Background: an optimization exercise with open tools, aiming at small area and a short achievable clock period. Do not read the settings as production practice.
Only simulation tests tie the RTL to the original design; equivalence was not proved.
Some runs may be left out. An edit can pass the tests and still lose a function that they never use.

Fig. 1: run 1, path with the least slack
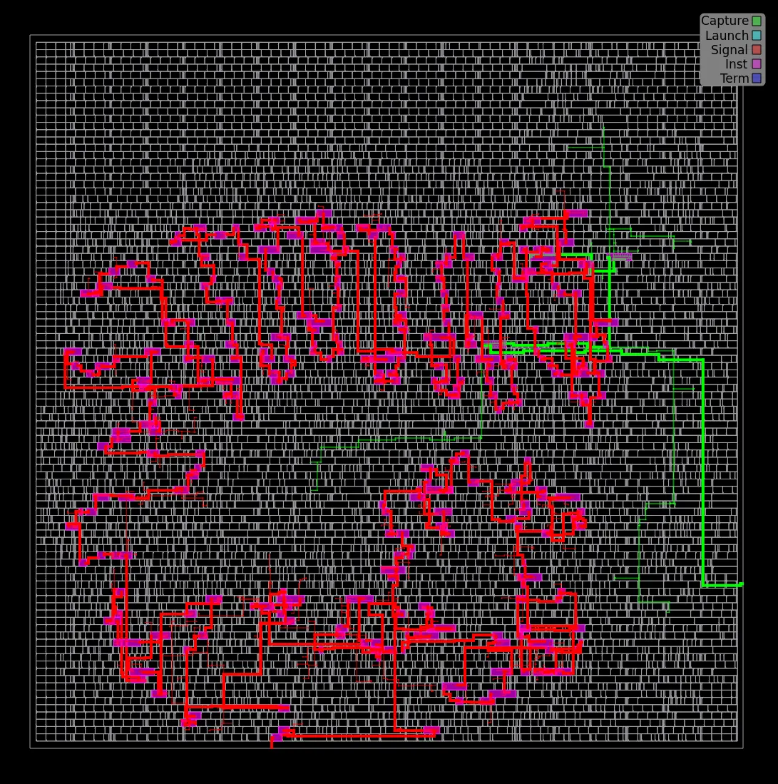
Fig. 2: run 1, close-up of the layout
Bar = 10 um. Region (121, 174) to (146, 199) um. Cells in gray, sequential cells in the stronger gray; small squares are vias.
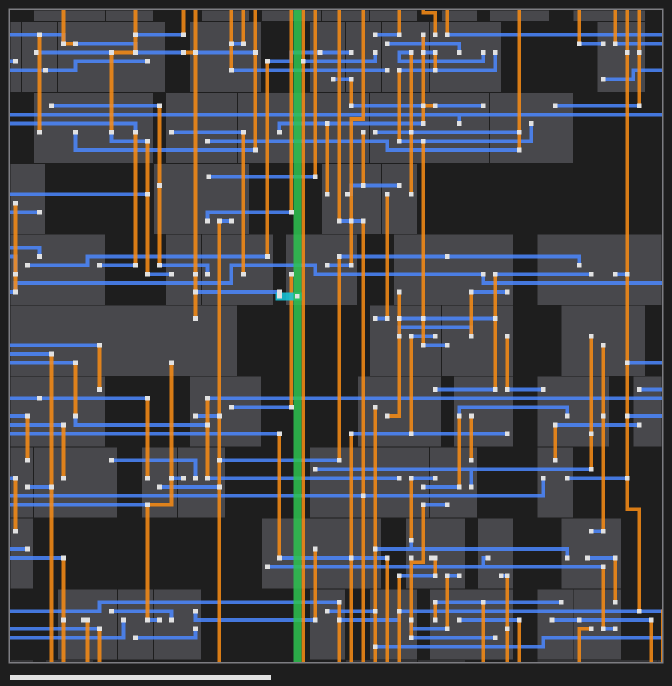
Fig. 3: run 1, local utilization
The die is cut into 27 by 27 equal tiles; white is low, dark blue is high, 0 to 100% covered.
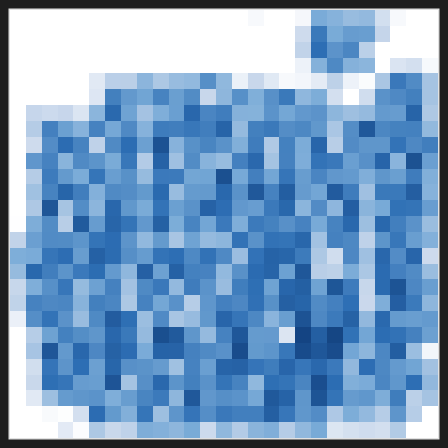
Fig. 4: run 1, placed cells, one color a class
Fill, decap, tap and diode cells in gray.
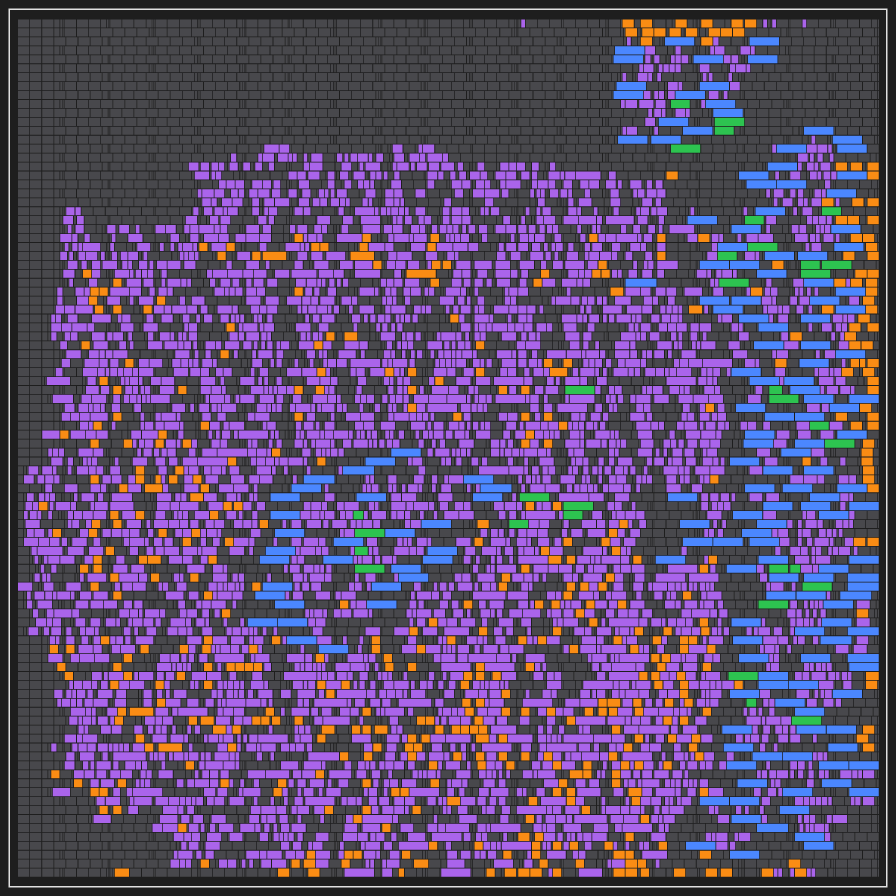
## flow/design.v

```verilog
`timescale 1ns / 1ps
module baud_generator #(
    parameter CLOCK_FREQ = 50000000,   
    parameter DEFAULT_BAUD = 9600,     
    parameter OVERSAMPLING = 16        
) (
    input wire clk,                
    input wire rst_n,              
    input wire [15:0] baud_cfg,    
    output reg baud_tick           
);
    localparam DEFAULT_DIVIDER = CLOCK_FREQ / (DEFAULT_BAUD * OVERSAMPLING);
    reg [15:0] baud_divider;       
    reg [15:0] counter;            
    always @(posedge clk or negedge rst_n) begin
        if (!rst_n) begin
            baud_divider <= DEFAULT_DIVIDER;
        end else begin
            if (baud_cfg == 16'd0) begin
                baud_divider <= DEFAULT_DIVIDER;
            end else begin
                baud_divider <= CLOCK_FREQ / (baud_cfg * OVERSAMPLING);
            end
        end
    end
    always @(posedge clk or negedge rst_n) begin
        if (!rst_n) begin
            counter <= 16'd0;
            baud_tick <= 1'b0;
        end else begin
            baud_tick <= 1'b0;   
            if (counter >= baud_divider - 1) begin
                counter <= 16'd0;
                baud_tick <= 1'b1;   
            end else begin
                counter <= counter + 16'd1;
            end
        end
    end
endmodule
`timescale 1ns / 1ps
module uart_tx #(
    parameter DATA_WIDTH = 8,
    parameter STOP_BITS = 1,
    parameter PARITY_EN = 0,    
    parameter BAUD_DIV = 0      
) (
    input wire clk,                      
    input wire rst_n,                    
    input wire tx_start,                 
    input wire [DATA_WIDTH-1:0] tx_data, 
    input wire baud_tick,                
    output reg tx,                       
    output reg tx_busy,                  
    output reg tx_done                   
);
    localparam IDLE = 2'b00;
    localparam START = 2'b01;
    localparam DATA = 2'b10;
    localparam PARITY = 2'b11;
    localparam STOP = 3'b100;
    reg [2:0] state, next_state;   
    reg [DATA_WIDTH-1:0] tx_shift_reg;
    reg [3:0] bit_count;
    reg [3:0] stop_bit_count;
    reg parity_bit;
    reg [15:0] baud_counter;
    wire baud_pulse;
    generate
        if (BAUD_DIV > 0) begin
            always @(posedge clk or negedge rst_n) begin
                if (!rst_n) begin
                    baud_counter <= 0;
                end else begin
                    if (baud_counter >= BAUD_DIV - 1) begin
                        baud_counter <= 0;
                    end else begin
                        baud_counter <= baud_counter + 1'b1;
                    end
                end
            end
            assign baud_pulse = (baud_counter == 0);
        end else begin
            assign baud_pulse = baud_tick;
        end
    endgenerate
    always @(*) begin
        next_state = state;
        case (state)
            IDLE: begin
                if (tx_start)
                    next_state = START;
            end
            START: begin
                if (baud_pulse)
                    next_state = DATA;
            end
            DATA: begin
                if (baud_pulse && bit_count == DATA_WIDTH - 1)
                    next_state = (PARITY_EN > 0) ? PARITY : STOP;
            end
            PARITY: begin
                if (baud_pulse)
                    next_state = STOP;
            end
            STOP: begin
                if (baud_pulse && stop_bit_count == STOP_BITS - 1)
                    next_state = IDLE;
            end
            default: next_state = IDLE;
        endcase
    end
    always @(posedge clk or negedge rst_n) begin
        if (!rst_n) begin
            state <= IDLE;
        end else begin
            state <= next_state;
        end
    end
    always @(posedge clk or negedge rst_n) begin
        if (!rst_n) begin
            tx <= 1'b1;               
            tx_shift_reg <= 0;
            bit_count <= 0;
            stop_bit_count <= 0;
            parity_bit <= 0;
            tx_busy <= 0;
            tx_done <= 0;
        end else begin
            tx_done <= 0;   
            case (state)
                IDLE: begin
                    tx <= 1'b1;   
                    tx_busy <= 0;
                    if (tx_start) begin
                        tx_shift_reg <= tx_data;
                        tx_busy <= 1'b1;
                        if (PARITY_EN == 1) begin
                            parity_bit <= ^tx_data;
                        end else if (PARITY_EN == 2) begin
                            parity_bit <= ~(^tx_data);
                        end
                    end
                end
                START: begin
                    tx <= 1'b0;   
                    tx_busy <= 1'b1;
                    bit_count <= 0;
                    stop_bit_count <= 0;
                    if (baud_pulse) begin
                    end
                end
                DATA: begin
                    tx <= tx_shift_reg[0];   
                    tx_busy <= 1'b1;
                    if (baud_pulse) begin
                        tx_shift_reg <= {1'b0, tx_shift_reg[DATA_WIDTH-1:1]};
                        if (bit_count < DATA_WIDTH - 1) begin
                            bit_count <= bit_count + 1'b1;
                        end
                    end
                end
                PARITY: begin
                    tx <= parity_bit;
                    tx_busy <= 1'b1;
                end
                STOP: begin
                    tx <= 1'b1;   
                    tx_busy <= 1'b1;
                    if (baud_pulse) begin
                        if (stop_bit_count < STOP_BITS - 1) begin
                            stop_bit_count <= stop_bit_count + 1'b1;
                        end else begin
                            tx_done <= 1'b1;   
                        end
                    end
                end
                default: tx <= 1'b1;
            endcase
        end
    end
endmodule
`timescale 1ns / 1ps
module uart_rx #(
    parameter DATA_WIDTH = 8,
    parameter STOP_BITS = 1,
    parameter PARITY_EN = 0,    
    parameter BAUD_DIV = 0,     
    parameter SAMPLE_RATE = 16  
) (
    input wire clk,                      
    input wire rst_n,                    
    input wire rx,                       
    input wire baud_tick,                
    output reg [DATA_WIDTH-1:0] rx_data, 
    output reg rx_valid,                 
    output reg frame_error,              
    output reg parity_error,             
    output reg overrun_error             
);
    localparam IDLE = 3'b000;
    localparam START = 3'b001;
    localparam DATA = 3'b010;
    localparam PARITY = 3'b011;
    localparam STOP = 3'b100;
    reg [2:0] state, next_state;
    reg [DATA_WIDTH-1:0] rx_shift_reg;
    reg [3:0] bit_count;
    reg [3:0] stop_bit_count;
    reg [4:0] sample_count;   
    reg calculated_parity;
    reg rx_data_ready;
    reg rx_sync1, rx_sync2;
    always @(posedge clk or negedge rst_n) begin
        if (!rst_n) begin
            rx_sync1 <= 1'b1;
            rx_sync2 <= 1'b1;
        end else begin
            rx_sync1 <= rx;
            rx_sync2 <= rx_sync1;
        end
    end
    reg [15:0] baud_counter;
    wire baud_pulse;
    wire sample_pulse;
    generate
        if (BAUD_DIV > 0) begin
            always @(posedge clk or negedge rst_n) begin
                if (!rst_n) begin
                    baud_counter <= 0;
                end else begin
                    if (baud_counter >= (BAUD_DIV / SAMPLE_RATE) - 1) begin
                        baud_counter <= 0;
                    end else begin
                        baud_counter <= baud_counter + 1'b1;
                    end
                end
            end
            assign sample_pulse = (baud_counter == 0);
            reg [7:0] sample_counter;
            always @(posedge clk or negedge rst_n) begin
                if (!rst_n) begin
                    sample_counter <= 0;
                end else if (sample_pulse) begin
                    if (sample_counter >= SAMPLE_RATE - 1) begin
                        sample_counter <= 0;
                    end else begin
                        sample_counter <= sample_counter + 1'b1;
                    end
                end
            end
            assign baud_pulse = sample_pulse && (sample_counter == 0);
        end else begin
            assign sample_pulse = baud_tick;
            reg [7:0] sample_counter;
            always @(posedge clk or negedge rst_n) begin
                if (!rst_n) begin
                    sample_counter <= 0;
                end else if (sample_pulse) begin
                    if (sample_counter >= SAMPLE_RATE - 1) begin
                        sample_counter <= 0;
                    end else begin
                        sample_counter <= sample_counter + 1'b1;
                    end
                end
            end
            assign baud_pulse = sample_pulse && (sample_counter == 0);
        end
    endgenerate
    reg [2:0] rx_filter;
    reg rx_filtered;
    always @(posedge clk or negedge rst_n) begin
        if (!rst_n) begin
            rx_filter <= 3'b111;
            rx_filtered <= 1'b1;
        end else if (sample_pulse) begin
            rx_filter <= {rx_filter[1:0], rx_sync2};
            rx_filtered <= (rx_filter[2] & rx_filter[1]) | 
                           (rx_filter[2] & rx_filter[0]) | 
                           (rx_filter[1] & rx_filter[0]);
        end
    end
    always @(*) begin
        next_state = state;
        case (state)
            IDLE: begin
                if (sample_pulse && !rx_filtered)
                    next_state = START;
            end
            START: begin
                if (sample_pulse && sample_count == (SAMPLE_RATE/2) - 1) begin
                    if (rx_filtered)   
                        next_state = IDLE;
                    else               
                        next_state = DATA;
                end
            end
            DATA: begin
                if (baud_pulse && bit_count == DATA_WIDTH - 1)
                    next_state = (PARITY_EN > 0) ? PARITY : STOP;
            end
            PARITY: begin
                if (baud_pulse)
                    next_state = STOP;
            end
            STOP: begin
                if (baud_pulse && stop_bit_count == STOP_BITS - 1)
                    next_state = IDLE;
            end
            default: next_state = IDLE;
        endcase
    end
    always @(posedge clk or negedge rst_n) begin
        if (!rst_n) begin
            state <= IDLE;
        end else begin
            state <= next_state;
        end
    end
    always @(posedge clk or negedge rst_n) begin
        if (!rst_n) begin
            rx_shift_reg <= 0;
            rx_data <= 0;
            rx_valid <= 0;
            frame_error <= 0;
            parity_error <= 0;
            overrun_error <= 0;
            bit_count <= 0;
            stop_bit_count <= 0;
            sample_count <= 0;
            calculated_parity <= 0;
            rx_data_ready <= 0;
        end else begin
            rx_valid <= 0;   
            if (sample_pulse) begin
                if (state == IDLE) begin
                    sample_count <= 0;
                end else begin
                    sample_count <= sample_count + 1'b1;
                    if (sample_count >= SAMPLE_RATE - 1)
                        sample_count <= 0;
                end
            end
            case (state)
                IDLE: begin
                    frame_error <= 0;
                    parity_error <= 0;
                    if (rx_data_ready && rx_valid) begin
                        overrun_error <= 1'b1;
                    end
                    if (next_state == START) begin
                        bit_count <= 0;
                        stop_bit_count <= 0;
                        calculated_parity <= 0;
                    end
                end
                START: begin
                end
                DATA: begin
                    if (sample_pulse && sample_count == (SAMPLE_RATE/2) - 1) begin
                        rx_shift_reg <= {rx_filtered, rx_shift_reg[DATA_WIDTH-1:1]};
                        if (PARITY_EN == 1) begin
                            calculated_parity <= calculated_parity ^ rx_filtered;
                        end else if (PARITY_EN == 2) begin
                            calculated_parity <= calculated_parity ^ rx_filtered;
                        end
                    end
                    if (baud_pulse) begin
                        if (bit_count < DATA_WIDTH - 1) begin
                            bit_count <= bit_count + 1'b1;
                        end
                    end
                end
                PARITY: begin
                    if (sample_pulse && sample_count == (SAMPLE_RATE/2) - 1) begin
                        if (PARITY_EN == 1) begin
                            parity_error <= calculated_parity != rx_filtered;
                        end else if (PARITY_EN == 2) begin
                            parity_error <= calculated_parity == rx_filtered;
                        end
                    end
                end
                STOP: begin
                    if (sample_pulse && sample_count == (SAMPLE_RATE/2) - 1) begin
                        if (!rx_filtered) begin
                            frame_error <= 1'b1;   
                        end
                    end
                    if (baud_pulse) begin
                        if (stop_bit_count < STOP_BITS - 1) begin
                            stop_bit_count <= stop_bit_count + 1'b1;
                        end else begin
                            rx_data <= rx_shift_reg;
                            rx_valid <= 1'b1;
                            rx_data_ready <= 1'b1;
                            overrun_error <= 0;   
                        end
                    end
                end
                default: begin
                end
            endcase
        end
    end
endmodule
`timescale 1ns / 1ps
module uart_protocol_checker #(
    parameter DATA_WIDTH = 8
) (
    input wire clk,                       
    input wire rst_n,                     
    input wire rx_valid,                  
    input wire [DATA_WIDTH-1:0] rx_data,  
    input wire frame_error,               
    input wire parity_error,              
    input wire overrun_error,             
    output reg [7:0] frame_error_count,   
    output reg [7:0] parity_error_count,  
    output reg [7:0] overrun_error_count, 
    output reg [7:0] break_count,         
    output reg error_detected,            
    output reg [1:0] error_type,          
    output reg break_detected,            
    output reg [15:0] bytes_received,     
    output reg [15:0] packets_received,   
    input wire clear_stats                
);
    localparam BREAK_THRESHOLD = 10;      
    reg [7:0] zero_counter;               
    reg break_active;                     
    reg [3:0] idle_counter;               
    localparam PACKET_DELIMITER = 3;      
    reg prev_rx_valid;
    reg prev_frame_error;
    reg prev_parity_error;
    reg prev_overrun_error;
    always @(posedge clk or negedge rst_n) begin
        if (!rst_n) begin
            zero_counter <= 0;
            break_detected <= 1'b0;
            break_active <= 1'b0;
        end else begin
            break_detected <= 1'b0;
            if (rx_valid && (rx_data == 0) && frame_error) begin
                zero_counter <= zero_counter + 1'b1;
                if (zero_counter >= BREAK_THRESHOLD - 1 && !break_active) begin
                    break_detected <= 1'b1;   
                    break_active <= 1'b1;
                end
            end else if (rx_valid && ((rx_data != 0) || !frame_error)) begin
                zero_counter <= 0;
                break_active <= 1'b0;   
            end
        end
    end
    always @(posedge clk or negedge rst_n) begin
        if (!rst_n) begin
            idle_counter <= 0;
            packets_received <= 0;
        end else if (clear_stats) begin
            packets_received <= 0;
        end else begin
            if (rx_valid) begin
                if (rx_data == {DATA_WIDTH{1'b1}}) begin
                    if (idle_counter < PACKET_DELIMITER) begin
                        idle_counter <= idle_counter + 1'b1;
                    end
                end else begin
                    if (idle_counter >= PACKET_DELIMITER) begin
                        packets_received <= packets_received + 1'b1;
                    end
                    idle_counter <= 0;
                end
            end
        end
    end
    always @(posedge clk or negedge rst_n) begin
        if (!rst_n) begin
            frame_error_count <= 0;
            parity_error_count <= 0;
            overrun_error_count <= 0;
            break_count <= 0;
            bytes_received <= 0;
            error_detected <= 1'b0;
            error_type <= 2'b00;
            prev_rx_valid <= 1'b0;
            prev_frame_error <= 1'b0;
            prev_parity_error <= 1'b0;
            prev_overrun_error <= 1'b0;
        end else if (clear_stats) begin
            frame_error_count <= 0;
            parity_error_count <= 0;
            overrun_error_count <= 0;
            break_count <= 0;
            bytes_received <= 0;
        end else begin
            error_detected <= 1'b0;
            if (rx_valid && !prev_rx_valid) begin
                bytes_received <= bytes_received + 1'b1;
            end
            if (frame_error && !prev_frame_error) begin
                frame_error_count <= frame_error_count + 1'b1;
                error_detected <= 1'b1;
                error_type <= 2'b00;
            end
            if (parity_error && !prev_parity_error) begin
                parity_error_count <= parity_error_count + 1'b1;
                error_detected <= 1'b1;
                error_type <= 2'b01;
            end
            if (overrun_error && !prev_overrun_error) begin
                overrun_error_count <= overrun_error_count + 1'b1;
                error_detected <= 1'b1;
                error_type <= 2'b10;
            end
            if (break_detected) begin
                break_count <= break_count + 1'b1;
                error_detected <= 1'b1;
                error_type <= 2'b11;
            end
            prev_rx_valid <= rx_valid;
            prev_frame_error <= frame_error;
            prev_parity_error <= parity_error;
            prev_overrun_error <= overrun_error;
        end
    end
endmodule
`timescale 1ns / 1ps
module uart_top #(
    parameter CLOCK_FREQ = 50000000,   
    parameter DEFAULT_BAUD = 9600,     
    parameter DATA_WIDTH = 8,          
    parameter STOP_BITS = 1,           
    parameter PARITY_EN = 0,           
    parameter OVERSAMPLING = 16        
) (
    input wire clk,                      
    input wire rst_n,                    
    input wire rx,                       
    output wire tx,                      
    input wire tx_start,                 
    input wire [DATA_WIDTH-1:0] tx_data, 
    output wire tx_busy,                 
    output wire tx_done,                 
    output wire [DATA_WIDTH-1:0] rx_data, 
    output wire rx_valid,                
    input wire [15:0] baud_cfg,          
    output wire frame_error,             
    output wire parity_error,            
    output wire overrun_error,           
    output wire break_detected,          
    output wire [7:0] frame_error_count,   
    output wire [7:0] parity_error_count,  
    output wire [7:0] overrun_error_count, 
    output wire [7:0] break_count,         
    output wire [15:0] bytes_received,     
    output wire [15:0] packets_received,   
    input wire clear_stats                
);
    wire baud_tick;
    baud_generator #(
        .CLOCK_FREQ(CLOCK_FREQ),
        .DEFAULT_BAUD(DEFAULT_BAUD),
        .OVERSAMPLING(OVERSAMPLING)
    ) baud_gen (
        .clk(clk),
        .rst_n(rst_n),
        .baud_cfg(baud_cfg),
        .baud_tick(baud_tick)
    );
    uart_tx #(
        .DATA_WIDTH(DATA_WIDTH),
        .STOP_BITS(STOP_BITS),
        .PARITY_EN(PARITY_EN),
        .BAUD_DIV(0)   
    ) uart_transmitter (
        .clk(clk),
        .rst_n(rst_n),
        .tx_start(tx_start),
        .tx_data(tx_data),
        .baud_tick(baud_tick),
        .tx(tx),
        .tx_busy(tx_busy),
        .tx_done(tx_done)
    );
    uart_rx #(
        .DATA_WIDTH(DATA_WIDTH),
        .STOP_BITS(STOP_BITS),
        .PARITY_EN(PARITY_EN),
        .BAUD_DIV(0),   
        .SAMPLE_RATE(OVERSAMPLING)
    ) uart_receiver (
        .clk(clk),
        .rst_n(rst_n),
        .rx(rx),
        .baud_tick(baud_tick),
        .rx_data(rx_data),
        .rx_valid(rx_valid),
        .frame_error(frame_error),
        .parity_error(parity_error),
        .overrun_error(overrun_error)
    );
    uart_protocol_checker #(
        .DATA_WIDTH(DATA_WIDTH)
    ) protocol_checker (
        .clk(clk),
        .rst_n(rst_n),
        .rx_valid(rx_valid),
        .rx_data(rx_data),
        .frame_error(frame_error),
        .parity_error(parity_error),
        .overrun_error(overrun_error),
        .frame_error_count(frame_error_count),
        .parity_error_count(parity_error_count),
        .overrun_error_count(overrun_error_count),
        .break_count(break_count),
        .error_detected(),   
        .error_type(),       
        .break_detected(break_detected),
        .bytes_received(bytes_received),
        .packets_received(packets_received),
        .clear_stats(clear_stats)
    );
endmodule
```

## flow/run.sh

```bash
#!/bin/bash
# synth_recipe.tcl (not shown) runs the flow's synth.tcl, then flattens the netlist and writes it again
# the make line also repeats each setting of config.mk as NAME=value (left out here)
make -C /OpenROAD-flow-scripts/flow DESIGN_CONFIG=/design/flow/config.mk WORK_HOME=/design/flow/orfs CLKGATE_MAP_FILE= SYNTH_SCRIPT=/design/flow/synth_recipe.tcl finish
```

## flow/config.mk

```make
export PLATFORM = sky130hd
export DESIGN_NAME = uart_top
export DESIGN_NICKNAME = uart_top
export VERILOG_FILES = /design/flow/design.v
export SDC_FILE = /design/flow/constraint.sdc
export NUM_CORES = 8
export LEC_CHECK = 0
export CAP_MARGIN = 20
export CORE_MARGIN = 2
export CORE_UTILIZATION = 40
export SLEW_MARGIN = 20
```

## flow/constraint.sdc

```tcl
create_clock -name core_clock -period 72.0 [get_ports {clk}]
set_input_delay 14.4000 -clock core_clock [delete_from_list [all_inputs] [get_ports {clk}]]
set_output_delay 14.4000 -clock core_clock [all_outputs]
set_load 0.01 [all_outputs]
```

==> qor.csv, run 1 <==
metric;value;unit
synth_commonest_cells;nor2_1 (399), ha_1 (334), nand2_1 (296);
core.rowCount;96;
yosysWarningCount;4;
synth_seq_cells;170;
final_common_cell;nor2_1;
die_w;267;um
setup_violations;0;
core;0.0685;sq mm
cts_tree;yes;
antenna_found_initial;1;
cts_resized;30;
grt_max_degree;103;
worstPathRequired;72.35;ns
via_count;28600;
yosys.area_share.simple;0.232;
yosysTopAreaCell;ha_1;
placed_cell_area;0.0314;sq mm
ys_seq_area_frac;0.155;
gr-usage-all-layers;0.231;
cpMaxStageDelayCell;or4_4;
startpoint_type;input pin;
dpl.hpwl;64800;um
grt-ovfl-total;0;
cpPeakStageDelay;0.59;ns
drive_gt1_frac;0.220;
synth_compound_area_frac;0.285;
hold_viol;0;
die_h;267;um
fmax;14.4;MHz
drv_cap;0;
synth_xor_area_frac;0.0822;
min_path_cells;0;
ys_top_cells_by_area;ha_1 (15%), dfrtp_1 (14%), nor2_1 (5.4%), a21oi_1 (5.0%), xnor2_1 (4.7%);
final_cell_mix;nor2_1 (380), buf_4 (351), nand2_1 (288), ha_1 (277), a21oi_1 (228);
fin_area;0.0348;sq mm
clk_path_buf_depth;2;
slew_headroom;0.114;
synthMuxAreaShare;0.0520;
clk_latency;0.46;ns
avgSynthCellArea;7.57;sq um
ctsRootBufferMaster;clkbuf_16;
status;no timing/DRC/antenna violations;
cp-endpoint;baud_gen.baud_divider[0];
viasPerCell;5.79;
htree_levels;4;
initial_core_util;0.403;
area_delta_synth_final;26.3;%
finalWirelength;87700;um
finalNetCount;4406;
synth_edf_count;0;
netlist_instances;3644;
fin_crit_sh;0.962;
gp_congestion;0.934;
grt_first_pass_wirelength;134000;um
Back to the opening pictures, Fig. 1:
Final min period: 69.28 ns
post-route insts no fill: 4,938
final core utilization: 0.509
setup tns final: 0 ns

Back to the opening pictures, Fig. 2:
metal 4 -> green
metal 1 -> blue
metal 2 -> orange
metal 3 -> cyan
cells with their middle in the window = 50
sequential cells in the window = 0

Back to the opening pictures, Fig. 3:
emptiest ninth of the die = upper left
mean over tiles = 47%
tiles over 75% full = 14%
fullest tile = 92%

Back to the opening pictures, Fig. 4:
other buffers and delay cells -> orange  # cells 473, share of their area 12%
clock drivers and dummy loads -> green  # cells 32, share of their area 1.9%
combinational and other logic -> purple  # cells 3,381, share of their area 74%
flops -> blue  # cells 170, share of their area 13%

==> run 1: metrics by stage <==
stage,hold WS (ns),setup slack (ns)
after detailed placement,0.348,-1.35
after global routing,0.365,-0.513
after floorplan,0.345,0.0159
after global placement,0.352,-0.640
after CTS,0.363,0.0502
final,0.362,2.72
==> run 1: critical path, delay by kind of cell <==
family / cells / cell delay, ns
adders and majority gates: 26 / 6.92
muxes: 8 / 2.75
and+or+nand+nor: 61 / 9.57
buffers and inverters: 18 / 3.02
AOI/OAI and AO/OA: 195 / 32.86
==> run 1: cell type report <==
class	count	area, sq um
clock inverter	15	211
inverter	181	686
multi-input combinational	3200	24200
sequential	170	4270
clock buffer	17	425
timing repair buffer	473	3930
fill	6505	33600
tap	882	1100
==> run 1: layer usage <==
metal	share of wire	track usage
met1	0.48	0.327
met2	0.45	0.376
met3	0.050	0.0194
met4	0.026	0.0578
met5	0.00016	0
## Run 2: files that changed since run 1, shown whole
==> flow/design.v <==
`timescale 1ns / 1ps
module baud_generator (
    input wire clk,
    input wire rst_n,
    input wire [15:0] baud_cfg,
    output reg baud_tick
);
    reg [15:0] b;
    reg [15:0] c2;
    wire [17:0] m3;
    wire [16:0] mc;
    assign m3[0] = c2[0];
    assign m3[1] = c2[1] ^ c2[0];
    assign mc[1] = c2[1] & c2[0];
    assign m3[2] = c2[2] ^ c2[1] ^ mc[1];
    assign mc[2] = (c2[2] & c2[1]) | (c2[2] & mc[1]) | (c2[1] & mc[1]);
    assign m3[3] = c2[3] ^ c2[2] ^ mc[2];
    assign mc[3] = (c2[3] & c2[2]) | (c2[3] & mc[2]) | (c2[2] & mc[2]);
    assign m3[4] = c2[4] ^ c2[3] ^ mc[3];
    assign mc[4] = (c2[4] & c2[3]) | (c2[4] & mc[3]) | (c2[3] & mc[3]);
    assign m3[5] = c2[5] ^ c2[4] ^ mc[4];
    assign mc[5] = (c2[5] & c2[4]) | (c2[5] & mc[4]) | (c2[4] & mc[4]);
    assign m3[6] = c2[6] ^ c2[5] ^ mc[5];
    assign mc[6] = (c2[6] & c2[5]) | (c2[6] & mc[5]) | (c2[5] & mc[5]);
    assign m3[7] = c2[7] ^ c2[6] ^ mc[6];
    assign mc[7] = (c2[7] & c2[6]) | (c2[7] & mc[6]) | (c2[6] & mc[6]);
    assign m3[8] = c2[8] ^ c2[7] ^ mc[7];
    assign mc[8] = (c2[8] & c2[7]) | (c2[8] & mc[7]) | (c2[7] & mc[7]);
    assign m3[9] = c2[9] ^ c2[8] ^ mc[8];
    assign mc[9] = (c2[9] & c2[8]) | (c2[9] & mc[8]) | (c2[8] & mc[8]);
    assign m3[10] = c2[10] ^ c2[9] ^ mc[9];
    assign mc[10] = (c2[10] & c2[9]) | (c2[10] & mc[9]) | (c2[9] & mc[9]);
    assign m3[11] = c2[11] ^ c2[10] ^ mc[10];
    assign mc[11] = (c2[11] & c2[10]) | (c2[11] & mc[10]) | (c2[10] & mc[10]);
    assign m3[12] = c2[12] ^ c2[11] ^ mc[11];
    assign mc[12] = (c2[12] & c2[11]) | (c2[12] & mc[11]) | (c2[11] & mc[11]);
    assign m3[13] = c2[13] ^ c2[12] ^ mc[12];
    assign mc[13] = (c2[13] & c2[12]) | (c2[13] & mc[12]) | (c2[12] & mc[12]);
    assign m3[14] = c2[14] ^ c2[13] ^ mc[13];
    assign mc[14] = (c2[14] & c2[13]) | (c2[14] & mc[13]) | (c2[13] & mc[13]);
    assign m3[15] = c2[15] ^ c2[14] ^ mc[14];
    assign mc[15] = (c2[15] & c2[14]) | (c2[15] & mc[14]) | (c2[14] & mc[14]);
    assign m3[16] = c2[15] ^ mc[15];
    assign m3[17] = c2[15] & mc[15];
    localparam [143:0] KBT = 144'hbacaa89a48a0b6a9e4b28b68aaab6cb6ebc0;    
    wire b_small = (b[15:6] == 10'd0) && (b[5:4] != 2'b11);    
    wire [5:0] kb = !b_small ? 6'd0 : (b[5:0] >= 6'd24) ? b[5:0] : KBT[b[4:0] * 6 +: 6];
    wire e1_0 = (b[1:0] == 2'd1);
    wire e2_0 = (b[1:0] == 2'd2);
    wire e3_0 = (b[1:0] == 2'd3);
    wire p0_0 = (e1_0 & c2[0]) | (e3_0 & m3[0]);
    wire p0_1 = (e1_0 & c2[1]) | (e2_0 & c2[0]) | (e3_0 & m3[1]);
    wire p0_2 = (e1_0 & c2[2]) | (e2_0 & c2[1]) | (e3_0 & m3[2]);
    wire p0_3 = (e1_0 & c2[3]) | (e2_0 & c2[2]) | (e3_0 & m3[3]);
    wire p0_4 = (e1_0 & c2[4]) | (e2_0 & c2[3]) | (e3_0 & m3[4]);
    wire p0_5 = (e1_0 & c2[5]) | (e2_0 & c2[4]) | (e3_0 & m3[5]);
    wire p0_6 = (e1_0 & c2[6]) | (e2_0 & c2[5]) | (e3_0 & m3[6]);
    wire p0_7 = (e1_0 & c2[7]) | (e2_0 & c2[6]) | (e3_0 & m3[7]);
    wire p0_8 = (e1_0 & c2[8]) | (e2_0 & c2[7]) | (e3_0 & m3[8]);
    wire p0_9 = (e1_0 & c2[9]) | (e2_0 & c2[8]) | (e3_0 & m3[9]);
    wire p0_10 = (e1_0 & c2[10]) | (e2_0 & c2[9]) | (e3_0 & m3[10]);
    wire p0_11 = (e1_0 & c2[11]) | (e2_0 & c2[10]) | (e3_0 & m3[11]);
    wire p0_12 = (e1_0 & c2[12]) | (e2_0 & c2[11]) | (e3_0 & m3[12]);
    wire p0_13 = (e1_0 & c2[13]) | (e2_0 & c2[12]) | (e3_0 & m3[13]);
    wire p0_14 = (e1_0 & c2[14]) | (e2_0 & c2[13]) | (e3_0 & m3[14]);
    wire p0_15 = (e1_0 & c2[15]) | (e2_0 & c2[14]) | (e3_0 & m3[15]);
    wire p0_16 = (e2_0 & c2[15]) | (e3_0 & m3[16]);
    wire p0_17 = (e3_0 & m3[17]);
    wire e1_1 = (b[3:2] == 2'd1);
    wire e2_1 = (b[3:2] == 2'd2);
    wire e3_1 = (b[3:2] == 2'd3);
    wire p1_0 = (e1_1 & c2[0]) | (e3_1 & m3[0]);
    wire p1_1 = (e1_1 & c2[1]) | (e2_1 & c2[0]) | (e3_1 & m3[1]);
    wire p1_2 = (e1_1 & c2[2]) | (e2_1 & c2[1]) | (e3_1 & m3[2]);
    wire p1_3 = (e1_1 & c2[3]) | (e2_1 & c2[2]) | (e3_1 & m3[3]);
    wire p1_4 = (e1_1 & c2[4]) | (e2_1 & c2[3]) | (e3_1 & m3[4]);
    wire p1_5 = (e1_1 & c2[5]) | (e2_1 & c2[4]) | (e3_1 & m3[5]);
    wire p1_6 = (e1_1 & c2[6]) | (e2_1 & c2[5]) | (e3_1 & m3[6]);
    wire p1_7 = (e1_1 & c2[7]) | (e2_1 & c2[6]) | (e3_1 & m3[7]);
    wire p1_8 = (e1_1 & c2[8]) | (e2_1 & c2[7]) | (e3_1 & m3[8]);
    wire p1_9 = (e1_1 & c2[9]) | (e2_1 & c2[8]) | (e3_1 & m3[9]);
    wire p1_10 = (e1_1 & c2[10]) | (e2_1 & c2[9]) | (e3_1 & m3[10]);
    wire p1_11 = (e1_1 & c2[11]) | (e2_1 & c2[10]) | (e3_1 & m3[11]);
    wire p1_12 = (e1_1 & c2[12]) | (e2_1 & c2[11]) | (e3_1 & m3[12]);
    wire p1_13 = (e1_1 & c2[13]) | (e2_1 & c2[12]) | (e3_1 & m3[13]);
    wire p1_14 = (e1_1 & c2[14]) | (e2_1 & c2[13]) | (e3_1 & m3[14]);
    wire p1_15 = (e1_1 & c2[15]) | (e2_1 & c2[14]) | (e3_1 & m3[15]);
    wire p1_16 = (e2_1 & c2[15]) | (e3_1 & m3[16]);
    wire p1_17 = (e3_1 & m3[17]);
    wire e1_2 = (b[5:4] == 2'd1);
    wire e2_2 = (b[5:4] == 2'd2);
    wire e3_2 = (b[5:4] == 2'd3);
    wire p2_0 = (e1_2 & c2[0]) | (e3_2 & m3[0]);
    wire p2_1 = (e1_2 & c2[1]) | (e2_2 & c2[0]) | (e3_2 & m3[1]);
    wire p2_2 = (e1_2 & c2[2]) | (e2_2 & c2[1]) | (e3_2 & m3[2]);
    wire p2_3 = (e1_2 & c2[3]) | (e2_2 & c2[2]) | (e3_2 & m3[3]);
    wire p2_4 = (e1_2 & c2[4]) | (e2_2 & c2[3]) | (e3_2 & m3[4]);
    wire p2_5 = (e1_2 & c2[5]) | (e2_2 & c2[4]) | (e3_2 & m3[5]);
    wire p2_6 = (e1_2 & c2[6]) | (e2_2 & c2[5]) | (e3_2 & m3[6]);
    wire p2_7 = (e1_2 & c2[7]) | (e2_2 & c2[6]) | (e3_2 & m3[7]);
    wire p2_8 = (e1_2 & c2[8]) | (e2_2 & c2[7]) | (e3_2 & m3[8]);
    wire p2_9 = (e1_2 & c2[9]) | (e2_2 & c2[8]) | (e3_2 & m3[9]);
    wire p2_10 = (e1_2 & c2[10]) | (e2_2 & c2[9]) | (e3_2 & m3[10]);
    wire p2_11 = (e1_2 & c2[11]) | (e2_2 & c2[10]) | (e3_2 & m3[11]);
    wire p2_12 = (e1_2 & c2[12]) | (e2_2 & c2[11]) | (e3_2 & m3[12]);
    wire p2_13 = (e1_2 & c2[13]) | (e2_2 & c2[12]) | (e3_2 & m3[13]);
    wire p2_14 = (e1_2 & c2[14]) | (e2_2 & c2[13]) | (e3_2 & m3[14]);
    wire p2_15 = (e1_2 & c2[15]) | (e2_2 & c2[14]) | (e3_2 & m3[15]);
    wire p2_16 = (e2_2 & c2[15]) | (e3_2 & m3[16]);
    wire p2_17 = (e3_2 & m3[17]);
    wire e1_3 = (b[7:6] == 2'd1);
    wire e2_3 = (b[7:6] == 2'd2);
    wire e3_3 = (b[7:6] == 2'd3);
    wire p3_0 = (e1_3 & c2[0]) | (e3_3 & m3[0]);
    wire p3_1 = (e1_3 & c2[1]) | (e2_3 & c2[0]) | (e3_3 & m3[1]);
    wire p3_2 = (e1_3 & c2[2]) | (e2_3 & c2[1]) | (e3_3 & m3[2]);
    wire p3_3 = (e1_3 & c2[3]) | (e2_3 & c2[2]) | (e3_3 & m3[3]);
    wire p3_4 = (e1_3 & c2[4]) | (e2_3 & c2[3]) | (e3_3 & m3[4]);
    wire p3_5 = (e1_3 & c2[5]) | (e2_3 & c2[4]) | (e3_3 & m3[5]);
    wire p3_6 = (e1_3 & c2[6]) | (e2_3 & c2[5]) | (e3_3 & m3[6]);
    wire p3_7 = (e1_3 & c2[7]) | (e2_3 & c2[6]) | (e3_3 & m3[7]);
    wire p3_8 = (e1_3 & c2[8]) | (e2_3 & c2[7]) | (e3_3 & m3[8]);
    wire p3_9 = (e1_3 & c2[9]) | (e2_3 & c2[8]) | (e3_3 & m3[9]);
    wire p3_10 = (e1_3 & c2[10]) | (e2_3 & c2[9]) | (e3_3 & m3[10]);
    wire p3_11 = (e1_3 & c2[11]) | (e2_3 & c2[10]) | (e3_3 & m3[11]);
    wire p3_12 = (e1_3 & c2[12]) | (e2_3 & c2[11]) | (e3_3 & m3[12]);
    wire p3_13 = (e1_3 & c2[13]) | (e2_3 & c2[12]) | (e3_3 & m3[13]);
    wire p3_14 = (e1_3 & c2[14]) | (e2_3 & c2[13]) | (e3_3 & m3[14]);
    wire p3_15 = (e1_3 & c2[15]) | (e2_3 & c2[14]) | (e3_3 & m3[15]);
    wire e1_4 = (b[9:8] == 2'd1);
    wire e2_4 = (b[9:8] == 2'd2);
    wire e3_4 = (b[9:8] == 2'd3);
    wire p4_0 = (e1_4 & c2[0]) | (e3_4 & m3[0]);
    wire p4_1 = (e1_4 & c2[1]) | (e2_4 & c2[0]) | (e3_4 & m3[1]);
    wire p4_2 = (e1_4 & c2[2]) | (e2_4 & c2[1]) | (e3_4 & m3[2]);
    wire p4_3 = (e1_4 & c2[3]) | (e2_4 & c2[2]) | (e3_4 & m3[3]);
    wire p4_4 = (e1_4 & c2[4]) | (e2_4 & c2[3]) | (e3_4 & m3[4]);
    wire p4_5 = (e1_4 & c2[5]) | (e2_4 & c2[4]) | (e3_4 & m3[5]);
    wire p4_6 = (e1_4 & c2[6]) | (e2_4 & c2[5]) | (e3_4 & m3[6]);
    wire p4_7 = (e1_4 & c2[7]) | (e2_4 & c2[6]) | (e3_4 & m3[7]);
    wire p4_8 = (e1_4 & c2[8]) | (e2_4 & c2[7]) | (e3_4 & m3[8]);
    wire p4_9 = (e1_4 & c2[9]) | (e2_4 & c2[8]) | (e3_4 & m3[9]);
    wire p4_10 = (e1_4 & c2[10]) | (e2_4 & c2[9]) | (e3_4 & m3[10]);
    wire p4_11 = (e1_4 & c2[11]) | (e2_4 & c2[10]) | (e3_4 & m3[11]);
    wire p4_12 = (e1_4 & c2[12]) | (e2_4 & c2[11]) | (e3_4 & m3[12]);
    wire p4_13 = (e1_4 & c2[13]) | (e2_4 & c2[12]) | (e3_4 & m3[13]);
    wire e1_5 = (b[11:10] == 2'd1);
    wire e2_5 = (b[11:10] == 2'd2);
    wire e3_5 = (b[11:10] == 2'd3);
    wire p5_0 = (e1_5 & c2[0]) | (e3_5 & m3[0]);
    wire p5_1 = (e1_5 & c2[1]) | (e2_5 & c2[0]) | (e3_5 & m3[1]);
    wire p5_2 = (e1_5 & c2[2]) | (e2_5 & c2[1]) | (e3_5 & m3[2]);
    wire p5_3 = (e1_5 & c2[3]) | (e2_5 & c2[2]) | (e3_5 & m3[3]);
    wire p5_4 = (e1_5 & c2[4]) | (e2_5 & c2[3]) | (e3_5 & m3[4]);
    wire p5_5 = (e1_5 & c2[5]) | (e2_5 & c2[4]) | (e3_5 & m3[5]);
    wire p5_6 = (e1_5 & c2[6]) | (e2_5 & c2[5]) | (e3_5 & m3[6]);
    wire p5_7 = (e1_5 & c2[7]) | (e2_5 & c2[6]) | (e3_5 & m3[7]);
    wire p5_8 = (e1_5 & c2[8]) | (e2_5 & c2[7]) | (e3_5 & m3[8]);
    wire p5_9 = (e1_5 & c2[9]) | (e2_5 & c2[8]) | (e3_5 & m3[9]);
    wire p5_10 = (e1_5 & c2[10]) | (e2_5 & c2[9]) | (e3_5 & m3[10]);
    wire p5_11 = (e1_5 & c2[11]) | (e2_5 & c2[10]) | (e3_5 & m3[11]);
    wire e1_6 = (b[13:12] == 2'd1);
    wire e2_6 = (b[13:12] == 2'd2);
    wire e3_6 = (b[13:12] == 2'd3);
    wire p6_0 = (e1_6 & c2[0]) | (e3_6 & m3[0]);
    wire p6_1 = (e1_6 & c2[1]) | (e2_6 & c2[0]) | (e3_6 & m3[1]);
    wire p6_2 = (e1_6 & c2[2]) | (e2_6 & c2[1]) | (e3_6 & m3[2]);
    wire p6_3 = (e1_6 & c2[3]) | (e2_6 & c2[2]) | (e3_6 & m3[3]);
    wire p6_4 = (e1_6 & c2[4]) | (e2_6 & c2[3]) | (e3_6 & m3[4]);
    wire p6_5 = (e1_6 & c2[5]) | (e2_6 & c2[4]) | (e3_6 & m3[5]);
    wire p6_6 = (e1_6 & c2[6]) | (e2_6 & c2[5]) | (e3_6 & m3[6]);
    wire p6_7 = (e1_6 & c2[7]) | (e2_6 & c2[6]) | (e3_6 & m3[7]);
    wire p6_8 = (e1_6 & c2[8]) | (e2_6 & c2[7]) | (e3_6 & m3[8]);
    wire p6_9 = (e1_6 & c2[9]) | (e2_6 & c2[8]) | (e3_6 & m3[9]);
    wire e1_7 = (b[15:14] == 2'd1);
    wire e2_7 = (b[15:14] == 2'd2);
    wire e3_7 = (b[15:14] == 2'd3);
    wire p7_0 = (e1_7 & c2[0]) | (e3_7 & m3[0]);
    wire p7_1 = (e1_7 & c2[1]) | (e2_7 & c2[0]) | (e3_7 & m3[1]);
    wire p7_2 = (e1_7 & c2[2]) | (e2_7 & c2[1]) | (e3_7 & m3[2]);
    wire p7_3 = (e1_7 & c2[3]) | (e2_7 & c2[2]) | (e3_7 & m3[3]);
    wire p7_4 = (e1_7 & c2[4]) | (e2_7 & c2[3]) | (e3_7 & m3[4]);
    wire p7_5 = (e1_7 & c2[5]) | (e2_7 & c2[4]) | (e3_7 & m3[5]);
    wire p7_6 = (e1_7 & c2[6]) | (e2_7 & c2[5]) | (e3_7 & m3[6]);
    wire p7_7 = (e1_7 & c2[7]) | (e2_7 & c2[6]) | (e3_7 & m3[7]);
    wire s1;
    wire k2;
    wire s3;
    wire k4;
    wire s5;
    wire k6;
    wire s7;
    wire k8;
    wire s9;
    wire k10;
    wire s11;
    wire k12;
    wire s13;
    wire k14;
    wire s15;
    wire k16;
    wire s17;
    wire k18;
    wire s19;
    wire k20;
    wire s21;
    wire k22;
    wire s23;
    wire k24;
    wire s25;
    wire k26;
    wire s27;
    wire k28;
    wire s29;
    wire k30;
    wire s31;
    wire k32;
    wire s33;
    wire k34;
    wire s35;
    wire k36;
    wire s37;
    wire k38;
    wire s39;
    wire k40;
    wire s41;
    wire k42;
    wire s43;
    wire k44;
    wire s45;
    wire k46;
    wire s47;
    wire k48;
    wire s49;
    wire k50;
    wire s51;
    wire k52;
    wire s53;
    wire k54;
    wire s55;
    wire k56;
    wire s57;
    wire k58;
    wire s59;
    wire k60;
    wire s61;
    wire k62;
    wire s63;
    wire k64;
    wire s65;
    wire k66;
    wire s67;
    wire k68;
    wire s69;
    wire k70;
    wire s71;
    wire k72;
    wire s73;
    wire k74;
    wire s75;
    wire k76;
    wire s77;
    wire k78;
    wire s79;
    wire k80;
    wire s81;
    wire k82;
    wire s83;
    wire k84;
    wire s85;
    wire k86;
    wire s87;
    wire k88;
    wire s89;
    wire k90;
    wire s91;
    wire k92;
    wire s93;
    wire k94;
    wire s95;
    wire k96;
    wire s97;
    wire k98;
    wire s99;
    wire k100;
    wire s101;
    wire k102;
    wire s103;
    wire k104;
    wire s105;
    wire k106;
    wire s107;
    wire k108;
    wire s109;
    wire k110;
    wire s111;
    wire k112;
    wire s113;
    wire k114;
    wire s115;
    wire k116;
    wire s117;
    wire k118;
    wire s119;
    wire k120;
    wire s121;
    wire k122;
    wire s123;
    wire k124;
    wire s125;
    wire k126;
    wire s127;
    wire k128;
    wire s129;
    wire k130;
    wire s131;
    wire k132;
    wire s133;
    wire k134;
    wire s135;
    wire k136;
    wire s137;
    wire k138;
    wire s139;
    wire k140;
    wire s141;
    wire k142;
    wire s143;
    wire k144;
    wire s145;
    wire k146;
    wire s147;
    wire k148;
    wire s149;
    wire k150;
    wire s151;
    wire k152;
    wire s153;
    wire k154;
    wire s155;
    wire k156;
    wire s157;
    wire k158;
    wire s159;
    wire k160;
    wire s161;
    wire k162;
    wire s163;
    wire k164;
    wire s165;
    wire k166;
    wire s167;
    wire k168;
    wire s169;
    wire k170;
    wire s171;
    wire k172;
    wire s173;
    wire k174;
    wire s175;
    wire k176;
    wire s177;
    wire k178;
    wire r179;
    wire r180;
    wire r181;
    wire r182;
    wire r183;
    wire r184;
    wire r185;
    wire r186;
    wire r187;
    wire r188;
    wire r189;
    wire r190;
    wire r191;
    wire r192;
    wire r193;
    wire r194;
    wire r195;
    wire r196;
    wire r197;
    wire r198;
    wire r199;
    wire r200;
    assign s1 = p0_12 ^ p1_10 ^ p2_8;
    assign k2 = (p0_12 & p1_10) | (p0_12 & p2_8) | (p1_10 & p2_8);
    assign s3 = p0_13 ^ p1_11 ^ p2_9;
    assign k4 = (p0_13 & p1_11) | (p0_13 & p2_9) | (p1_11 & p2_9);
    assign s5 = p0_14 ^ p1_12 ^ p2_10;
    assign k6 = (p0_14 & p1_12) | (p0_14 & p2_10) | (p1_12 & p2_10);
    assign s7 = p3_8 ^ p4_6 ^ p5_4;
    assign k8 = (p3_8 & p4_6) | (p3_8 & p5_4) | (p4_6 & p5_4);
    assign s9 = p0_15 ^ p1_13 ^ p2_11;
    assign k10 = (p0_15 & p1_13) | (p0_15 & p2_11) | (p1_13 & p2_11);
    assign s11 = p3_9 ^ p4_7 ^ p5_5;
    assign k12 = (p3_9 & p4_7) | (p3_9 & p5_5) | (p4_7 & p5_5);
    assign s13 = p0_16 ^ p1_14 ^ p2_12;
    assign k14 = (p0_16 & p1_14) | (p0_16 & p2_12) | (p1_14 & p2_12);
    assign s15 = p3_10 ^ p4_8 ^ p5_6;
    assign k16 = (p3_10 & p4_8) | (p3_10 & p5_6) | (p4_8 & p5_6);
    assign s17 = p6_4 ^ p7_2;
    assign k18 = p6_4 & p7_2;
    assign s19 = p0_17 ^ p1_15 ^ p2_13;
    assign k20 = (p0_17 & p1_15) | (p0_17 & p2_13) | (p1_15 & p2_13);
    assign s21 = p3_11 ^ p4_9 ^ p5_7;
    assign k22 = (p3_11 & p4_9) | (p3_11 & p5_7) | (p4_9 & p5_7);
    assign s23 = p6_5 ^ p7_3 ^ kb[1];
    assign k24 = (p6_5 & p7_3) | (p6_5 & kb[1]) | (p7_3 & kb[1]);
    assign s25 = p1_16 ^ p2_14 ^ p3_12;
    assign k26 = (p1_16 & p2_14) | (p1_16 & p3_12) | (p2_14 & p3_12);
    assign s27 = p4_10 ^ p5_8 ^ p6_6;
    assign k28 = (p4_10 & p5_8) | (p4_10 & p6_6) | (p5_8 & p6_6);
    assign s29 = p7_4 ^ kb[2];
    assign k30 = p7_4 & kb[2];
    assign s31 = p1_17 ^ p2_15 ^ p3_13;
    assign k32 = (p1_17 & p2_15) | (p1_17 & p3_13) | (p2_15 & p3_13);
    assign s33 = p4_11 ^ p5_9 ^ p6_7;
    assign k34 = (p4_11 & p5_9) | (p4_11 & p6_7) | (p5_9 & p6_7);
    assign s35 = p7_5 ^ kb[3];
    assign k36 = p7_5 & kb[3];
    assign s37 = p2_16 ^ p3_14 ^ p4_12;
    assign k38 = (p2_16 & p3_14) | (p2_16 & p4_12) | (p3_14 & p4_12);
    assign s39 = p5_10 ^ p6_8 ^ p7_6;
    assign k40 = (p5_10 & p6_8) | (p5_10 & p7_6) | (p6_8 & p7_6);
    assign s41 = kb[4] ^ 1'b1;
    assign k42 = kb[4] & 1'b1;
    assign s43 = p2_17 ^ p3_15 ^ p4_13;
    assign k44 = (p2_17 & p3_15) | (p2_17 & p4_13) | (p3_15 & p4_13);
    assign s45 = p5_11 ^ p6_9 ^ p7_7;
    assign k46 = (p5_11 & p6_9) | (p5_11 & p7_7) | (p6_9 & p7_7);
    assign s47 = p0_6 ^ p1_4;
    assign k48 = p0_6 & p1_4;
    assign s49 = p0_7 ^ p1_5 ^ p2_3;
    assign k50 = (p0_7 & p1_5) | (p0_7 & p2_3) | (p1_5 & p2_3);
    assign s51 = p0_8 ^ p1_6 ^ p2_4;
    assign k52 = (p0_8 & p1_6) | (p0_8 & p2_4) | (p1_6 & p2_4);
    assign s53 = p0_9 ^ p1_7 ^ p2_5;
    assign k54 = (p0_9 & p1_7) | (p0_9 & p2_5) | (p1_7 & p2_5);
    assign s55 = p0_10 ^ p1_8 ^ p2_6;
    assign k56 = (p0_10 & p1_8) | (p0_10 & p2_6) | (p1_8 & p2_6);
    assign s57 = p3_4 ^ p4_2;
    assign k58 = p3_4 & p4_2;
    assign s59 = p0_11 ^ p1_9 ^ p2_7;
    assign k60 = (p0_11 & p1_9) | (p0_11 & p2_7) | (p1_9 & p2_7);
    assign s61 = p3_5 ^ p4_3 ^ p5_1;
    assign k62 = (p3_5 & p4_3) | (p3_5 & p5_1) | (p4_3 & p5_1);
    assign s63 = s1 ^ p3_6 ^ p4_4;
    assign k64 = (s1 & p3_6) | (s1 & p4_4) | (p3_6 & p4_4);
    assign s65 = p5_2 ^ p6_0 ^ 1'b1;
    assign k66 = (p5_2 & p6_0) | (p5_2 & 1'b1) | (p6_0 & 1'b1);
    assign s67 = s3 ^ p3_7 ^ p4_5;
    assign k68 = (s3 & p3_7) | (s3 & p4_5) | (p3_7 & p4_5);
    assign s69 = p5_3 ^ p6_1 ^ k2;
    assign k70 = (p5_3 & p6_1) | (p5_3 & k2) | (p6_1 & k2);
    assign s71 = s5 ^ s7 ^ p6_2;
    assign k72 = (s5 & s7) | (s5 & p6_2) | (s7 & p6_2);
    assign s73 = p7_0 ^ 1'b1 ^ k4;
    assign k74 = (p7_0 & 1'b1) | (p7_0 & k4) | (1'b1 & k4);
    assign s75 = s9 ^ s11 ^ p6_3;
    assign k76 = (s9 & s11) | (s9 & p6_3) | (s11 & p6_3);
    assign s77 = p7_1 ^ k6 ^ k8;
    assign k78 = (p7_1 & k6) | (p7_1 & k8) | (k6 & k8);
    assign s79 = s13 ^ s15 ^ s17;
    assign k80 = (s13 & s15) | (s13 & s17) | (s15 & s17);
    assign s81 = kb[0] ^ k10 ^ k12;
    assign k82 = (kb[0] & k10) | (kb[0] & k12) | (k10 & k12);
    assign s83 = s19 ^ s21 ^ s23;
    assign k84 = (s19 & s21) | (s19 & s23) | (s21 & s23);
    assign s85 = k14 ^ k16 ^ k18;
    assign k86 = (k14 & k16) | (k14 & k18) | (k16 & k18);
    assign s87 = s25 ^ s27 ^ s29;
    assign k88 = (s25 & s27) | (s25 & s29) | (s27 & s29);
    assign s89 = k20 ^ k22 ^ k24;
    assign k90 = (k20 & k22) | (k20 & k24) | (k22 & k24);
    assign s91 = s31 ^ s33 ^ s35;
    assign k92 = (s31 & s33) | (s31 & s35) | (s33 & s35);
    assign s93 = k26 ^ k28 ^ k30;
    assign k94 = (k26 & k28) | (k26 & k30) | (k28 & k30);
    assign s95 = s37 ^ s39 ^ s41;
    assign k96 = (s37 & s39) | (s37 & s41) | (s39 & s41);
    assign s97 = k32 ^ k34 ^ k36;
    assign k98 = (k32 & k34) | (k32 & k36) | (k34 & k36);
    assign s99 = s43 ^ s45 ^ kb[5];
    assign k100 = (s43 & s45) | (s43 & kb[5]) | (s45 & kb[5]);
    assign s101 = k38 ^ k40 ^ k42;
    assign k102 = (k38 & k40) | (k38 & k42) | (k40 & k42);
    assign s103 = p0_4 ^ p1_2;
    assign k104 = p0_4 & p1_2;
    assign s105 = p0_5 ^ p1_3 ^ p2_1;
    assign k106 = (p0_5 & p1_3) | (p0_5 & p2_1) | (p1_3 & p2_1);
    assign s107 = s47 ^ p2_2 ^ p3_0;
    assign k108 = (s47 & p2_2) | (s47 & p3_0) | (p2_2 & p3_0);
    assign s109 = s49 ^ p3_1 ^ 1'b1;
    assign k110 = (s49 & p3_1) | (s49 & 1'b1) | (p3_1 & 1'b1);
    assign s111 = s51 ^ p3_2 ^ p4_0;
    assign k112 = (s51 & p3_2) | (s51 & p4_0) | (p3_2 & p4_0);
    assign s113 = s53 ^ p3_3 ^ p4_1;
    assign k114 = (s53 & p3_3) | (s53 & p4_1) | (p3_3 & p4_1);
    assign s115 = s55 ^ s57 ^ p5_0;
    assign k116 = (s55 & s57) | (s55 & p5_0) | (s57 & p5_0);
    assign s117 = s59 ^ s61 ^ k56;
    assign k118 = (s59 & s61) | (s59 & k56) | (s61 & k56);
    assign s119 = s63 ^ s65 ^ k60;
    assign k120 = (s63 & s65) | (s63 & k60) | (s65 & k60);
    assign s121 = s67 ^ s69 ^ k64;
    assign k122 = (s67 & s69) | (s67 & k64) | (s69 & k64);
    assign s123 = s71 ^ s73 ^ k68;
    assign k124 = (s71 & s73) | (s71 & k68) | (s73 & k68);
    assign s125 = s75 ^ s77 ^ k72;
    assign k126 = (s75 & s77) | (s75 & k72) | (s77 & k72);
    assign s127 = s79 ^ s81 ^ k76;
    assign k128 = (s79 & s81) | (s79 & k76) | (s81 & k76);
    assign s129 = s83 ^ s85 ^ k80;
    assign k130 = (s83 & s85) | (s83 & k80) | (s85 & k80);
    assign s131 = s87 ^ s89 ^ k84;
    assign k132 = (s87 & s89) | (s87 & k84) | (s89 & k84);
    assign s133 = s91 ^ s93 ^ k88;
    assign k134 = (s91 & s93) | (s91 & k88) | (s93 & k88);
    assign s135 = s95 ^ s97 ^ k92;
    assign k136 = (s95 & s97) | (s95 & k92) | (s97 & k92);
    assign s137 = s99 ^ s101 ^ k96;
    assign k138 = (s99 & s101) | (s99 & k96) | (s101 & k96);
    assign s139 = p0_2 ^ p1_0;
    assign k140 = p0_2 & p1_0;
    assign s141 = p0_3 ^ p1_1;
    assign k142 = p0_3 & p1_1;
    assign s143 = s103 ^ p2_0 ^ 1'b1;
    assign k144 = (s103 & p2_0) | (s103 & 1'b1) | (p2_0 & 1'b1);
    assign s145 = s105 ^ 1'b1 ^ k104;
    assign k146 = (s105 & 1'b1) | (s105 & k104) | (1'b1 & k104);
    assign s147 = s107 ^ 1'b1 ^ k106;
    assign k148 = (s107 & 1'b1) | (s107 & k106) | (1'b1 & k106);
    assign s149 = s109 ^ k48 ^ k108;
    assign k150 = (s109 & k48) | (s109 & k108) | (k48 & k108);
    assign s151 = s111 ^ k50 ^ k110;
    assign k152 = (s111 & k50) | (s111 & k110) | (k50 & k110);
    assign s153 = s113 ^ k52 ^ k112;
    assign k154 = (s113 & k52) | (s113 & k112) | (k52 & k112);
    assign s155 = s115 ^ k54 ^ k114;
    assign k156 = (s115 & k54) | (s115 & k114) | (k54 & k114);
    assign s157 = s117 ^ k58 ^ k116;
    assign k158 = (s117 & k58) | (s117 & k116) | (k58 & k116);
    assign s159 = s119 ^ k62 ^ k118;
    assign k160 = (s119 & k62) | (s119 & k118) | (k62 & k118);
    assign s161 = s121 ^ k66 ^ k120;
    assign k162 = (s121 & k66) | (s121 & k120) | (k66 & k120);
    assign s163 = s123 ^ k70 ^ k122;
    assign k164 = (s123 & k70) | (s123 & k122) | (k70 & k122);
    assign s165 = s125 ^ k74 ^ k124;
    assign k166 = (s125 & k74) | (s125 & k124) | (k74 & k124);
    assign s167 = s127 ^ k78 ^ k126;
    assign k168 = (s127 & k78) | (s127 & k126) | (k78 & k126);
    assign s169 = s129 ^ k82 ^ k128;
    assign k170 = (s129 & k82) | (s129 & k128) | (k82 & k128);
    assign s171 = s131 ^ k86 ^ k130;
    assign k172 = (s131 & k86) | (s131 & k130) | (k86 & k130);
    assign s173 = s133 ^ k90 ^ k132;
    assign k174 = (s133 & k90) | (s133 & k132) | (k90 & k132);
    assign s175 = s135 ^ k94 ^ k134;
    assign k176 = (s135 & k94) | (s135 & k134) | (k94 & k134);
    assign s177 = s137 ^ k98 ^ k136;
    assign k178 = (s137 & k98) | (s137 & k136) | (k98 & k136);
    assign r179 = p0_0 & 1'b1;
    assign r180 = (p0_1 & 1'b1) | (p0_1 & r179) | (1'b1 & r179);
    assign r181 = (s139 & 1'b1) | (s139 & r180) | (1'b1 & r180);
    assign r182 = (s141 & k140) | (s141 & r181) | (k140 & r181);
    assign r183 = (s143 & k142) | (s143 & r182) | (k142 & r182);
    assign r184 = (s145 & k144) | (s145 & r183) | (k144 & r183);
    assign r185 = (s147 & k146) | (s147 & r184) | (k146 & r184);
    assign r186 = (s149 & k148) | (s149 & r185) | (k148 & r185);
    assign r187 = (s151 & k150) | (s151 & r186) | (k150 & r186);
    assign r188 = (s153 & k152) | (s153 & r187) | (k152 & r187);
    assign r189 = (s155 & k154) | (s155 & r188) | (k154 & r188);
    assign r190 = (s157 & k156) | (s157 & r189) | (k156 & r189);
    assign r191 = (s159 & k158) | (s159 & r190) | (k158 & r190);
    assign r192 = (s161 & k160) | (s161 & r191) | (k160 & r191);
    assign r193 = (s163 & k162) | (s163 & r192) | (k162 & r192);
    assign r194 = (s165 & k164) | (s165 & r193) | (k164 & r193);
    assign r195 = (s167 & k166) | (s167 & r194) | (k166 & r194);
    assign r196 = (s169 & k168) | (s169 & r195) | (k168 & r195);
    assign r197 = (s171 & k170) | (s171 & r196) | (k170 & r196);
    assign r198 = (s173 & k172) | (s173 & r197) | (k172 & r197);
    assign r199 = (s175 & k174) | (s175 & r198) | (k174 & r198);
    assign r200 = (s177 & k176) | (s177 & r199) | (k176 & r199);
    wire gt = r200;
    wire hi = ((e2_3 & c2[15]) | (e3_3 & m3[16])) | ((e3_3 & m3[17])) | ((e1_4 & c2[14]) | (e2_4 & c2[13]) | (e3_4 & m3[14])) | ((e1_4 & c2[15]) | (e2_4 & c2[14]) | (e3_4 & m3[15])) | ((e2_4 & c2[15]) | (e3_4 & m3[16])) | ((e3_4 & m3[17])) | ((e1_5 & c2[12]) | (e2_5 & c2[11]) | (e3_5 & m3[12])) | ((e1_5 & c2[13]) | (e2_5 & c2[12]) | (e3_5 & m3[13])) | ((e1_5 & c2[14]) | (e2_5 & c2[13]) | (e3_5 & m3[14])) | ((e1_5 & c2[15]) | (e2_5 & c2[14]) | (e3_5 & m3[15])) | ((e2_5 & c2[15]) | (e3_5 & m3[16])) | ((e3_5 & m3[17])) | ((e1_6 & c2[10]) | (e2_6 & c2[9]) | (e3_6 & m3[10])) | ((e1_6 & c2[11]) | (e2_6 & c2[10]) | (e3_6 & m3[11])) | ((e1_6 & c2[12]) | (e2_6 & c2[11]) | (e3_6 & m3[12])) | ((e1_6 & c2[13]) | (e2_6 & c2[12]) | (e3_6 & m3[13])) | ((e1_6 & c2[14]) | (e2_6 & c2[13]) | (e3_6 & m3[14])) | ((e1_6 & c2[15]) | (e2_6 & c2[14]) | (e3_6 & m3[15])) | ((e2_6 & c2[15]) | (e3_6 & m3[16])) | ((e3_6 & m3[17])) | ((e1_7 & c2[8]) | (e2_7 & c2[7]) | (e3_7 & m3[8])) | ((e1_7 & c2[9]) | (e2_7 & c2[8]) | (e3_7 & m3[9])) | ((e1_7 & c2[10]) | (e2_7 & c2[9]) | (e3_7 & m3[10])) | ((e1_7 & c2[11]) | (e2_7 & c2[10]) | (e3_7 & m3[11])) | ((e1_7 & c2[12]) | (e2_7 & c2[11]) | (e3_7 & m3[12])) | ((e1_7 & c2[13]) | (e2_7 & c2[12]) | (e3_7 & m3[13])) | ((e1_7 & c2[14]) | (e2_7 & c2[13]) | (e3_7 & m3[14])) | ((e1_7 & c2[15]) | (e2_7 & c2[14]) | (e3_7 & m3[15])) | ((e2_7 & c2[15]) | (e3_7 & m3[16])) | ((e3_7 & m3[17])) | k44 | k46 | k100 | k102 | k138 | k178;
    wire cond = hi | gt | ((b == 16'd0) & (c2 > 16'd325));
    always @(posedge clk) b <= baud_cfg;
    always @(posedge clk or negedge rst_n) begin
        if (!rst_n) begin
            c2 <= 16'd2;
            baud_tick <= 1'b0;
        end else begin
            baud_tick <= cond;
            c2 <= cond ? 16'd2 : c2 + 16'd1;
        end
    end
endmodule
`timescale 1ns / 1ps
module uart_tx (
    input wire clk,
    input wire rst_n,
    input wire tx_start,
    input wire [7:0] tx_data,
    input wire baud_tick,
    output reg tx,
    output reg tx_busy,
    output reg tx_done
);
    localparam [3:0] IDLE = 4'd6, START = 4'd7, STOP = 4'd0;
    reg [3:0] state;
    reg [7:0] data;            
    wire idle = (state == IDLE);
    wire stop = (state == STOP);
    always @(posedge clk)
        if (idle && tx_start) data <= tx_data;
    always @(posedge clk or negedge rst_n) begin
        if (!rst_n) begin
            state   <= IDLE;
            tx      <= 1'b1;
            tx_busy <= 1'b0;
            tx_done <= 1'b0;
        end else begin
            tx_busy <= !idle || tx_start;
            tx_done <= stop && baud_tick;
            tx      <= state[3] ? data[state[2:0]] : (state != START);
            if (idle) begin
                if (tx_start) state <= START;
            end else if (baud_tick) begin
                state <= stop ? IDLE : state + 4'd1;
            end
        end
    end
endmodule
`timescale 1ns / 1ps
module uart_rx (
    input wire clk,
    input wire rst_n,
    input wire rx,
    input wire baud_tick,
    output reg [7:0] rx_data,
    output reg rx_valid,
    output reg frame_error,
    output wire parity_error,
    output reg overrun_error
);
    localparam [3:0] IDLE = 4'd6, START = 4'd7, STOP = 4'd0;
    assign parity_error = 1'b0;
    reg rx_sync1, rx_sync2;
    reg [2:0] rx_filter;
    reg rx_filtered;
    reg [3:0] div16;           
    reg [3:0] sample_count;    
    reg [3:0] state;
    reg [6:0] shift_lo;        
    reg shift_hi;
    wire baud_pulse = baud_tick && (div16 == 4'd0);
    wire mid = baud_tick && (sample_count == 4'd7);
    wire idle = (state == IDLE);
    wire stop = (state == STOP);
    wire data_st = state[3];
    always @(posedge clk) begin
        rx_sync1 <= rx;
        rx_sync2 <= rx_sync1;
        if (baud_tick)
            sample_count <= idle ? 4'd0 : sample_count + 4'd1;
        if (data_st && mid)
            shift_lo <= {shift_hi, shift_lo[6:1]};
    end
    always @(posedge clk or negedge rst_n) begin
        if (!rst_n) begin
            rx_filter     <= 3'b111;
            rx_filtered   <= 1'b1;
            div16         <= 4'd0;
            state         <= IDLE;
            shift_hi      <= 1'b0;
            rx_data       <= 8'd0;
            rx_valid      <= 1'b0;
            frame_error   <= 1'b0;
            overrun_error <= 1'b0;
        end else begin
            if (baud_tick) begin
                div16       <= div16 + 4'd1;
                rx_filter   <= {rx_filter[1:0], rx_sync2};
                rx_filtered <= (rx_filter[2] & rx_filter[1]) |
                               (rx_filter[2] & rx_filter[0]) |
                               (rx_filter[1] & rx_filter[0]);
            end
            if (data_st && mid)
                shift_hi <= rx_filtered;
            rx_valid <= stop && baud_pulse;
            if (stop && baud_pulse) begin
                rx_data       <= {shift_hi, shift_lo};
                overrun_error <= 1'b0;
            end else if (rx_valid) begin
                overrun_error <= 1'b1;
            end
            if (idle)
                frame_error <= 1'b0;
            else if (stop && mid && !rx_filtered)
                frame_error <= 1'b1;
            case (state)
                IDLE:    if (baud_tick && !rx_filtered) state <= START;
                START:   if (mid) state <= rx_filtered ? IDLE : 4'd8;
                STOP:    if (baud_pulse) state <= IDLE;
                default: if (baud_pulse) state <= state + 4'd1;    
            endcase
        end
    end
endmodule
`timescale 1ns / 1ps
module uart_protocol_checker (
    input wire clk,
    input wire rst_n,
    input wire rx_valid,
    input wire [7:0] rx_data,
    input wire frame_error,
    input wire overrun_error,
    output reg [7:0] frame_error_count,
    output wire [7:0] parity_error_count,
    output reg [7:0] overrun_error_count,
    output reg [7:0] break_count,
    output reg break_detected,
    output reg [15:0] bytes_received,
    output reg [15:0] packets_received,
    input wire clear_stats
);
    assign parity_error_count = 8'd0;
    reg [3:0] zeros;
    reg [1:0] idle_count;      
    reg prev_rx_valid, prev_frame_error, prev_overrun_error;
    wire zero_frame = (rx_data == 8'd0) && frame_error;
    always @(posedge clk or negedge rst_n) begin
        if (!rst_n) begin
            zeros          <= 4'd0;
            break_detected <= 1'b0;
        end else begin
            break_detected <= rx_valid && zero_frame && (zeros == 4'd9);
            if (rx_valid) begin
                if (!zero_frame)
                    zeros <= 4'd0;
                else if (zeros != 4'd10)
                    zeros <= zeros + 4'd1;
            end
        end
    end
    always @(posedge clk or negedge rst_n) begin
        if (!rst_n) begin
            idle_count          <= 2'd0;
            packets_received    <= 16'd0;
            frame_error_count   <= 8'd0;
            overrun_error_count <= 8'd0;
            break_count         <= 8'd0;
            bytes_received      <= 16'd0;
            prev_rx_valid       <= 1'b0;
            prev_frame_error    <= 1'b0;
            prev_overrun_error  <= 1'b0;
        end else if (clear_stats) begin
            packets_received    <= 16'd0;
            frame_error_count   <= 8'd0;
            overrun_error_count <= 8'd0;
            break_count         <= 8'd0;
            bytes_received      <= 16'd0;
        end else begin
            if (rx_valid) begin
                if (rx_data == 8'hFF) begin
                    if (idle_count != 2'd3) idle_count <= idle_count + 2'd1;
                end else begin
                    if (idle_count == 2'd3) packets_received <= packets_received + 16'd1;
                    idle_count <= 2'd0;
                end
            end
            if (rx_valid && !prev_rx_valid)
                bytes_received <= bytes_received + 16'd1;
            if (frame_error && !prev_frame_error)
                frame_error_count <= frame_error_count + 8'd1;
            if (overrun_error && !prev_overrun_error)
                overrun_error_count <= overrun_error_count + 8'd1;
            if (break_detected)
                break_count <= break_count + 8'd1;
            prev_rx_valid      <= rx_valid;
            prev_frame_error   <= frame_error;
            prev_overrun_error <= overrun_error;
        end
    end
endmodule
`timescale 1ns / 1ps
module uart_top #(
    parameter CLOCK_FREQ = 50000000,
    parameter DEFAULT_BAUD = 9600,
    parameter DATA_WIDTH = 8,
    parameter STOP_BITS = 1,
    parameter PARITY_EN = 0,
    parameter OVERSAMPLING = 16
) (
    input wire clk,
    input wire rst_n,
    input wire rx,
    output wire tx,
    input wire tx_start,
    input wire [DATA_WIDTH-1:0] tx_data,
    output wire tx_busy,
    output wire tx_done,
    output wire [DATA_WIDTH-1:0] rx_data,
    output wire rx_valid,
    input wire [15:0] baud_cfg,
    output wire frame_error,
    output wire parity_error,
    output wire overrun_error,
    output wire break_detected,
    output wire [7:0] frame_error_count,
    output wire [7:0] parity_error_count,
    output wire [7:0] overrun_error_count,
    output wire [7:0] break_count,
    output wire [15:0] bytes_received,
    output wire [15:0] packets_received,
    input wire clear_stats
);
    wire baud_tick;
    baud_generator baud_gen (
        .clk(clk),
        .rst_n(rst_n),
        .baud_cfg(baud_cfg),
        .baud_tick(baud_tick)
    );
    uart_tx uart_transmitter (
        .clk(clk),
        .rst_n(rst_n),
        .tx_start(tx_start),
        .tx_data(tx_data),
        .baud_tick(baud_tick),
        .tx(tx),
        .tx_busy(tx_busy),
        .tx_done(tx_done)
    );
    uart_rx uart_receiver (
        .clk(clk),
        .rst_n(rst_n),
        .rx(rx),
        .baud_tick(baud_tick),
        .rx_data(rx_data),
        .rx_valid(rx_valid),
        .frame_error(frame_error),
        .parity_error(parity_error),
        .overrun_error(overrun_error)
    );
    uart_protocol_checker protocol_checker (
        .clk(clk),
        .rst_n(rst_n),
        .rx_valid(rx_valid),
        .rx_data(rx_data),
        .frame_error(frame_error),
        .overrun_error(overrun_error),
        .frame_error_count(frame_error_count),
        .parity_error_count(parity_error_count),
        .overrun_error_count(overrun_error_count),
        .break_count(break_count),
        .break_detected(break_detected),
        .bytes_received(bytes_received),
        .packets_received(packets_received),
        .clear_stats(clear_stats)
    );
endmodule
==> run 2 against run 1 <==
  * Die area is 55% lower
  * Worst setup slack gained 53 ns
  * Utilization down 4.0 points
  * Highest routed layer is now met4
==> qor.csv, run 2 <==
metric;value;unit;change
cp_num_cells;1;;-99.7%
cp_num_buf_inv;1;;-17
die_w;178;um;-33%
grt_first_pass_wirelength;51000;um;-62%
fin_area;0.0139;sq mm;-60%
yosysTopAreaCell;dfrtp_1;;
clk_path_buf_depth;2;;unchanged
status;no timing/DRC/antenna violations;;
fin_crit_sh;0.222;;-0.741
ys_top_cells_by_area;dfrtp_1 (21%), fa_1 (14%), ha_1 (6.8%), nor2_1 (5.0%), a22o_1 (4.8%);;
clk_latency;0.43;ns;-0.03 ns
fin_crit;15.97;ns;-53.32 ns
core.rowCount;63;;-34%
cts_resized;0;;-100%
slew_headroom;0.330;;+0.216
dpl.hpwl;21700;um;-67%
hold_viol;0;;unchanged
cts_tree;yes;;
synth_xor_area_frac;0.0427;;-0.0396
min_path_cells;0;;unchanged
area_delta_synth_final;14.9;%;
fin_cells;1786;;-64%
ctsRootBufferMaster;clkbuf_16;;
finalWirelength;30900;um;-65%
viasPerCell;5.59;;-3.4%
finalNetCount;1565;;-64%
grt_max_degree;62;;-40%
core;0.0297;sq mm;-57%
final_cell_mix;nor2_1 (161), a21oi_1 (104), dfrtp_1 (104), nand2_1 (97), clkdlybuf4s50_1 (97);;
cpPeakStageDelay;0.61;ns;+0.02 ns
htree_levels;4;;unchanged
yosysWarningCount;4;;unchanged
synth_edf_count;19;;+19
drive_gt1_frac;0.0666;;-0.153
startpoint_type;register;;
gr-usage-all-layers;0.203;;-0.0273
fmax;62.6;MHz;+330%
placed_cell_area;0.0133;sq mm;-57%
synth_seq_cells;151;;-11%
setup_violations;0;;unchanged
-- run 2: logic make-up after synthesis --
| group | count (synthesis) |
|---|---|
| simple gates | 424 |
| compound gates | 324 |
| buf+inv | 203 |
| fa+ha+maj | 156 |
| flops | 151 |
| xor+xnor | 59 |
| mux | 23 |
| other cells | 1 |
-- run 2: area by class of cell --
type	count	area share
Inverter	94	0.0254
Clock inverter	10	0.00584
Tap cell	390	0.0351
Multi-Input combinational cell	995	0.542
Timing Repair Buffer	124	0.0842
Sequential cell	151	0.273
Clock buffer	22	0.0349
-- run 2: routing by layer --
metal,wire length [um],global-route usage
met1,13800,0.281
met2,14100,0.323
met3,2200,0.0377
met4,826,0.0659
met5,0,0
-- run 2: through the flow --
step,hold WS [ns],worst slack (ns),util
3_5_place_dp,0.316,56.03,0.449
6_report,0.329,56.03,0.468
2_1_floorplan,0.310,56.61,-
5_1_grt,0.341,55.96,0.468
3_3_place_gp,0.317,56.03,0.449
4_1_cts,0.331,56.01,0.468
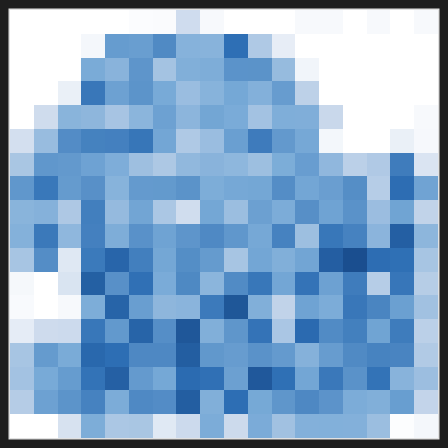
Fig. 5. Local utilization (run 2).
The die is cut into 18 by 18 equal tiles; white is low, dark blue is high, 0 to 100% covered.
nearly empty tiles = 14%
tiles over 75% full = 5.9%
fullest tile = 88%
mean over tiles = 42%
emptiest ninth of the die = upper right

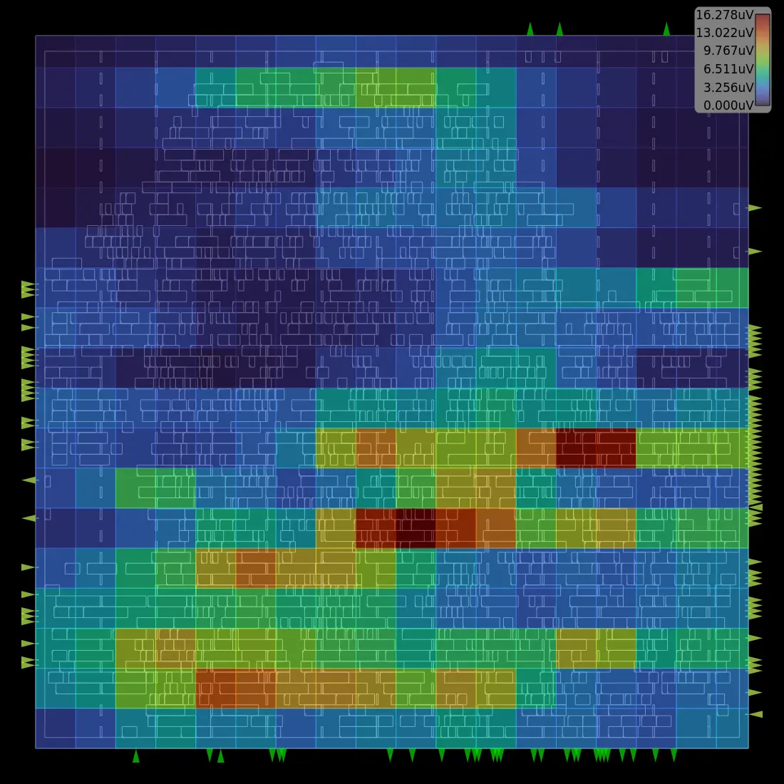
Fig. 6. Static IR drop (run 2).

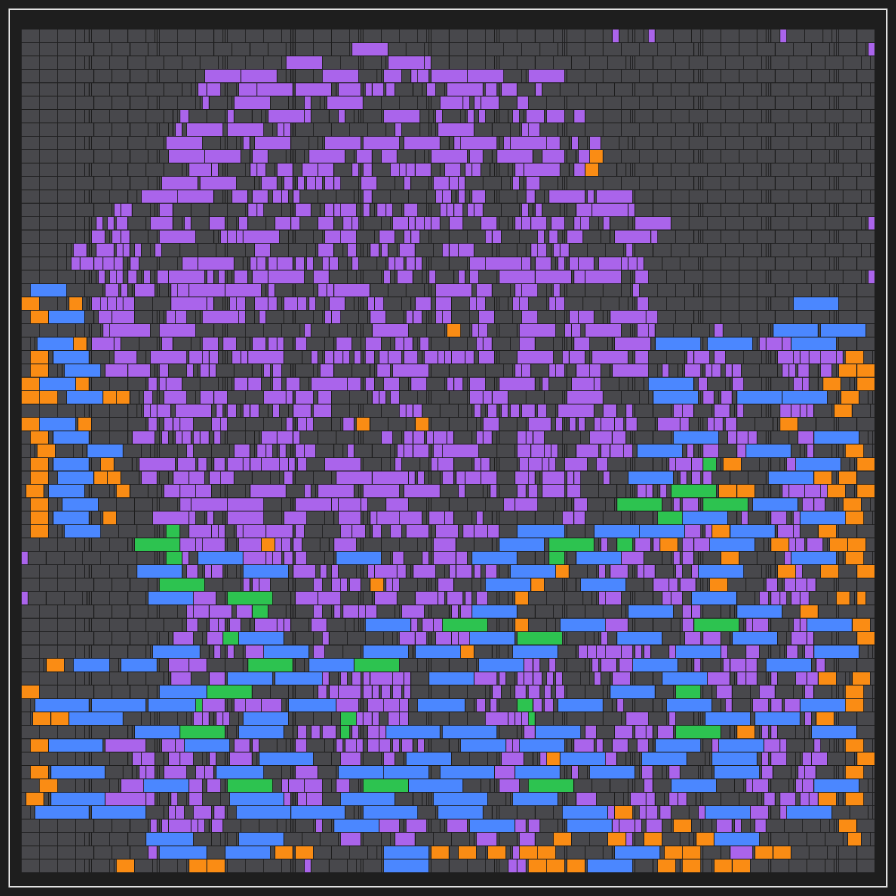
Fig. 7. Placed cells, one color a class (run 2).
Fill, decap, tap and diode cells in gray.
flops -> blue  # cells 151, share of their area 28%
other buffers and delay cells -> orange  # cells 124, share of their area 8.7%
combinational and other logic -> purple  # cells 1,089, share of their area 59%
clock drivers and dummy loads -> green  # cells 32, share of their area 4.2%

Fig. 8: run 2, path with the least slack
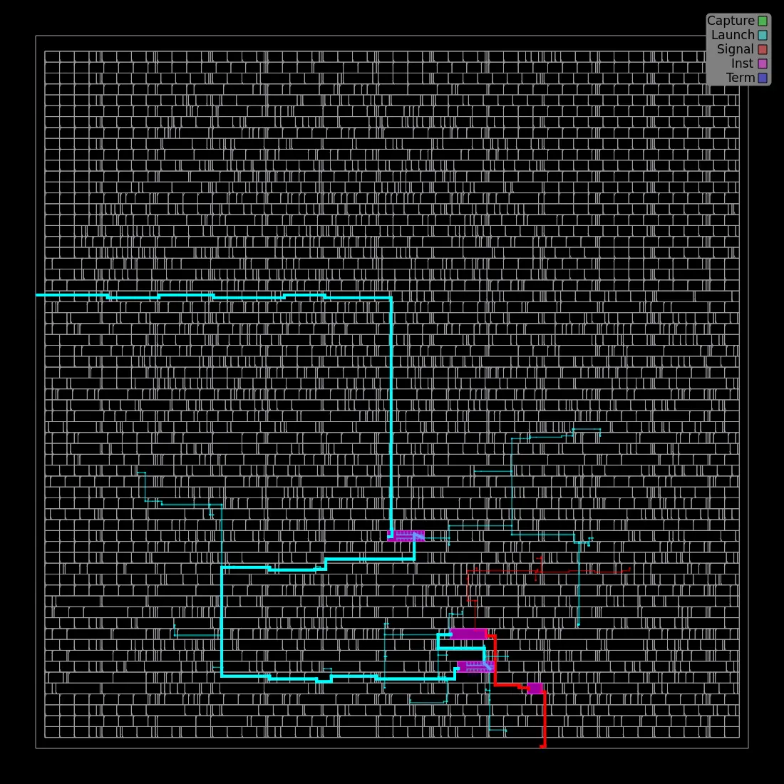

--- run 3 (diff from run 2) ---
--- a/flow/design.v
+++ b/flow/design.v
@@ -425,4 +425,2 @@
     assign k40 = (p5_10 & p6_8) | (p5_10 & p7_6) | (p6_8 & p7_6);
-    assign s41 = kb[4] ^ 1'b1;
-    assign k42 = kb[4] & 1'b1;
     assign s43 = p2_17 ^ p3_15 ^ p4_13;
@@ -479,4 +477,4 @@
     assign k94 = (k26 & k28) | (k26 & k30) | (k28 & k30);
-    assign s95 = s37 ^ s39 ^ s41;
-    assign k96 = (s37 & s39) | (s37 & s41) | (s39 & s41);
+    assign s95 = s37 ^ s39 ^ ~kb[4];
+    assign k96 = (s37 & s39) | (s37 & ~kb[4]) | (s39 & ~kb[4]);
     assign s97 = k32 ^ k34 ^ k36;
@@ -485,4 +483,4 @@
     assign k100 = (s43 & s45) | (s43 & kb[5]) | (s45 & kb[5]);
-    assign s101 = k38 ^ k40 ^ k42;
-    assign k102 = (k38 & k40) | (k38 & k42) | (k40 & k42);
+    assign s101 = k38 ^ k40 ^ kb[4];
+    assign k102 = (k38 & k40) | (k38 & kb[4]) | (k40 & kb[4]);
     assign s103 = p0_4 ^ p1_2;
@@ -587,4 +585,4 @@
     wire hi = ((e2_3 & c2[15]) | (e3_3 & m3[16])) | ((e3_3 & m3[17])) | ((e1_4 & c2[14]) | (e2_4 & c2[13]) | (e3_4 & m3[14])) | ((e1_4 & c2[15]) | (e2_4 & c2[14]) | (e3_4 & m3[15])) | ((e2_4 & c2[15]) | (e3_4 & m3[16])) | ((e3_4 & m3[17])) | ((e1_5 & c2[12]) | (e2_5 & c2[11]) | (e3_5 & m3[12])) | ((e1_5 & c2[13]) | (e2_5 & c2[12]) | (e3_5 & m3[13])) | ((e1_5 & c2[14]) | (e2_5 & c2[13]) | (e3_5 & m3[14])) | ((e1_5 & c2[15]) | (e2_5 & c2[14]) | (e3_5 & m3[15])) | ((e2_5 & c2[15]) | (e3_5 & m3[16])) | ((e3_5 & m3[17])) | ((e1_6 & c2[10]) | (e2_6 & c2[9]) | (e3_6 & m3[10])) | ((e1_6 & c2[11]) | (e2_6 & c2[10]) | (e3_6 & m3[11])) | ((e1_6 & c2[12]) | (e2_6 & c2[11]) | (e3_6 & m3[12])) | ((e1_6 & c2[13]) | (e2_6 & c2[12]) | (e3_6 & m3[13])) | ((e1_6 & c2[14]) | (e2_6 & c2[13]) | (e3_6 & m3[14])) | ((e1_6 & c2[15]) | (e2_6 & c2[14]) | (e3_6 & m3[15])) | ((e2_6 & c2[15]) | (e3_6 & m3[16])) | ((e3_6 & m3[17])) | ((e1_7 & c2[8]) | (e2_7 & c2[7]) | (e3_7 & m3[8])) | ((e1_7 & c2[9]) | (e2_7 & c2[8]) | (e3_7 & m3[9])) | ((e1_7 & c2[10]) | (e2_7 & c2[9]) | (e3_7 & m3[10])) | ((e1_7 & c2[11]) | (e2_7 & c2[10]) | (e3_7 & m3[11])) | ((e1_7 & c2[12]) | (e2_7 & c2[11]) | (e3_7 & m3[12])) | ((e1_7 & c2[13]) | (e2_7 & c2[12]) | (e3_7 & m3[13])) | ((e1_7 & c2[14]) | (e2_7 & c2[13]) | (e3_7 & m3[14])) | ((e1_7 & c2[15]) | (e2_7 & c2[14]) | (e3_7 & m3[15])) | ((e2_7 & c2[15]) | (e3_7 & m3[16])) | ((e3_7 & m3[17])) | k44 | k46 | k100 | k102 | k138 | k178;
-    wire cond = hi | gt | ((b == 16'd0) & (c2 > 16'd325));
-    always @(posedge clk) b <= baud_cfg;
+    wire cond = hi | gt;
+    always @(posedge clk) b <= (baud_cfg == 16'd0) ? 16'd9600 : baud_cfg;
     always @(posedge clk or negedge rst_n) begin
==> flow/flow/run.sh (new file) <==
#!/bin/bash
# Own flow: the standard flow (standard.sh, unchanged synthesis and steps), with the
# port buffers that buffer_ports inserts chosen explicitly as the smallest buffer.
# make's full output goes to standard.log; ORFS keeps each step's log under orfs/logs.
export BUFFER_PORTS_ARGS="-buffer_cell sky130_fd_sc_hd__buf_1"
bash standard.sh > standard.log 2>&1
==> flow/standard.sh (new file) <==
#!/bin/bash
# synth_recipe.tcl (not shown) runs the flow's synth.tcl, then flattens the netlist and writes it again
# the make line also repeats each setting of config.mk as NAME=value (left out here)
make -C /OpenROAD-flow-scripts/flow DESIGN_CONFIG=/design/flow/config.mk WORK_HOME=/design/flow/orfs CLKGATE_MAP_FILE= SYNTH_SCRIPT=/design/flow/synth_recipe.tcl "${@:-finish}"
--- a/flow/config.mk
+++ b/flow/config.mk
@@ -7,2 +7,3 @@
 export LEC_CHECK = 0
+export ABC_AREA = 1
 export CAP_MARGIN = 20
@@ -10,2 +11,5 @@
 export CORE_UTILIZATION = 40
+export CTS_BUF_LIST = sky130_fd_sc_hd__clkbuf_8
+export CTS_CLUSTER_DIAMETER = 100
+export CTS_CLUSTER_SIZE = 30
 export SLEW_MARGIN = 20
removed: flow/run.sh
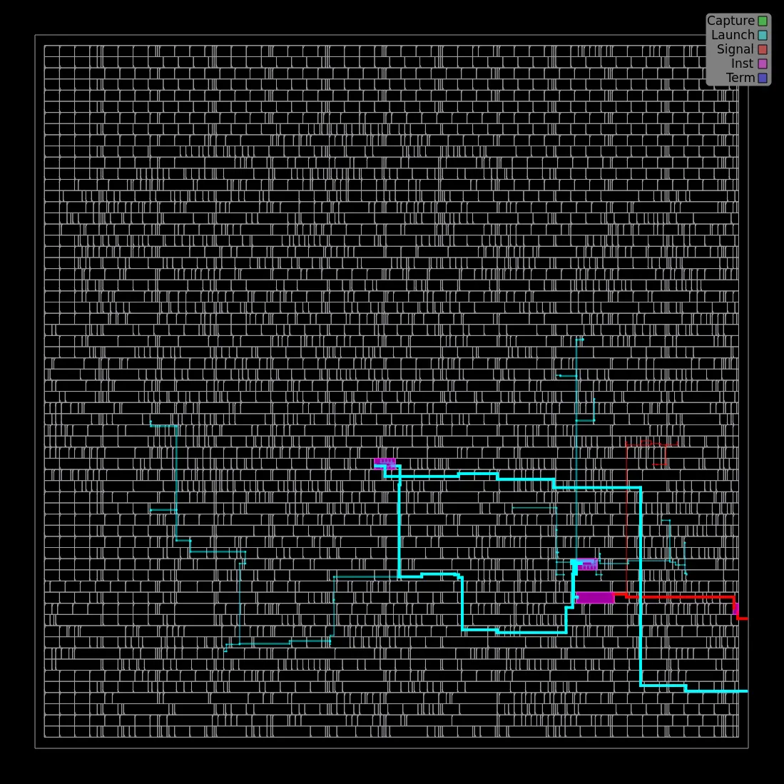
Fig. 9. Path with the least slack (run 3).
final worst slack: 56.48 ns
post-route insts no fill: 1,834

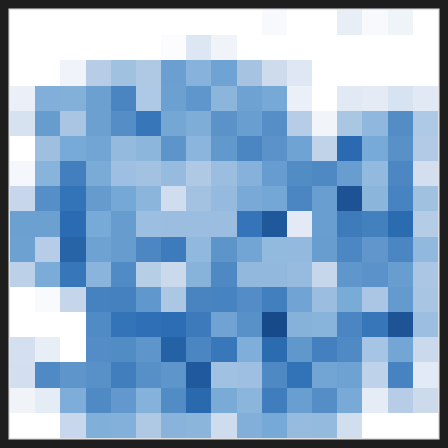
Fig. 10. Local utilization (run 3).
The die is cut into 17 by 17 equal tiles; white is low, dark blue is high, 0 to 100% covered.
fullest tile = 90%
densest ninth of the die = bottom center
nearly empty tiles = 16%
mean over tiles = 40%
tiles over 75% full = 4.5%

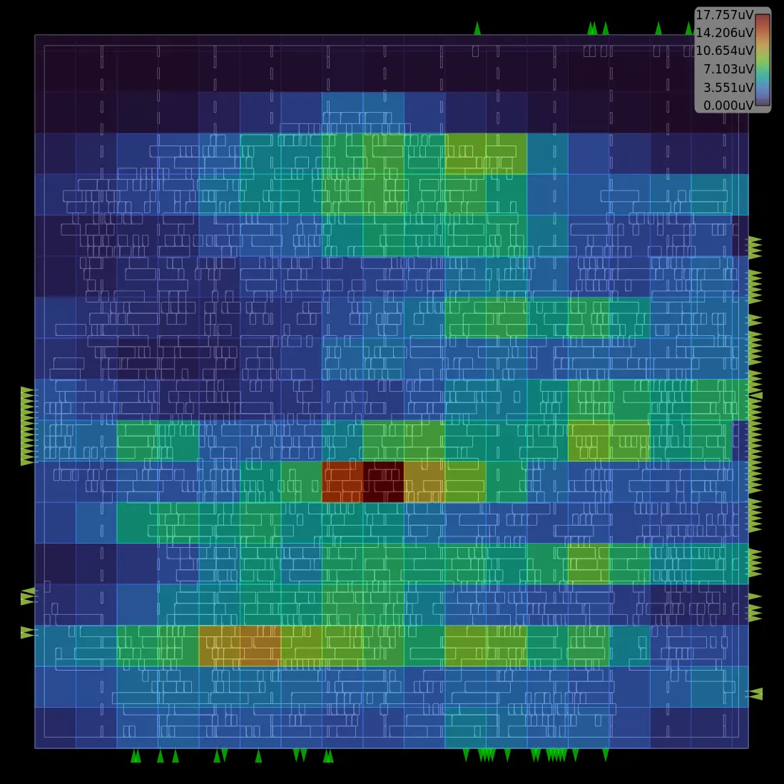
Fig. 11. Static IR drop (run 3).

==> run 3 against run 2 <==
  * Maximum frequency rose by 2.9%
  * Via count fell by 0.38%
  * Utilization fell by 3.0 points
  * Worst hold slack improved by 0.016 ns
  * Flip-flop and latch count did not move
==> qor.csv, run 3 <==
metric;value;unit;change
status;no timing/DRC/antenna violations;;
dr.pass1.iters;6;;
area_delta_synth_final;8.22;%;
min_path_cells;0;;unchanged
met3_length;2900;um;+32%
min_to;uart_receiver.rx_sync2;;
finalWirelength;32700;um;+5.6%
clk_path_buf_depth;2;;unchanged
drtIter0Drc;1116;;
grtUsageMet3;0.0451;;+0.00733
startpoint_type;register;;
cp_cell_sequence;buf_1;;
yosysTopAreaCell;dfrtp_1;;
synth_cell_types;53;;
initial_core_util;0.405;;
ys_top_cells_by_area;dfrtp_1 (23%), fa_1 (15%), nand2_1 (7.6%), inv_1 (7.5%), ha_1 (5.8%);;
startpoint;protocol_checker.break_detected;;
ctsRootBufferMaster;clkbuf_8;;
io_pins;109;;
cts_buffers;17;;
cts_tree;yes;;
core;0.0285;sq mm;-3.9%
synth_area;0.0116;sq mm;
gr-usage-all-layers;0.219;;+0.0157
hold_path_class;reg -> reg;;
cp_num_buf_inv;1;;unchanged
met1_length;14300;um;+3.7%
drive_gt1_frac;0.0510;;-0.0156
die_w;174;um;-2.3%
final_common_cell;nand2_1;;
viasPerCell;5.42;;-3.0%
synth_ff_type;dfrtp_1;;
cp_num_cells;1;;unchanged
synth.most_common_cell;nand2_1;;
avgSynthCellArea;8.41;sq um;
clk_latency;0.45;ns;+0.02 ns
netlist_instances;1374;;
clkSinkCount;151;;
final_core_util;0.438;;-0.0304
r2r.worst_path.cells;30;;
grt-ovfl-total;0;;
grt_first_pass_wirelength;52400;um;+2.8%
finalNetCount;1606;;+2.6%
cp-endpoint;break_detected;;
die_h;174;um;
crit_type;reg -> out;;
wl_met2;14500;um;+3.3%
fmax;64.4;MHz;+2.9%
clock_skew;0.0144;ns;
htree_levels;4;;unchanged
drv_slew;0;;
fin_crit_sh;0.216;;-0.00615
cts_hold_buf;0;;
fin_crit;15.52;ns;-0.443 ns
slew_headroom;0.290;;-0.0400
dpl.hpwl;24200;um;+12%
clk_pin_slew;0.09;ns;
r2r_start;baud_gen.c2[0];;
synth_seq_cells;151;;unchanged
cpPeakStageDelay;0.50;ns;-0.11 ns
hold_viol;0;;unchanged
hp-start;uart_receiver.rx_sync1;;
antenna_found_initial;0;;
gr-usage-met2;0.340;;+0.0170
drv_cap;0;;
gr-usage-met1;0.308;;+0.0273
drc;0;;
top_layer_used;met4;;
cts_resized;0;;unchanged
grt_max_degree;65;;+4.8%
synth_edf_count;19;;unchanged
yosysWarningCount;4;;unchanged
setup_violations;0;;unchanged
gr-max-usage-layer;met2;;
port_buffers;99;;
grt_pass1_vias;9631;;
yosysTopAreaCellShare;0.225;;
regToRegSetupSlack;61.01;ns;
final_cell_mix;nand2_1 (234), inv_1 (233), dfrtp_1 (104), nor2_1 (101), buf_1 (98);;
via_count;9948;;
setup_tns;0;ns;
core.rowCount;62;;-1.6%
gp_congestion;1.04;;
-- run 3: final cells by class --
type	instances	area, sq um	share of cell area
Clock buffer	17	234	0.0187
Clock inverter	15	105	0.00841
Inverter	241	905	0.0724
Multi-Input combinational cell	920	6550	0.524
Sequential cell	151	3800	0.304
Tap cell	384	480	0.0384
Timing Repair Buffer	106	428	0.0342
-- run 3: per-stage QoR --
step                      setup WS, ns  hold WS (ns)  instance area [sq um]
after floorplan                  56.66         0.310                  11600
after global placement           56.12         0.312                  12200
after detailed placement         56.07         0.330                  12200
after CTS                        56.42         0.351                  12500
after global routing             56.37         0.357                  12500
final                            56.48         0.344                  12500
-- run 3: kinds of logic (layout without fill, tap and decap cells) --
family	Yosys count	count (layout)	synth area share
other cells	1	9	0.000325
fa+ha+maj	140	140	0.208
xor+xnor	20	20	0.0152
flops	151	151	0.329
simple gates	461	461	0.178
mux	3	3	0.00271
compound gates	287	287	0.161
buf+inv	311	379	0.107
--- run 4 (diff from run 3) ---
--- a/flow/config.mk
+++ b/flow/config.mk
@@ -12,4 +12,2 @@
 export CTS_BUF_LIST = sky130_fd_sc_hd__clkbuf_8
-export CTS_CLUSTER_DIAMETER = 100
-export CTS_CLUSTER_SIZE = 30
 export SLEW_MARGIN = 20
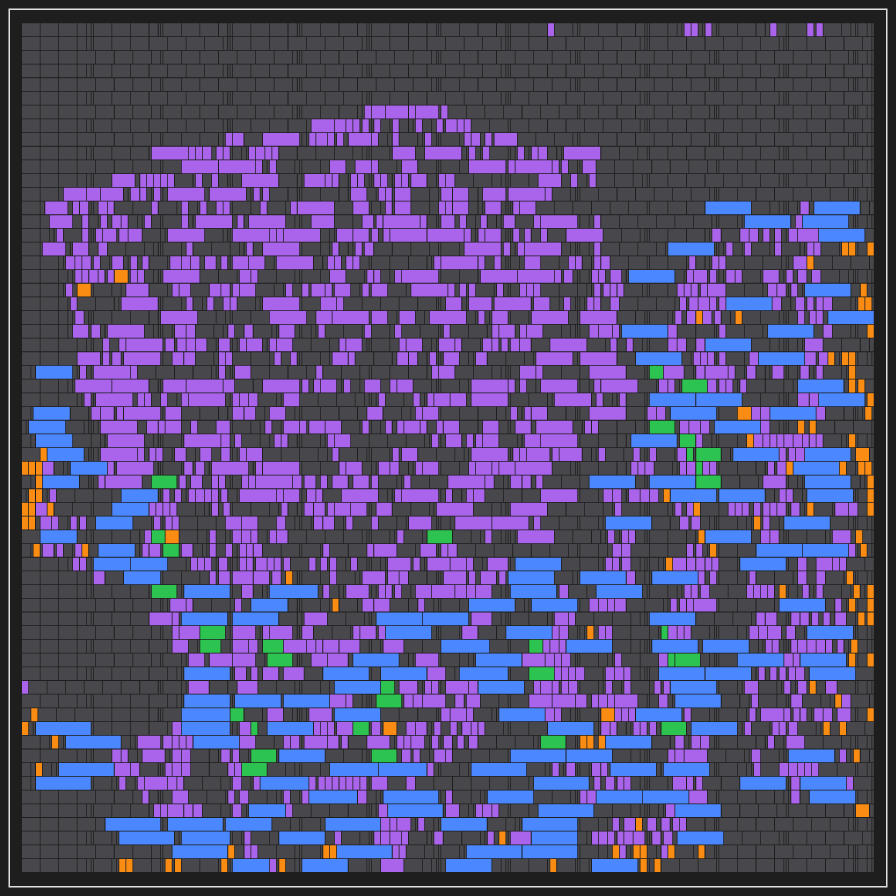
Fig. 12. Placed cells, one color a class (run 4).
Fill, decap, tap and diode cells in gray.
clock drivers and dummy loads -> green  # cells 32, share of their area 2.8%
flops -> blue  # cells 151, share of their area 32%
other buffers and delay cells -> orange  # cells 106, share of their area 3.6%
combinational and other logic -> purple  # cells 1,161, share of their area 62%

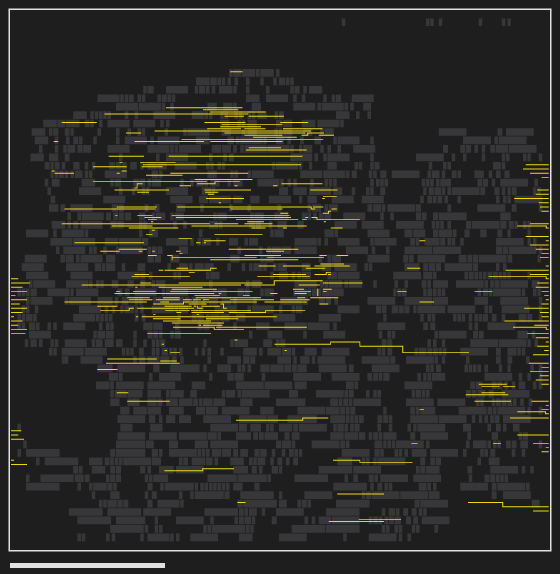
Fig. 13. Metal 3 (run 4).
Bar = 50 um. Cells faint in the background.
nets with wire on the layer = 203
wire length on this layer = 2,900 um

==> run 4 against run 3 <==
  * Worst hold slack unchanged
  * Die area stayed put
  * Synthesized area unchanged
  * Register-to-register slack about the same
  * Still clean on timing, DRC and antenna
==> qor.csv, run 4 <==
metric;value;unit;change
status;no timing/DRC/antenna violations;;
grt_pass1_vias;9631;;unchanged
hold_slack;0.344;ns;unchanged
setup_violations;0;;unchanged
drv_cap;0;;unchanged
gr-usage-met2;0.340;;unchanged
dp_slack;56.07;ns;unchanged
yosysTopAreaCell;dfrtp_1;;
core;0.0285;sq mm;unchanged
hp-start;uart_receiver.rx_sync1;;
gr-usage-all-layers;0.219;;unchanged
initial_core_util;0.405;;unchanged
die_w;174;um;unchanged
setup_tns;0;ns;unchanged
die_h;174;um;unchanged
dr.pass1.iters;6;;unchanged
finalNetCount;1606;;unchanged
synthMuxAreaShare;0.00271;;unchanged
grtUsageMet3;0.0451;;unchanged
clk_latency;0.45;ns;about the same
grt_first_pass_wirelength;52400;um;unchanged
synth_seq_cells;151;;unchanged
gr-usage-met1;0.308;;unchanged
htree_levels;4;;unchanged
synth_xor_area_frac;0.0152;;unchanged
port_buffers;99;;unchanged
avgSynthCellArea;8.41;sq um;unchanged
synth_adder_area_share;0.208;;unchanged
netlist_instances;1374;;unchanged
drv_slew;0;;unchanged
ys_top_cells_by_area;dfrtp_1 (23%), fa_1 (15%), nand2_1 (7.6%), inv_1 (7.5%), ha_1 (5.8%);;
cts_buffers;17;;unchanged
hold_viol;0;;unchanged
fmax;64.4;MHz;unchanged
synth_top_family_by_area;adder cells;;
yosysTopAreaCellShare;0.225;;unchanged
drive_gt1_frac;0.0510;;unchanged
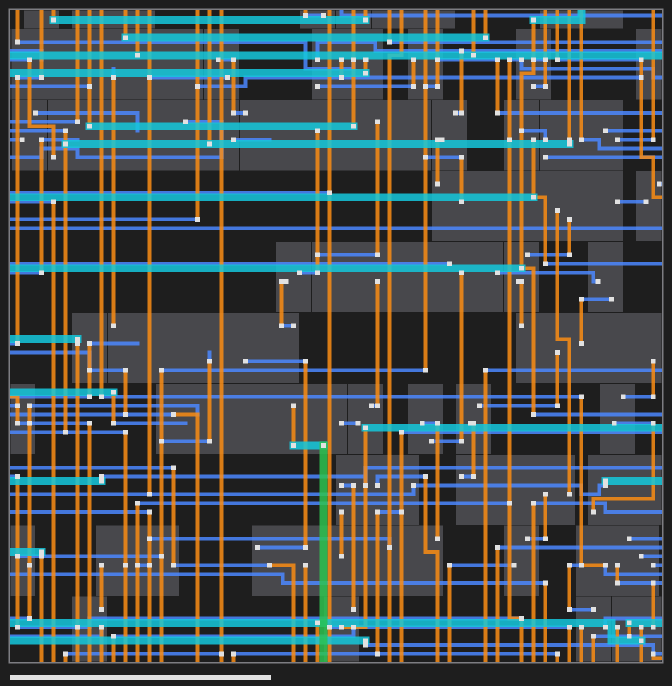
Fig. 14. Close-up of the layout (run 4).
Bar = 10 um. Region (74, 109) to (99, 134) um. Cells in gray, sequential cells in the stronger gray; small squares are vias.
metal 1 -> blue
metal 2 -> orange
metal 4 -> green
metal 3 -> cyan
most frequent = inv_1 (12), fa_1 (9), nand2_1 (6)
cells with their middle in the window = 35
sequential cells in the window = 0

-- run 4: cell counts in the layout (fill, tap and decap cells not counted) --
No cell type changed its count.
-- run 4: per-stage QoR --
stage	util	area [sq um]	instances
after CTS	0.438	12500	1834
after global routing	0.438	12500	1834
after floorplan	-	11600	1382
after global placement	0.426	12200	1802
after detailed placement	0.426	12200	1802
final	0.438	12500	1834
-- run 4: how the worst max path moves through the flow --
stage / start / slack [ns] / endpoint / cells past startpoint
floorplan: tx_start / 56.66 / uart_transmitter.state[2] / 7
global placement: clear_stats / 56.12 / protocol_checker.idle_count[0] / 6
detailed placement: clear_stats / 56.07 / protocol_checker.idle_count[0] / 7
CTS: protocol_checker.break_detected / 56.42 / break_detected / 1
global route: clear_stats / 56.37 / protocol_checker.idle_count[0] / 7
finish: protocol_checker.break_detected / 56.48 / break_detected / 1
-- run 4: final cells by class --
class	instances	area (sq um)	area share
multi-input combinational	920	6550	0.524
inverter	241	905	0.0724
clock inverter	15	105	0.00841
timing repair buffer	106	428	0.0342
sequential	151	3800	0.304
clock buffer	17	234	0.0187
tap	384	480	0.0384
--- run 5 (diff from run 4) ---
--- a/flow/flow/run.sh
+++ b/flow/flow/run.sh
@@ -5,2 +5,3 @@
 export BUFFER_PORTS_ARGS="-buffer_cell sky130_fd_sc_hd__buf_1"
+export CTS_ARGS="-sink_clustering_enable -repair_clock_nets -buf_list sky130_fd_sc_hd__clkbuf_8 -sink_clustering_size 30 -sink_clustering_max_diameter 100 -dont_use_dummy_load"
 bash standard.sh > standard.log 2>&1
--- a/flow/config.mk
+++ b/flow/config.mk
@@ -12,2 +12,4 @@
 export CTS_BUF_LIST = sky130_fd_sc_hd__clkbuf_8
+export CTS_CLUSTER_DIAMETER = 100
+export CTS_CLUSTER_SIZE = 30
 export SLEW_MARGIN = 20
==> run 5 against run 4 <==
  * Final cell count shrank 0.82%
  * Highest routed layer unchanged
  * First-iteration DRC count shrank 6.7%
  * Still clean on timing, DRC and antenna
==> qor.csv, run 5 <==
metric;value;unit;change
status;no timing/DRC/antenna violations;;
yosysTopAreaCellShare;0.225;;unchanged
antenna_found_initial;0;;
crit_type;reg -> out;;
fin_crit_sh;0.215;;
n_all_buffers;106;;unchanged
fmax;64.5;MHz;about the same
drc;0;;
hp-start;uart_receiver.rx_sync1;;
arrival;1.12;ns;
placed_cell_area;0.0122;sq mm;unchanged
nClkBuffers;17;;unchanged
design.seq.count;151;;unchanged
well_tap_count;384;;unchanged
min_to;uart_receiver.rx_sync2;;
drive_gt1_frac;0.0446;;-0.00644
viasPerCell;5.47;;
setup_tns;0;ns;unchanged
fin_area;0.0124;sq mm;-0.84%
regToRegSetupSlack;61.03;ns;
slew_headroom;0.278;;
buf_share;0.0345;;+0.000290
core;0.0285;sq mm;unchanged
grt_first_pass_wirelength;52200;um;-0.53%
final_core_util;0.434;;-0.00368
multi_input_cells;920;;unchanged
setup_violations;0;;unchanged
hold_slack;0.343;ns;-0.00172 ns
min_path_cells;0;;
gr-usage-all-layers;0.218;;-0.00114
nonClockInverterCount;241;;unchanged
cpMaxStageDelayCell;dfrtp_1;;
initial_core_util;0.405;;unchanged
startpoint_type;register;;
die_w;174;um;unchanged
drv_slew;0;;unchanged
multi_input_area_share;0.529;;+0.00444
die_h;174;um;unchanged
die-area;0.0303;sq mm;
htree_levels;4;;unchanged
area_delta_synth_final;7.31;%;
dominant_cells;multi-input combinational cells;;
drv_cap;0;;unchanged
multiInputGateArea;0.00655;sq mm;unchanged
cp_num_buf_inv;1;;
io_pins;109;;
fin_crit;15.52;ns;
final_cell_mix;nand2_1 (234), inv_1 (232), dfrtp_1 (104), nor2_1 (101), buf_1 (98);;
gp_congestion;1.04;;
avgSynthCellArea;8.41;sq um;unchanged
fin_cells;1819;;-0.82%
dp_slack;56.07;ns;unchanged
cp_num_cells;1;;unchanged
grt-ovfl-total;0;;
fin_ws;56.48;ns;
grt_pass1_vias;9602;;-0.30%
cts_buffers;17;;unchanged
r2r_start;baud_gen.c2[0];;
netlist_instances;1374;;unchanged
ys_seq_area_frac;0.329;;
cp_cell_sequence;buf_1;;
drtIter0Drc;1041;;
clk_latency;0.45;ns;about the same
clock_cell_area_share;0.0189;;-0.00825
cts_hold_buf;0;;
placed_cells;1802;;unchanged
port_buffers;99;;unchanged
dr.pass1.iters;8;;+2
hold_viol;0;;unchanged
synth_seq_cells;151;;unchanged
yosysTopAreaCell;dfrtp_1;;
seq_area;0.00380;sq mm;unchanged
finalNetCount;1606;;unchanged
sh_seq_area;0.306;;+0.00257
worstSetupEndpointType;output port;;
ys_top_cells_by_area;dfrtp_1 (23%), fa_1 (15%), nand2_1 (7.6%), inv_1 (7.5%), ha_1 (5.8%);;
run 5: cell counts after synthesis:
No cell type changed its count.
run 5: logic make-up after synthesis:
logic type,after synthesis,synth area share
flops,151,0.329
compound gates,287,0.161
buf+inv,311,0.107
mux,3,0.00271
xor+xnor,20,0.0152
simple gates,461,0.178
other cells,1,0.000325
fa+ha+maj,140,0.208
run 5: worst max-delay path by stage:
| stage | startpoint | endpoint | slack (ns) |
|---|---|---|---|
| global placement | clear_stats | protocol_checker.idle_count[0] | 56.12 |
| floorplan | tx_start | uart_transmitter.state[2] | 56.66 |
| detailed placement | clear_stats | protocol_checker.idle_count[0] | 56.07 |
| CTS | protocol_checker.break_detected | break_detected | 56.42 |
| global route | clear_stats | protocol_checker.idle_count[0] | 56.35 |
| finish | protocol_checker.break_detected | break_detected | 56.48 |
run 5: per-layer routing:
metal / GRT usage / wire length (um)
met5: 0 / 0
met4: 0.0728 / 888
met2: 0.340 / 14400
met3: 0.0418 / 2970
met1: 0.306 / 14300
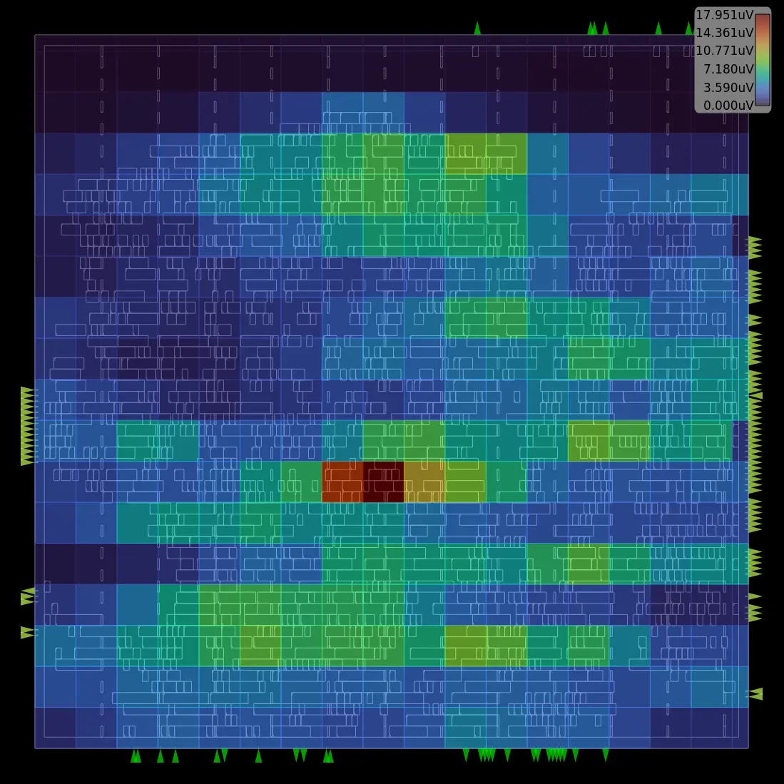
Fig. 15. Static IR drop (run 5).

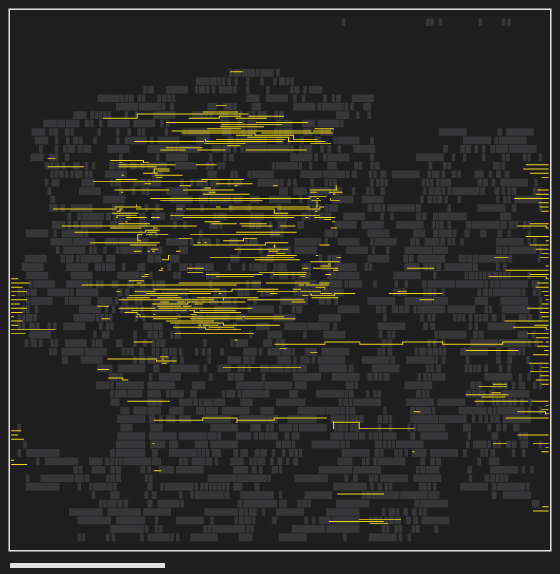
Fig. 16. Metal 3 (run 5).
Bar = 50 um. Cells faint in the background.
wire length on this layer = 2,970 um
longest straight run = 51.3 um
main direction = horizontal
nets with wire on the layer = 209

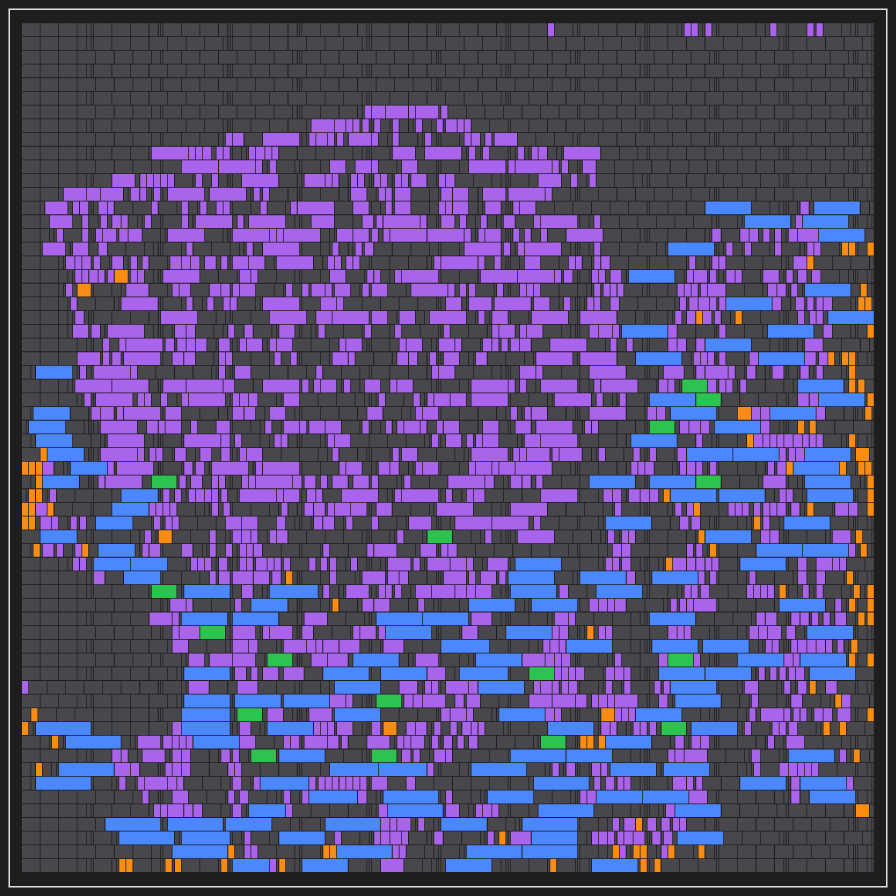
Fig. 17. Placed cells, one color a class (run 5).
Fill, decap, tap and diode cells in gray.
other buffers and delay cells -> orange  # cells 106, share of their area 3.6%
flops -> blue  # cells 151, share of their area 32%
combinational and other logic -> purple  # cells 1,161, share of their area 63%
clock drivers -> green  # cells 17, share of their area 2.0%

--- run 6 (diff from run 5) ---
--- a/flow/design.v
+++ b/flow/design.v
@@ -44,5 +44,12 @@
     assign m3[17] = c2[15] & mc[15];
-    localparam [143:0] KBT = 144'hbacaa89a48a0b6a9e4b28b68aaab6cb6ebc0;    
-    wire b_small = (b[15:6] == 10'd0) && (b[5:4] != 2'b11);    
-    wire [5:0] kb = !b_small ? 6'd0 : (b[5:0] >= 6'd24) ? b[5:0] : KBT[b[4:0] * 6 +: 6];
+    localparam [31:0] KBT0 = 32'h0000a22a;
+    localparam [31:0] KBT1 = 32'h00aa60c6;
+    localparam [31:0] KBT2 = 32'h00ccba3e;
+    localparam [31:0] KBT3 = 32'h00f0cffe;
+    localparam [31:0] KBT4 = 32'h00000000;
+    localparam [31:0] KBT5 = 32'h00fffffe;
+    wire b_small = (b[15:6] == 10'd0) && !(b[5] && b[4]);    
+    wire b_ge24 = b[5] || (b[4] && b[3]);
+    wire [5:0] kb_tab = {KBT5[b[4:0]], KBT4[b[4:0]], KBT3[b[4:0]], KBT2[b[4:0]], KBT1[b[4:0]], KBT0[b[4:0]]};
+    wire [5:0] kb = !b_small ? 6'd0 : b_ge24 ? b[5:0] : kb_tab;
     wire e1_0 = (b[1:0] == 2'd1);
@@ -586,2 +593,10 @@
     wire cond = hi | gt;
+    wire [16:0] c2_t;
+    wire [15:0] c2_inc;
+    assign c2_t[0] = 1'b1;
+    genvar gi;
+    generate for (gi = 0; gi < 16; gi = gi + 1) begin : g_inc
+        assign c2_inc[gi] = c2[gi] ^ c2_t[gi];
+        assign c2_t[gi + 1] = c2[gi] & c2_t[gi];
+    end endgenerate
     always @(posedge clk) b <= (baud_cfg == 16'd0) ? 16'd9600 : baud_cfg;
@@ -593,3 +608,3 @@
             baud_tick <= cond;
-            c2 <= cond ? 16'd2 : c2 + 16'd1;
+            c2 <= cond ? 16'd2 : c2_inc;
         end
@@ -613,2 +628,6 @@
     wire stop = (state == STOP);
+    wire [3:0] state_inc = {state[3] ^ (state[2] & state[1] & state[0]),
+                            state[2] ^ (state[1] & state[0]),
+                            state[1] ^ state[0],
+                            ~state[0]};
     always @(posedge clk)
@@ -628,3 +647,3 @@
             end else if (baud_tick) begin
-                state <= stop ? IDLE : state + 4'd1;
+                state <= stop ? IDLE : state_inc;
             end
@@ -660,2 +679,6 @@
     wire data_st = state[3];
+    function [3:0] inc4;
+        input [3:0] x;
+        inc4 = {x[3] ^ (x[2] & x[1] & x[0]), x[2] ^ (x[1] & x[0]), x[1] ^ x[0], ~x[0]};
+    endfunction
     always @(posedge clk) begin
@@ -664,3 +687,3 @@
         if (baud_tick)
-            sample_count <= idle ? 4'd0 : sample_count + 4'd1;
+            sample_count <= idle ? 4'd0 : inc4(sample_count);
         if (data_st && mid)
@@ -681,3 +704,3 @@
             if (baud_tick) begin
-                div16       <= div16 + 4'd1;
+                div16       <= inc4(div16);
                 rx_filter   <= {rx_filter[1:0], rx_sync2};
@@ -704,3 +727,3 @@
                 STOP:    if (baud_pulse) state <= IDLE;
-                default: if (baud_pulse) state <= state + 4'd1;    
+                default: if (baud_pulse) state <= inc4(state);    
             endcase
@@ -727,2 +750,28 @@
     assign parity_error_count = 8'd0;
+    function [7:0] inc8;
+        input [7:0] x;
+        input en;
+        integer i;
+        reg c;
+        begin
+            c = en;
+            for (i = 0; i < 8; i = i + 1) begin
+                inc8[i] = x[i] ^ c;
+                c = c & x[i];
+            end
+        end
+    endfunction
+    function [15:0] inc16;
+        input [15:0] x;
+        input en;
+        integer i;
+        reg c;
+        begin
+            c = en;
+            for (i = 0; i < 16; i = i + 1) begin
+                inc16[i] = x[i] ^ c;
+                c = c & x[i];
+            end
+        end
+    endfunction
     reg [3:0] zeros;
@@ -731,2 +780,3 @@
     wire zero_frame = (rx_data == 8'd0) && frame_error;
+    wire ff_frame = (rx_data == 8'hFF);
     always @(posedge clk or negedge rst_n) begin
@@ -741,3 +791,6 @@
                 else if (zeros != 4'd10)
-                    zeros <= zeros + 4'd1;
+                    zeros <= {zeros[3] ^ (zeros[2] & zeros[1] & zeros[0]),
+                              zeros[2] ^ (zeros[1] & zeros[0]),
+                              zeros[1] ^ zeros[0],
+                              ~zeros[0]};
             end
@@ -745,2 +798,3 @@
     end
+    wire pkt_inc = rx_valid && !ff_frame && (idle_count == 2'd3);
     always @(posedge clk or negedge rst_n) begin
@@ -764,17 +818,12 @@
             if (rx_valid) begin
-                if (rx_data == 8'hFF) begin
-                    if (idle_count != 2'd3) idle_count <= idle_count + 2'd1;
-                end else begin
-                    if (idle_count == 2'd3) packets_received <= packets_received + 16'd1;
+                if (ff_frame)
+                    idle_count <= {idle_count[1] | idle_count[0], idle_count[1] | ~idle_count[0]};
+                else
                     idle_count <= 2'd0;
-                end
             end
-            if (rx_valid && !prev_rx_valid)
-                bytes_received <= bytes_received + 16'd1;
-            if (frame_error && !prev_frame_error)
-                frame_error_count <= frame_error_count + 8'd1;
-            if (overrun_error && !prev_overrun_error)
-                overrun_error_count <= overrun_error_count + 8'd1;
-            if (break_detected)
-                break_count <= break_count + 8'd1;
+            packets_received    <= inc16(packets_received, pkt_inc);
+            bytes_received      <= inc16(bytes_received, rx_valid && !prev_rx_valid);
+            frame_error_count   <= inc8(frame_error_count, frame_error && !prev_frame_error);
+            overrun_error_count <= inc8(overrun_error_count, overrun_error && !prev_overrun_error);
+            break_count         <= inc8(break_count, break_detected);
             prev_rx_valid      <= rx_valid;
==> flow/flow/run.sh (replaced) <==
#!/bin/bash
export BUFFER_PORTS_ARGS="-buffer_cell sky130_fd_sc_hd__buf_1"
export CTS_ARGS="-sink_clustering_enable -repair_clock_nets -buf_list {sky130_fd_sc_hd__clkbuf_4 sky130_fd_sc_hd__clkbuf_8} -sink_clustering_size 30 -sink_clustering_max_diameter 100 -dont_use_dummy_load"
bash standard.sh > standard.log 2>&1
==> run 6 against run 5 <==
  * Maximum frequency about the same
  * Worst hold slack got worse by 0.0098 ns
  * Clock skew decreased by 0.010 ns
  * Count of clock-buffer cells in the layout unchanged
  * Synthesized area decreased by 3.2%
  * Final area decreased by 2.9%
  * Utilization increased by 0.14 points
  * Global-route usage decreased by 1.0 points
  * Still clean on timing, DRC and antenna
  * Final cell count decreased by 6.3%
  * Wire length decreased by 8.7%
==> qor.csv, run 6 <==
metric;value;unit;change
worstSetupEndpointType;output port;;
min_path_cells;0;;unchanged
drtIter0Drc;1069;;+2.7%
die_w;171;um;-1.6%
met1_length;12800;um;-10%
fin_cells;1704;;-6.3%
antenna_found_initial;0;;unchanged
placed_cell_area;0.0118;sq mm;-3.0%
status;no timing/DRC/antenna violations;;
fmax;64.5;MHz;about the same
cp_cell_sequence;buf_1;;
grtUsageMet3;0.0460;;+0.00424
dr.pass1.iters;6;;-2
drv_slew;0;;unchanged
arrival;1.10;ns;-0.02 ns
min_to;uart_receiver.rx_sync2;;
fin_crit_sh;0.215;;about the same
die-area;0.0293;sq mm;-3.1%
met3_length;2460;um;-17%
slew_headroom;0.302;;+0.0239
gr-max-usage-layer;met2;;
initial_core_util;0.405;;about the same
regToRegSetupSlack;61.17;ns;+0.14 ns
gr-usage-met1;0.286;;-0.0198
run 6: area by class of cell:
cell class              instances  area [sq um]  share of cell area
repair buffers                106           429              0.0357
well taps                     378           473              0.0393
inverters                     257           965              0.0801
multi-input cells             795          6140               0.510
flip-flops and latches        151          3800               0.315
clock buffers                  17           234              0.0194
run 6: per-stage QoR:
stage	hold WS, ns	worst slack, ns
after floorplan	0.310	56.59
after global placement	0.320	56.12
after detailed placement	0.321	56.09
after CTS	0.337	56.45
after global routing	0.346	56.39
final	0.333	56.50
run 6: worst max-delay path by stage:
stage,start,cells past startpoint,to,slack (ns)
finish,uart_transmitter.tx,1,tx,56.50
global route,rst_n,2,uart_receiver.div16[1],56.39
CTS,uart_transmitter.tx,1,tx,56.45
detailed placement,rst_n,2,baud_gen.c2[14],56.09
global placement,rst_n,2,baud_gen.c2[14],56.12
floorplan,tx_start,7,uart_transmitter.state[1],56.59
run 6: cells by family (layout without fill, tap and decap cells):
family	Yosys count	after routing	share of synthesized area
other	1	9	0.000335
buffers and inverters	328	380	0.115
DFF	151	151	0.339
adders and majority gates	186	186	0.266
xor gates and xnor gates	13	13	0.0102
AOI/OAI and AO/OA	212	212	0.132
and+or+nand+nor	375	375	0.137
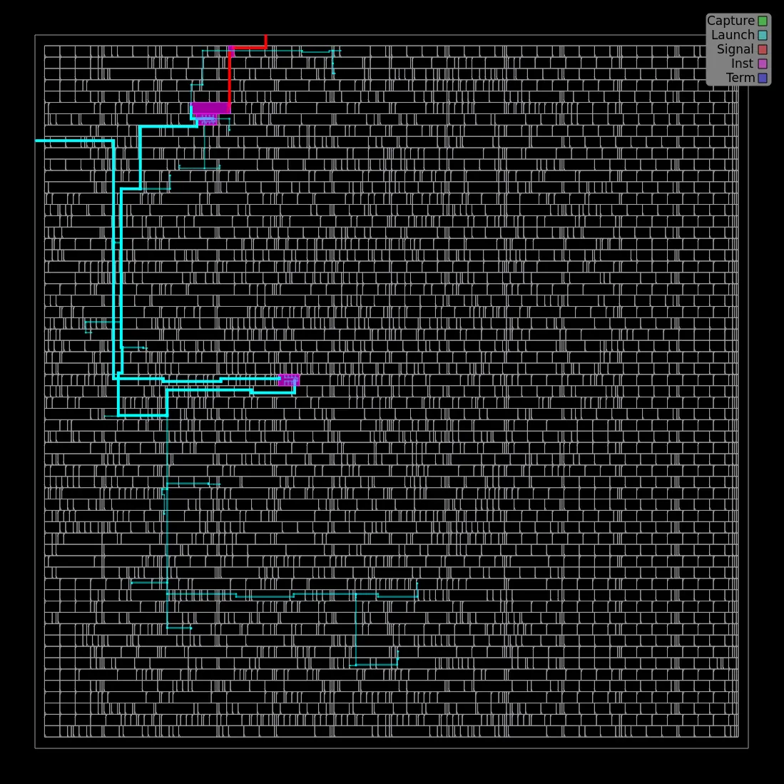
Fig. 18. Path with the least slack (run 6).
final core utilization: 0.436
Final min period: 15.50 ns

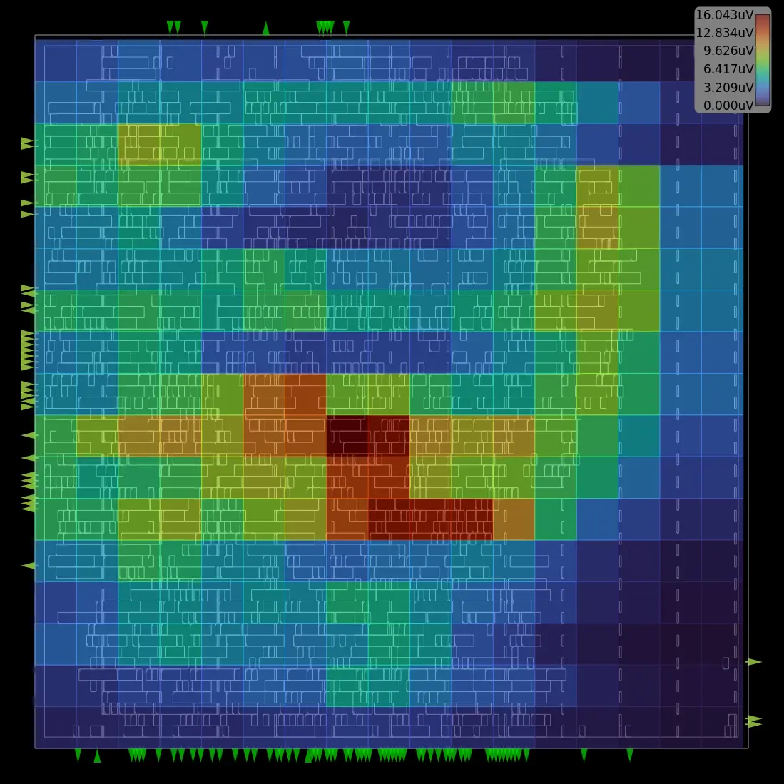
Fig. 19. Static IR drop (run 6).

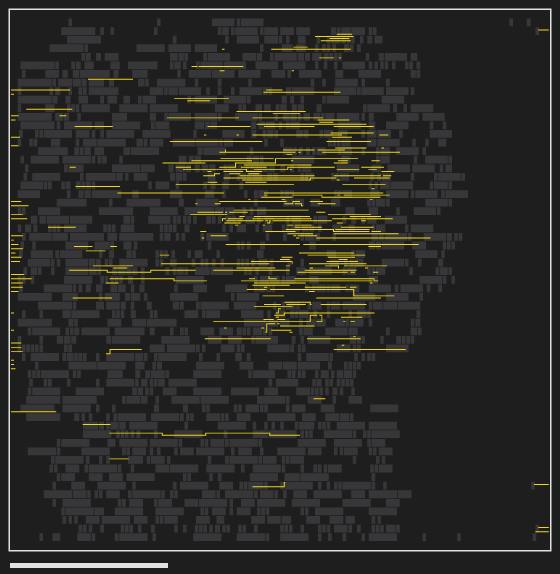
Fig. 20. Metal 3 (run 6).
Bar = 50 um. Cells faint in the background.
share of all routed wire = 8.3%
main direction = horizontal
wire length on this layer = 2,460 um

[separate check: timing with driven ports]
The results above use ideal ports. As a check the final layouts listed here were re-extracted and re-timed, cells and wires unchanged. Step 1 sets driving cells, clkbuf_16 on the clock port and buf_2 on the other inputs (assumed; they add their load-dependent delay and slew). Step 2 also shifts input and output timing later by t, the mid clock arrival at the registers, as if the neighbouring blocks saw the same clock. a / b / c = ideal ports / drivers / drivers and shift; a / b = the first two.
run	t, ns	setup slack, ns	worst data-port slew with drivers (ns)
run 1	0.509	2.717 / 2.751 / 2.242	0.12
run 2	0.468	56.034 / 55.983 / 56.023	0.03
run 3	0.486	56.477 / 56.436 / 56.068	0.07
run 4	0.486	56.477 / 56.436 / 56.068	0.07
run 5	0.472	56.485 / 56.444 / 56.096	0.07
run 6	0.481	56.495 / 56.457 / 56.127	0.04
After both steps every run listed still meets setup and hold. For run 1, which loses most, drivers alone change the setup slack by +0.034 ns; drivers and shift together by -0.475 ns.
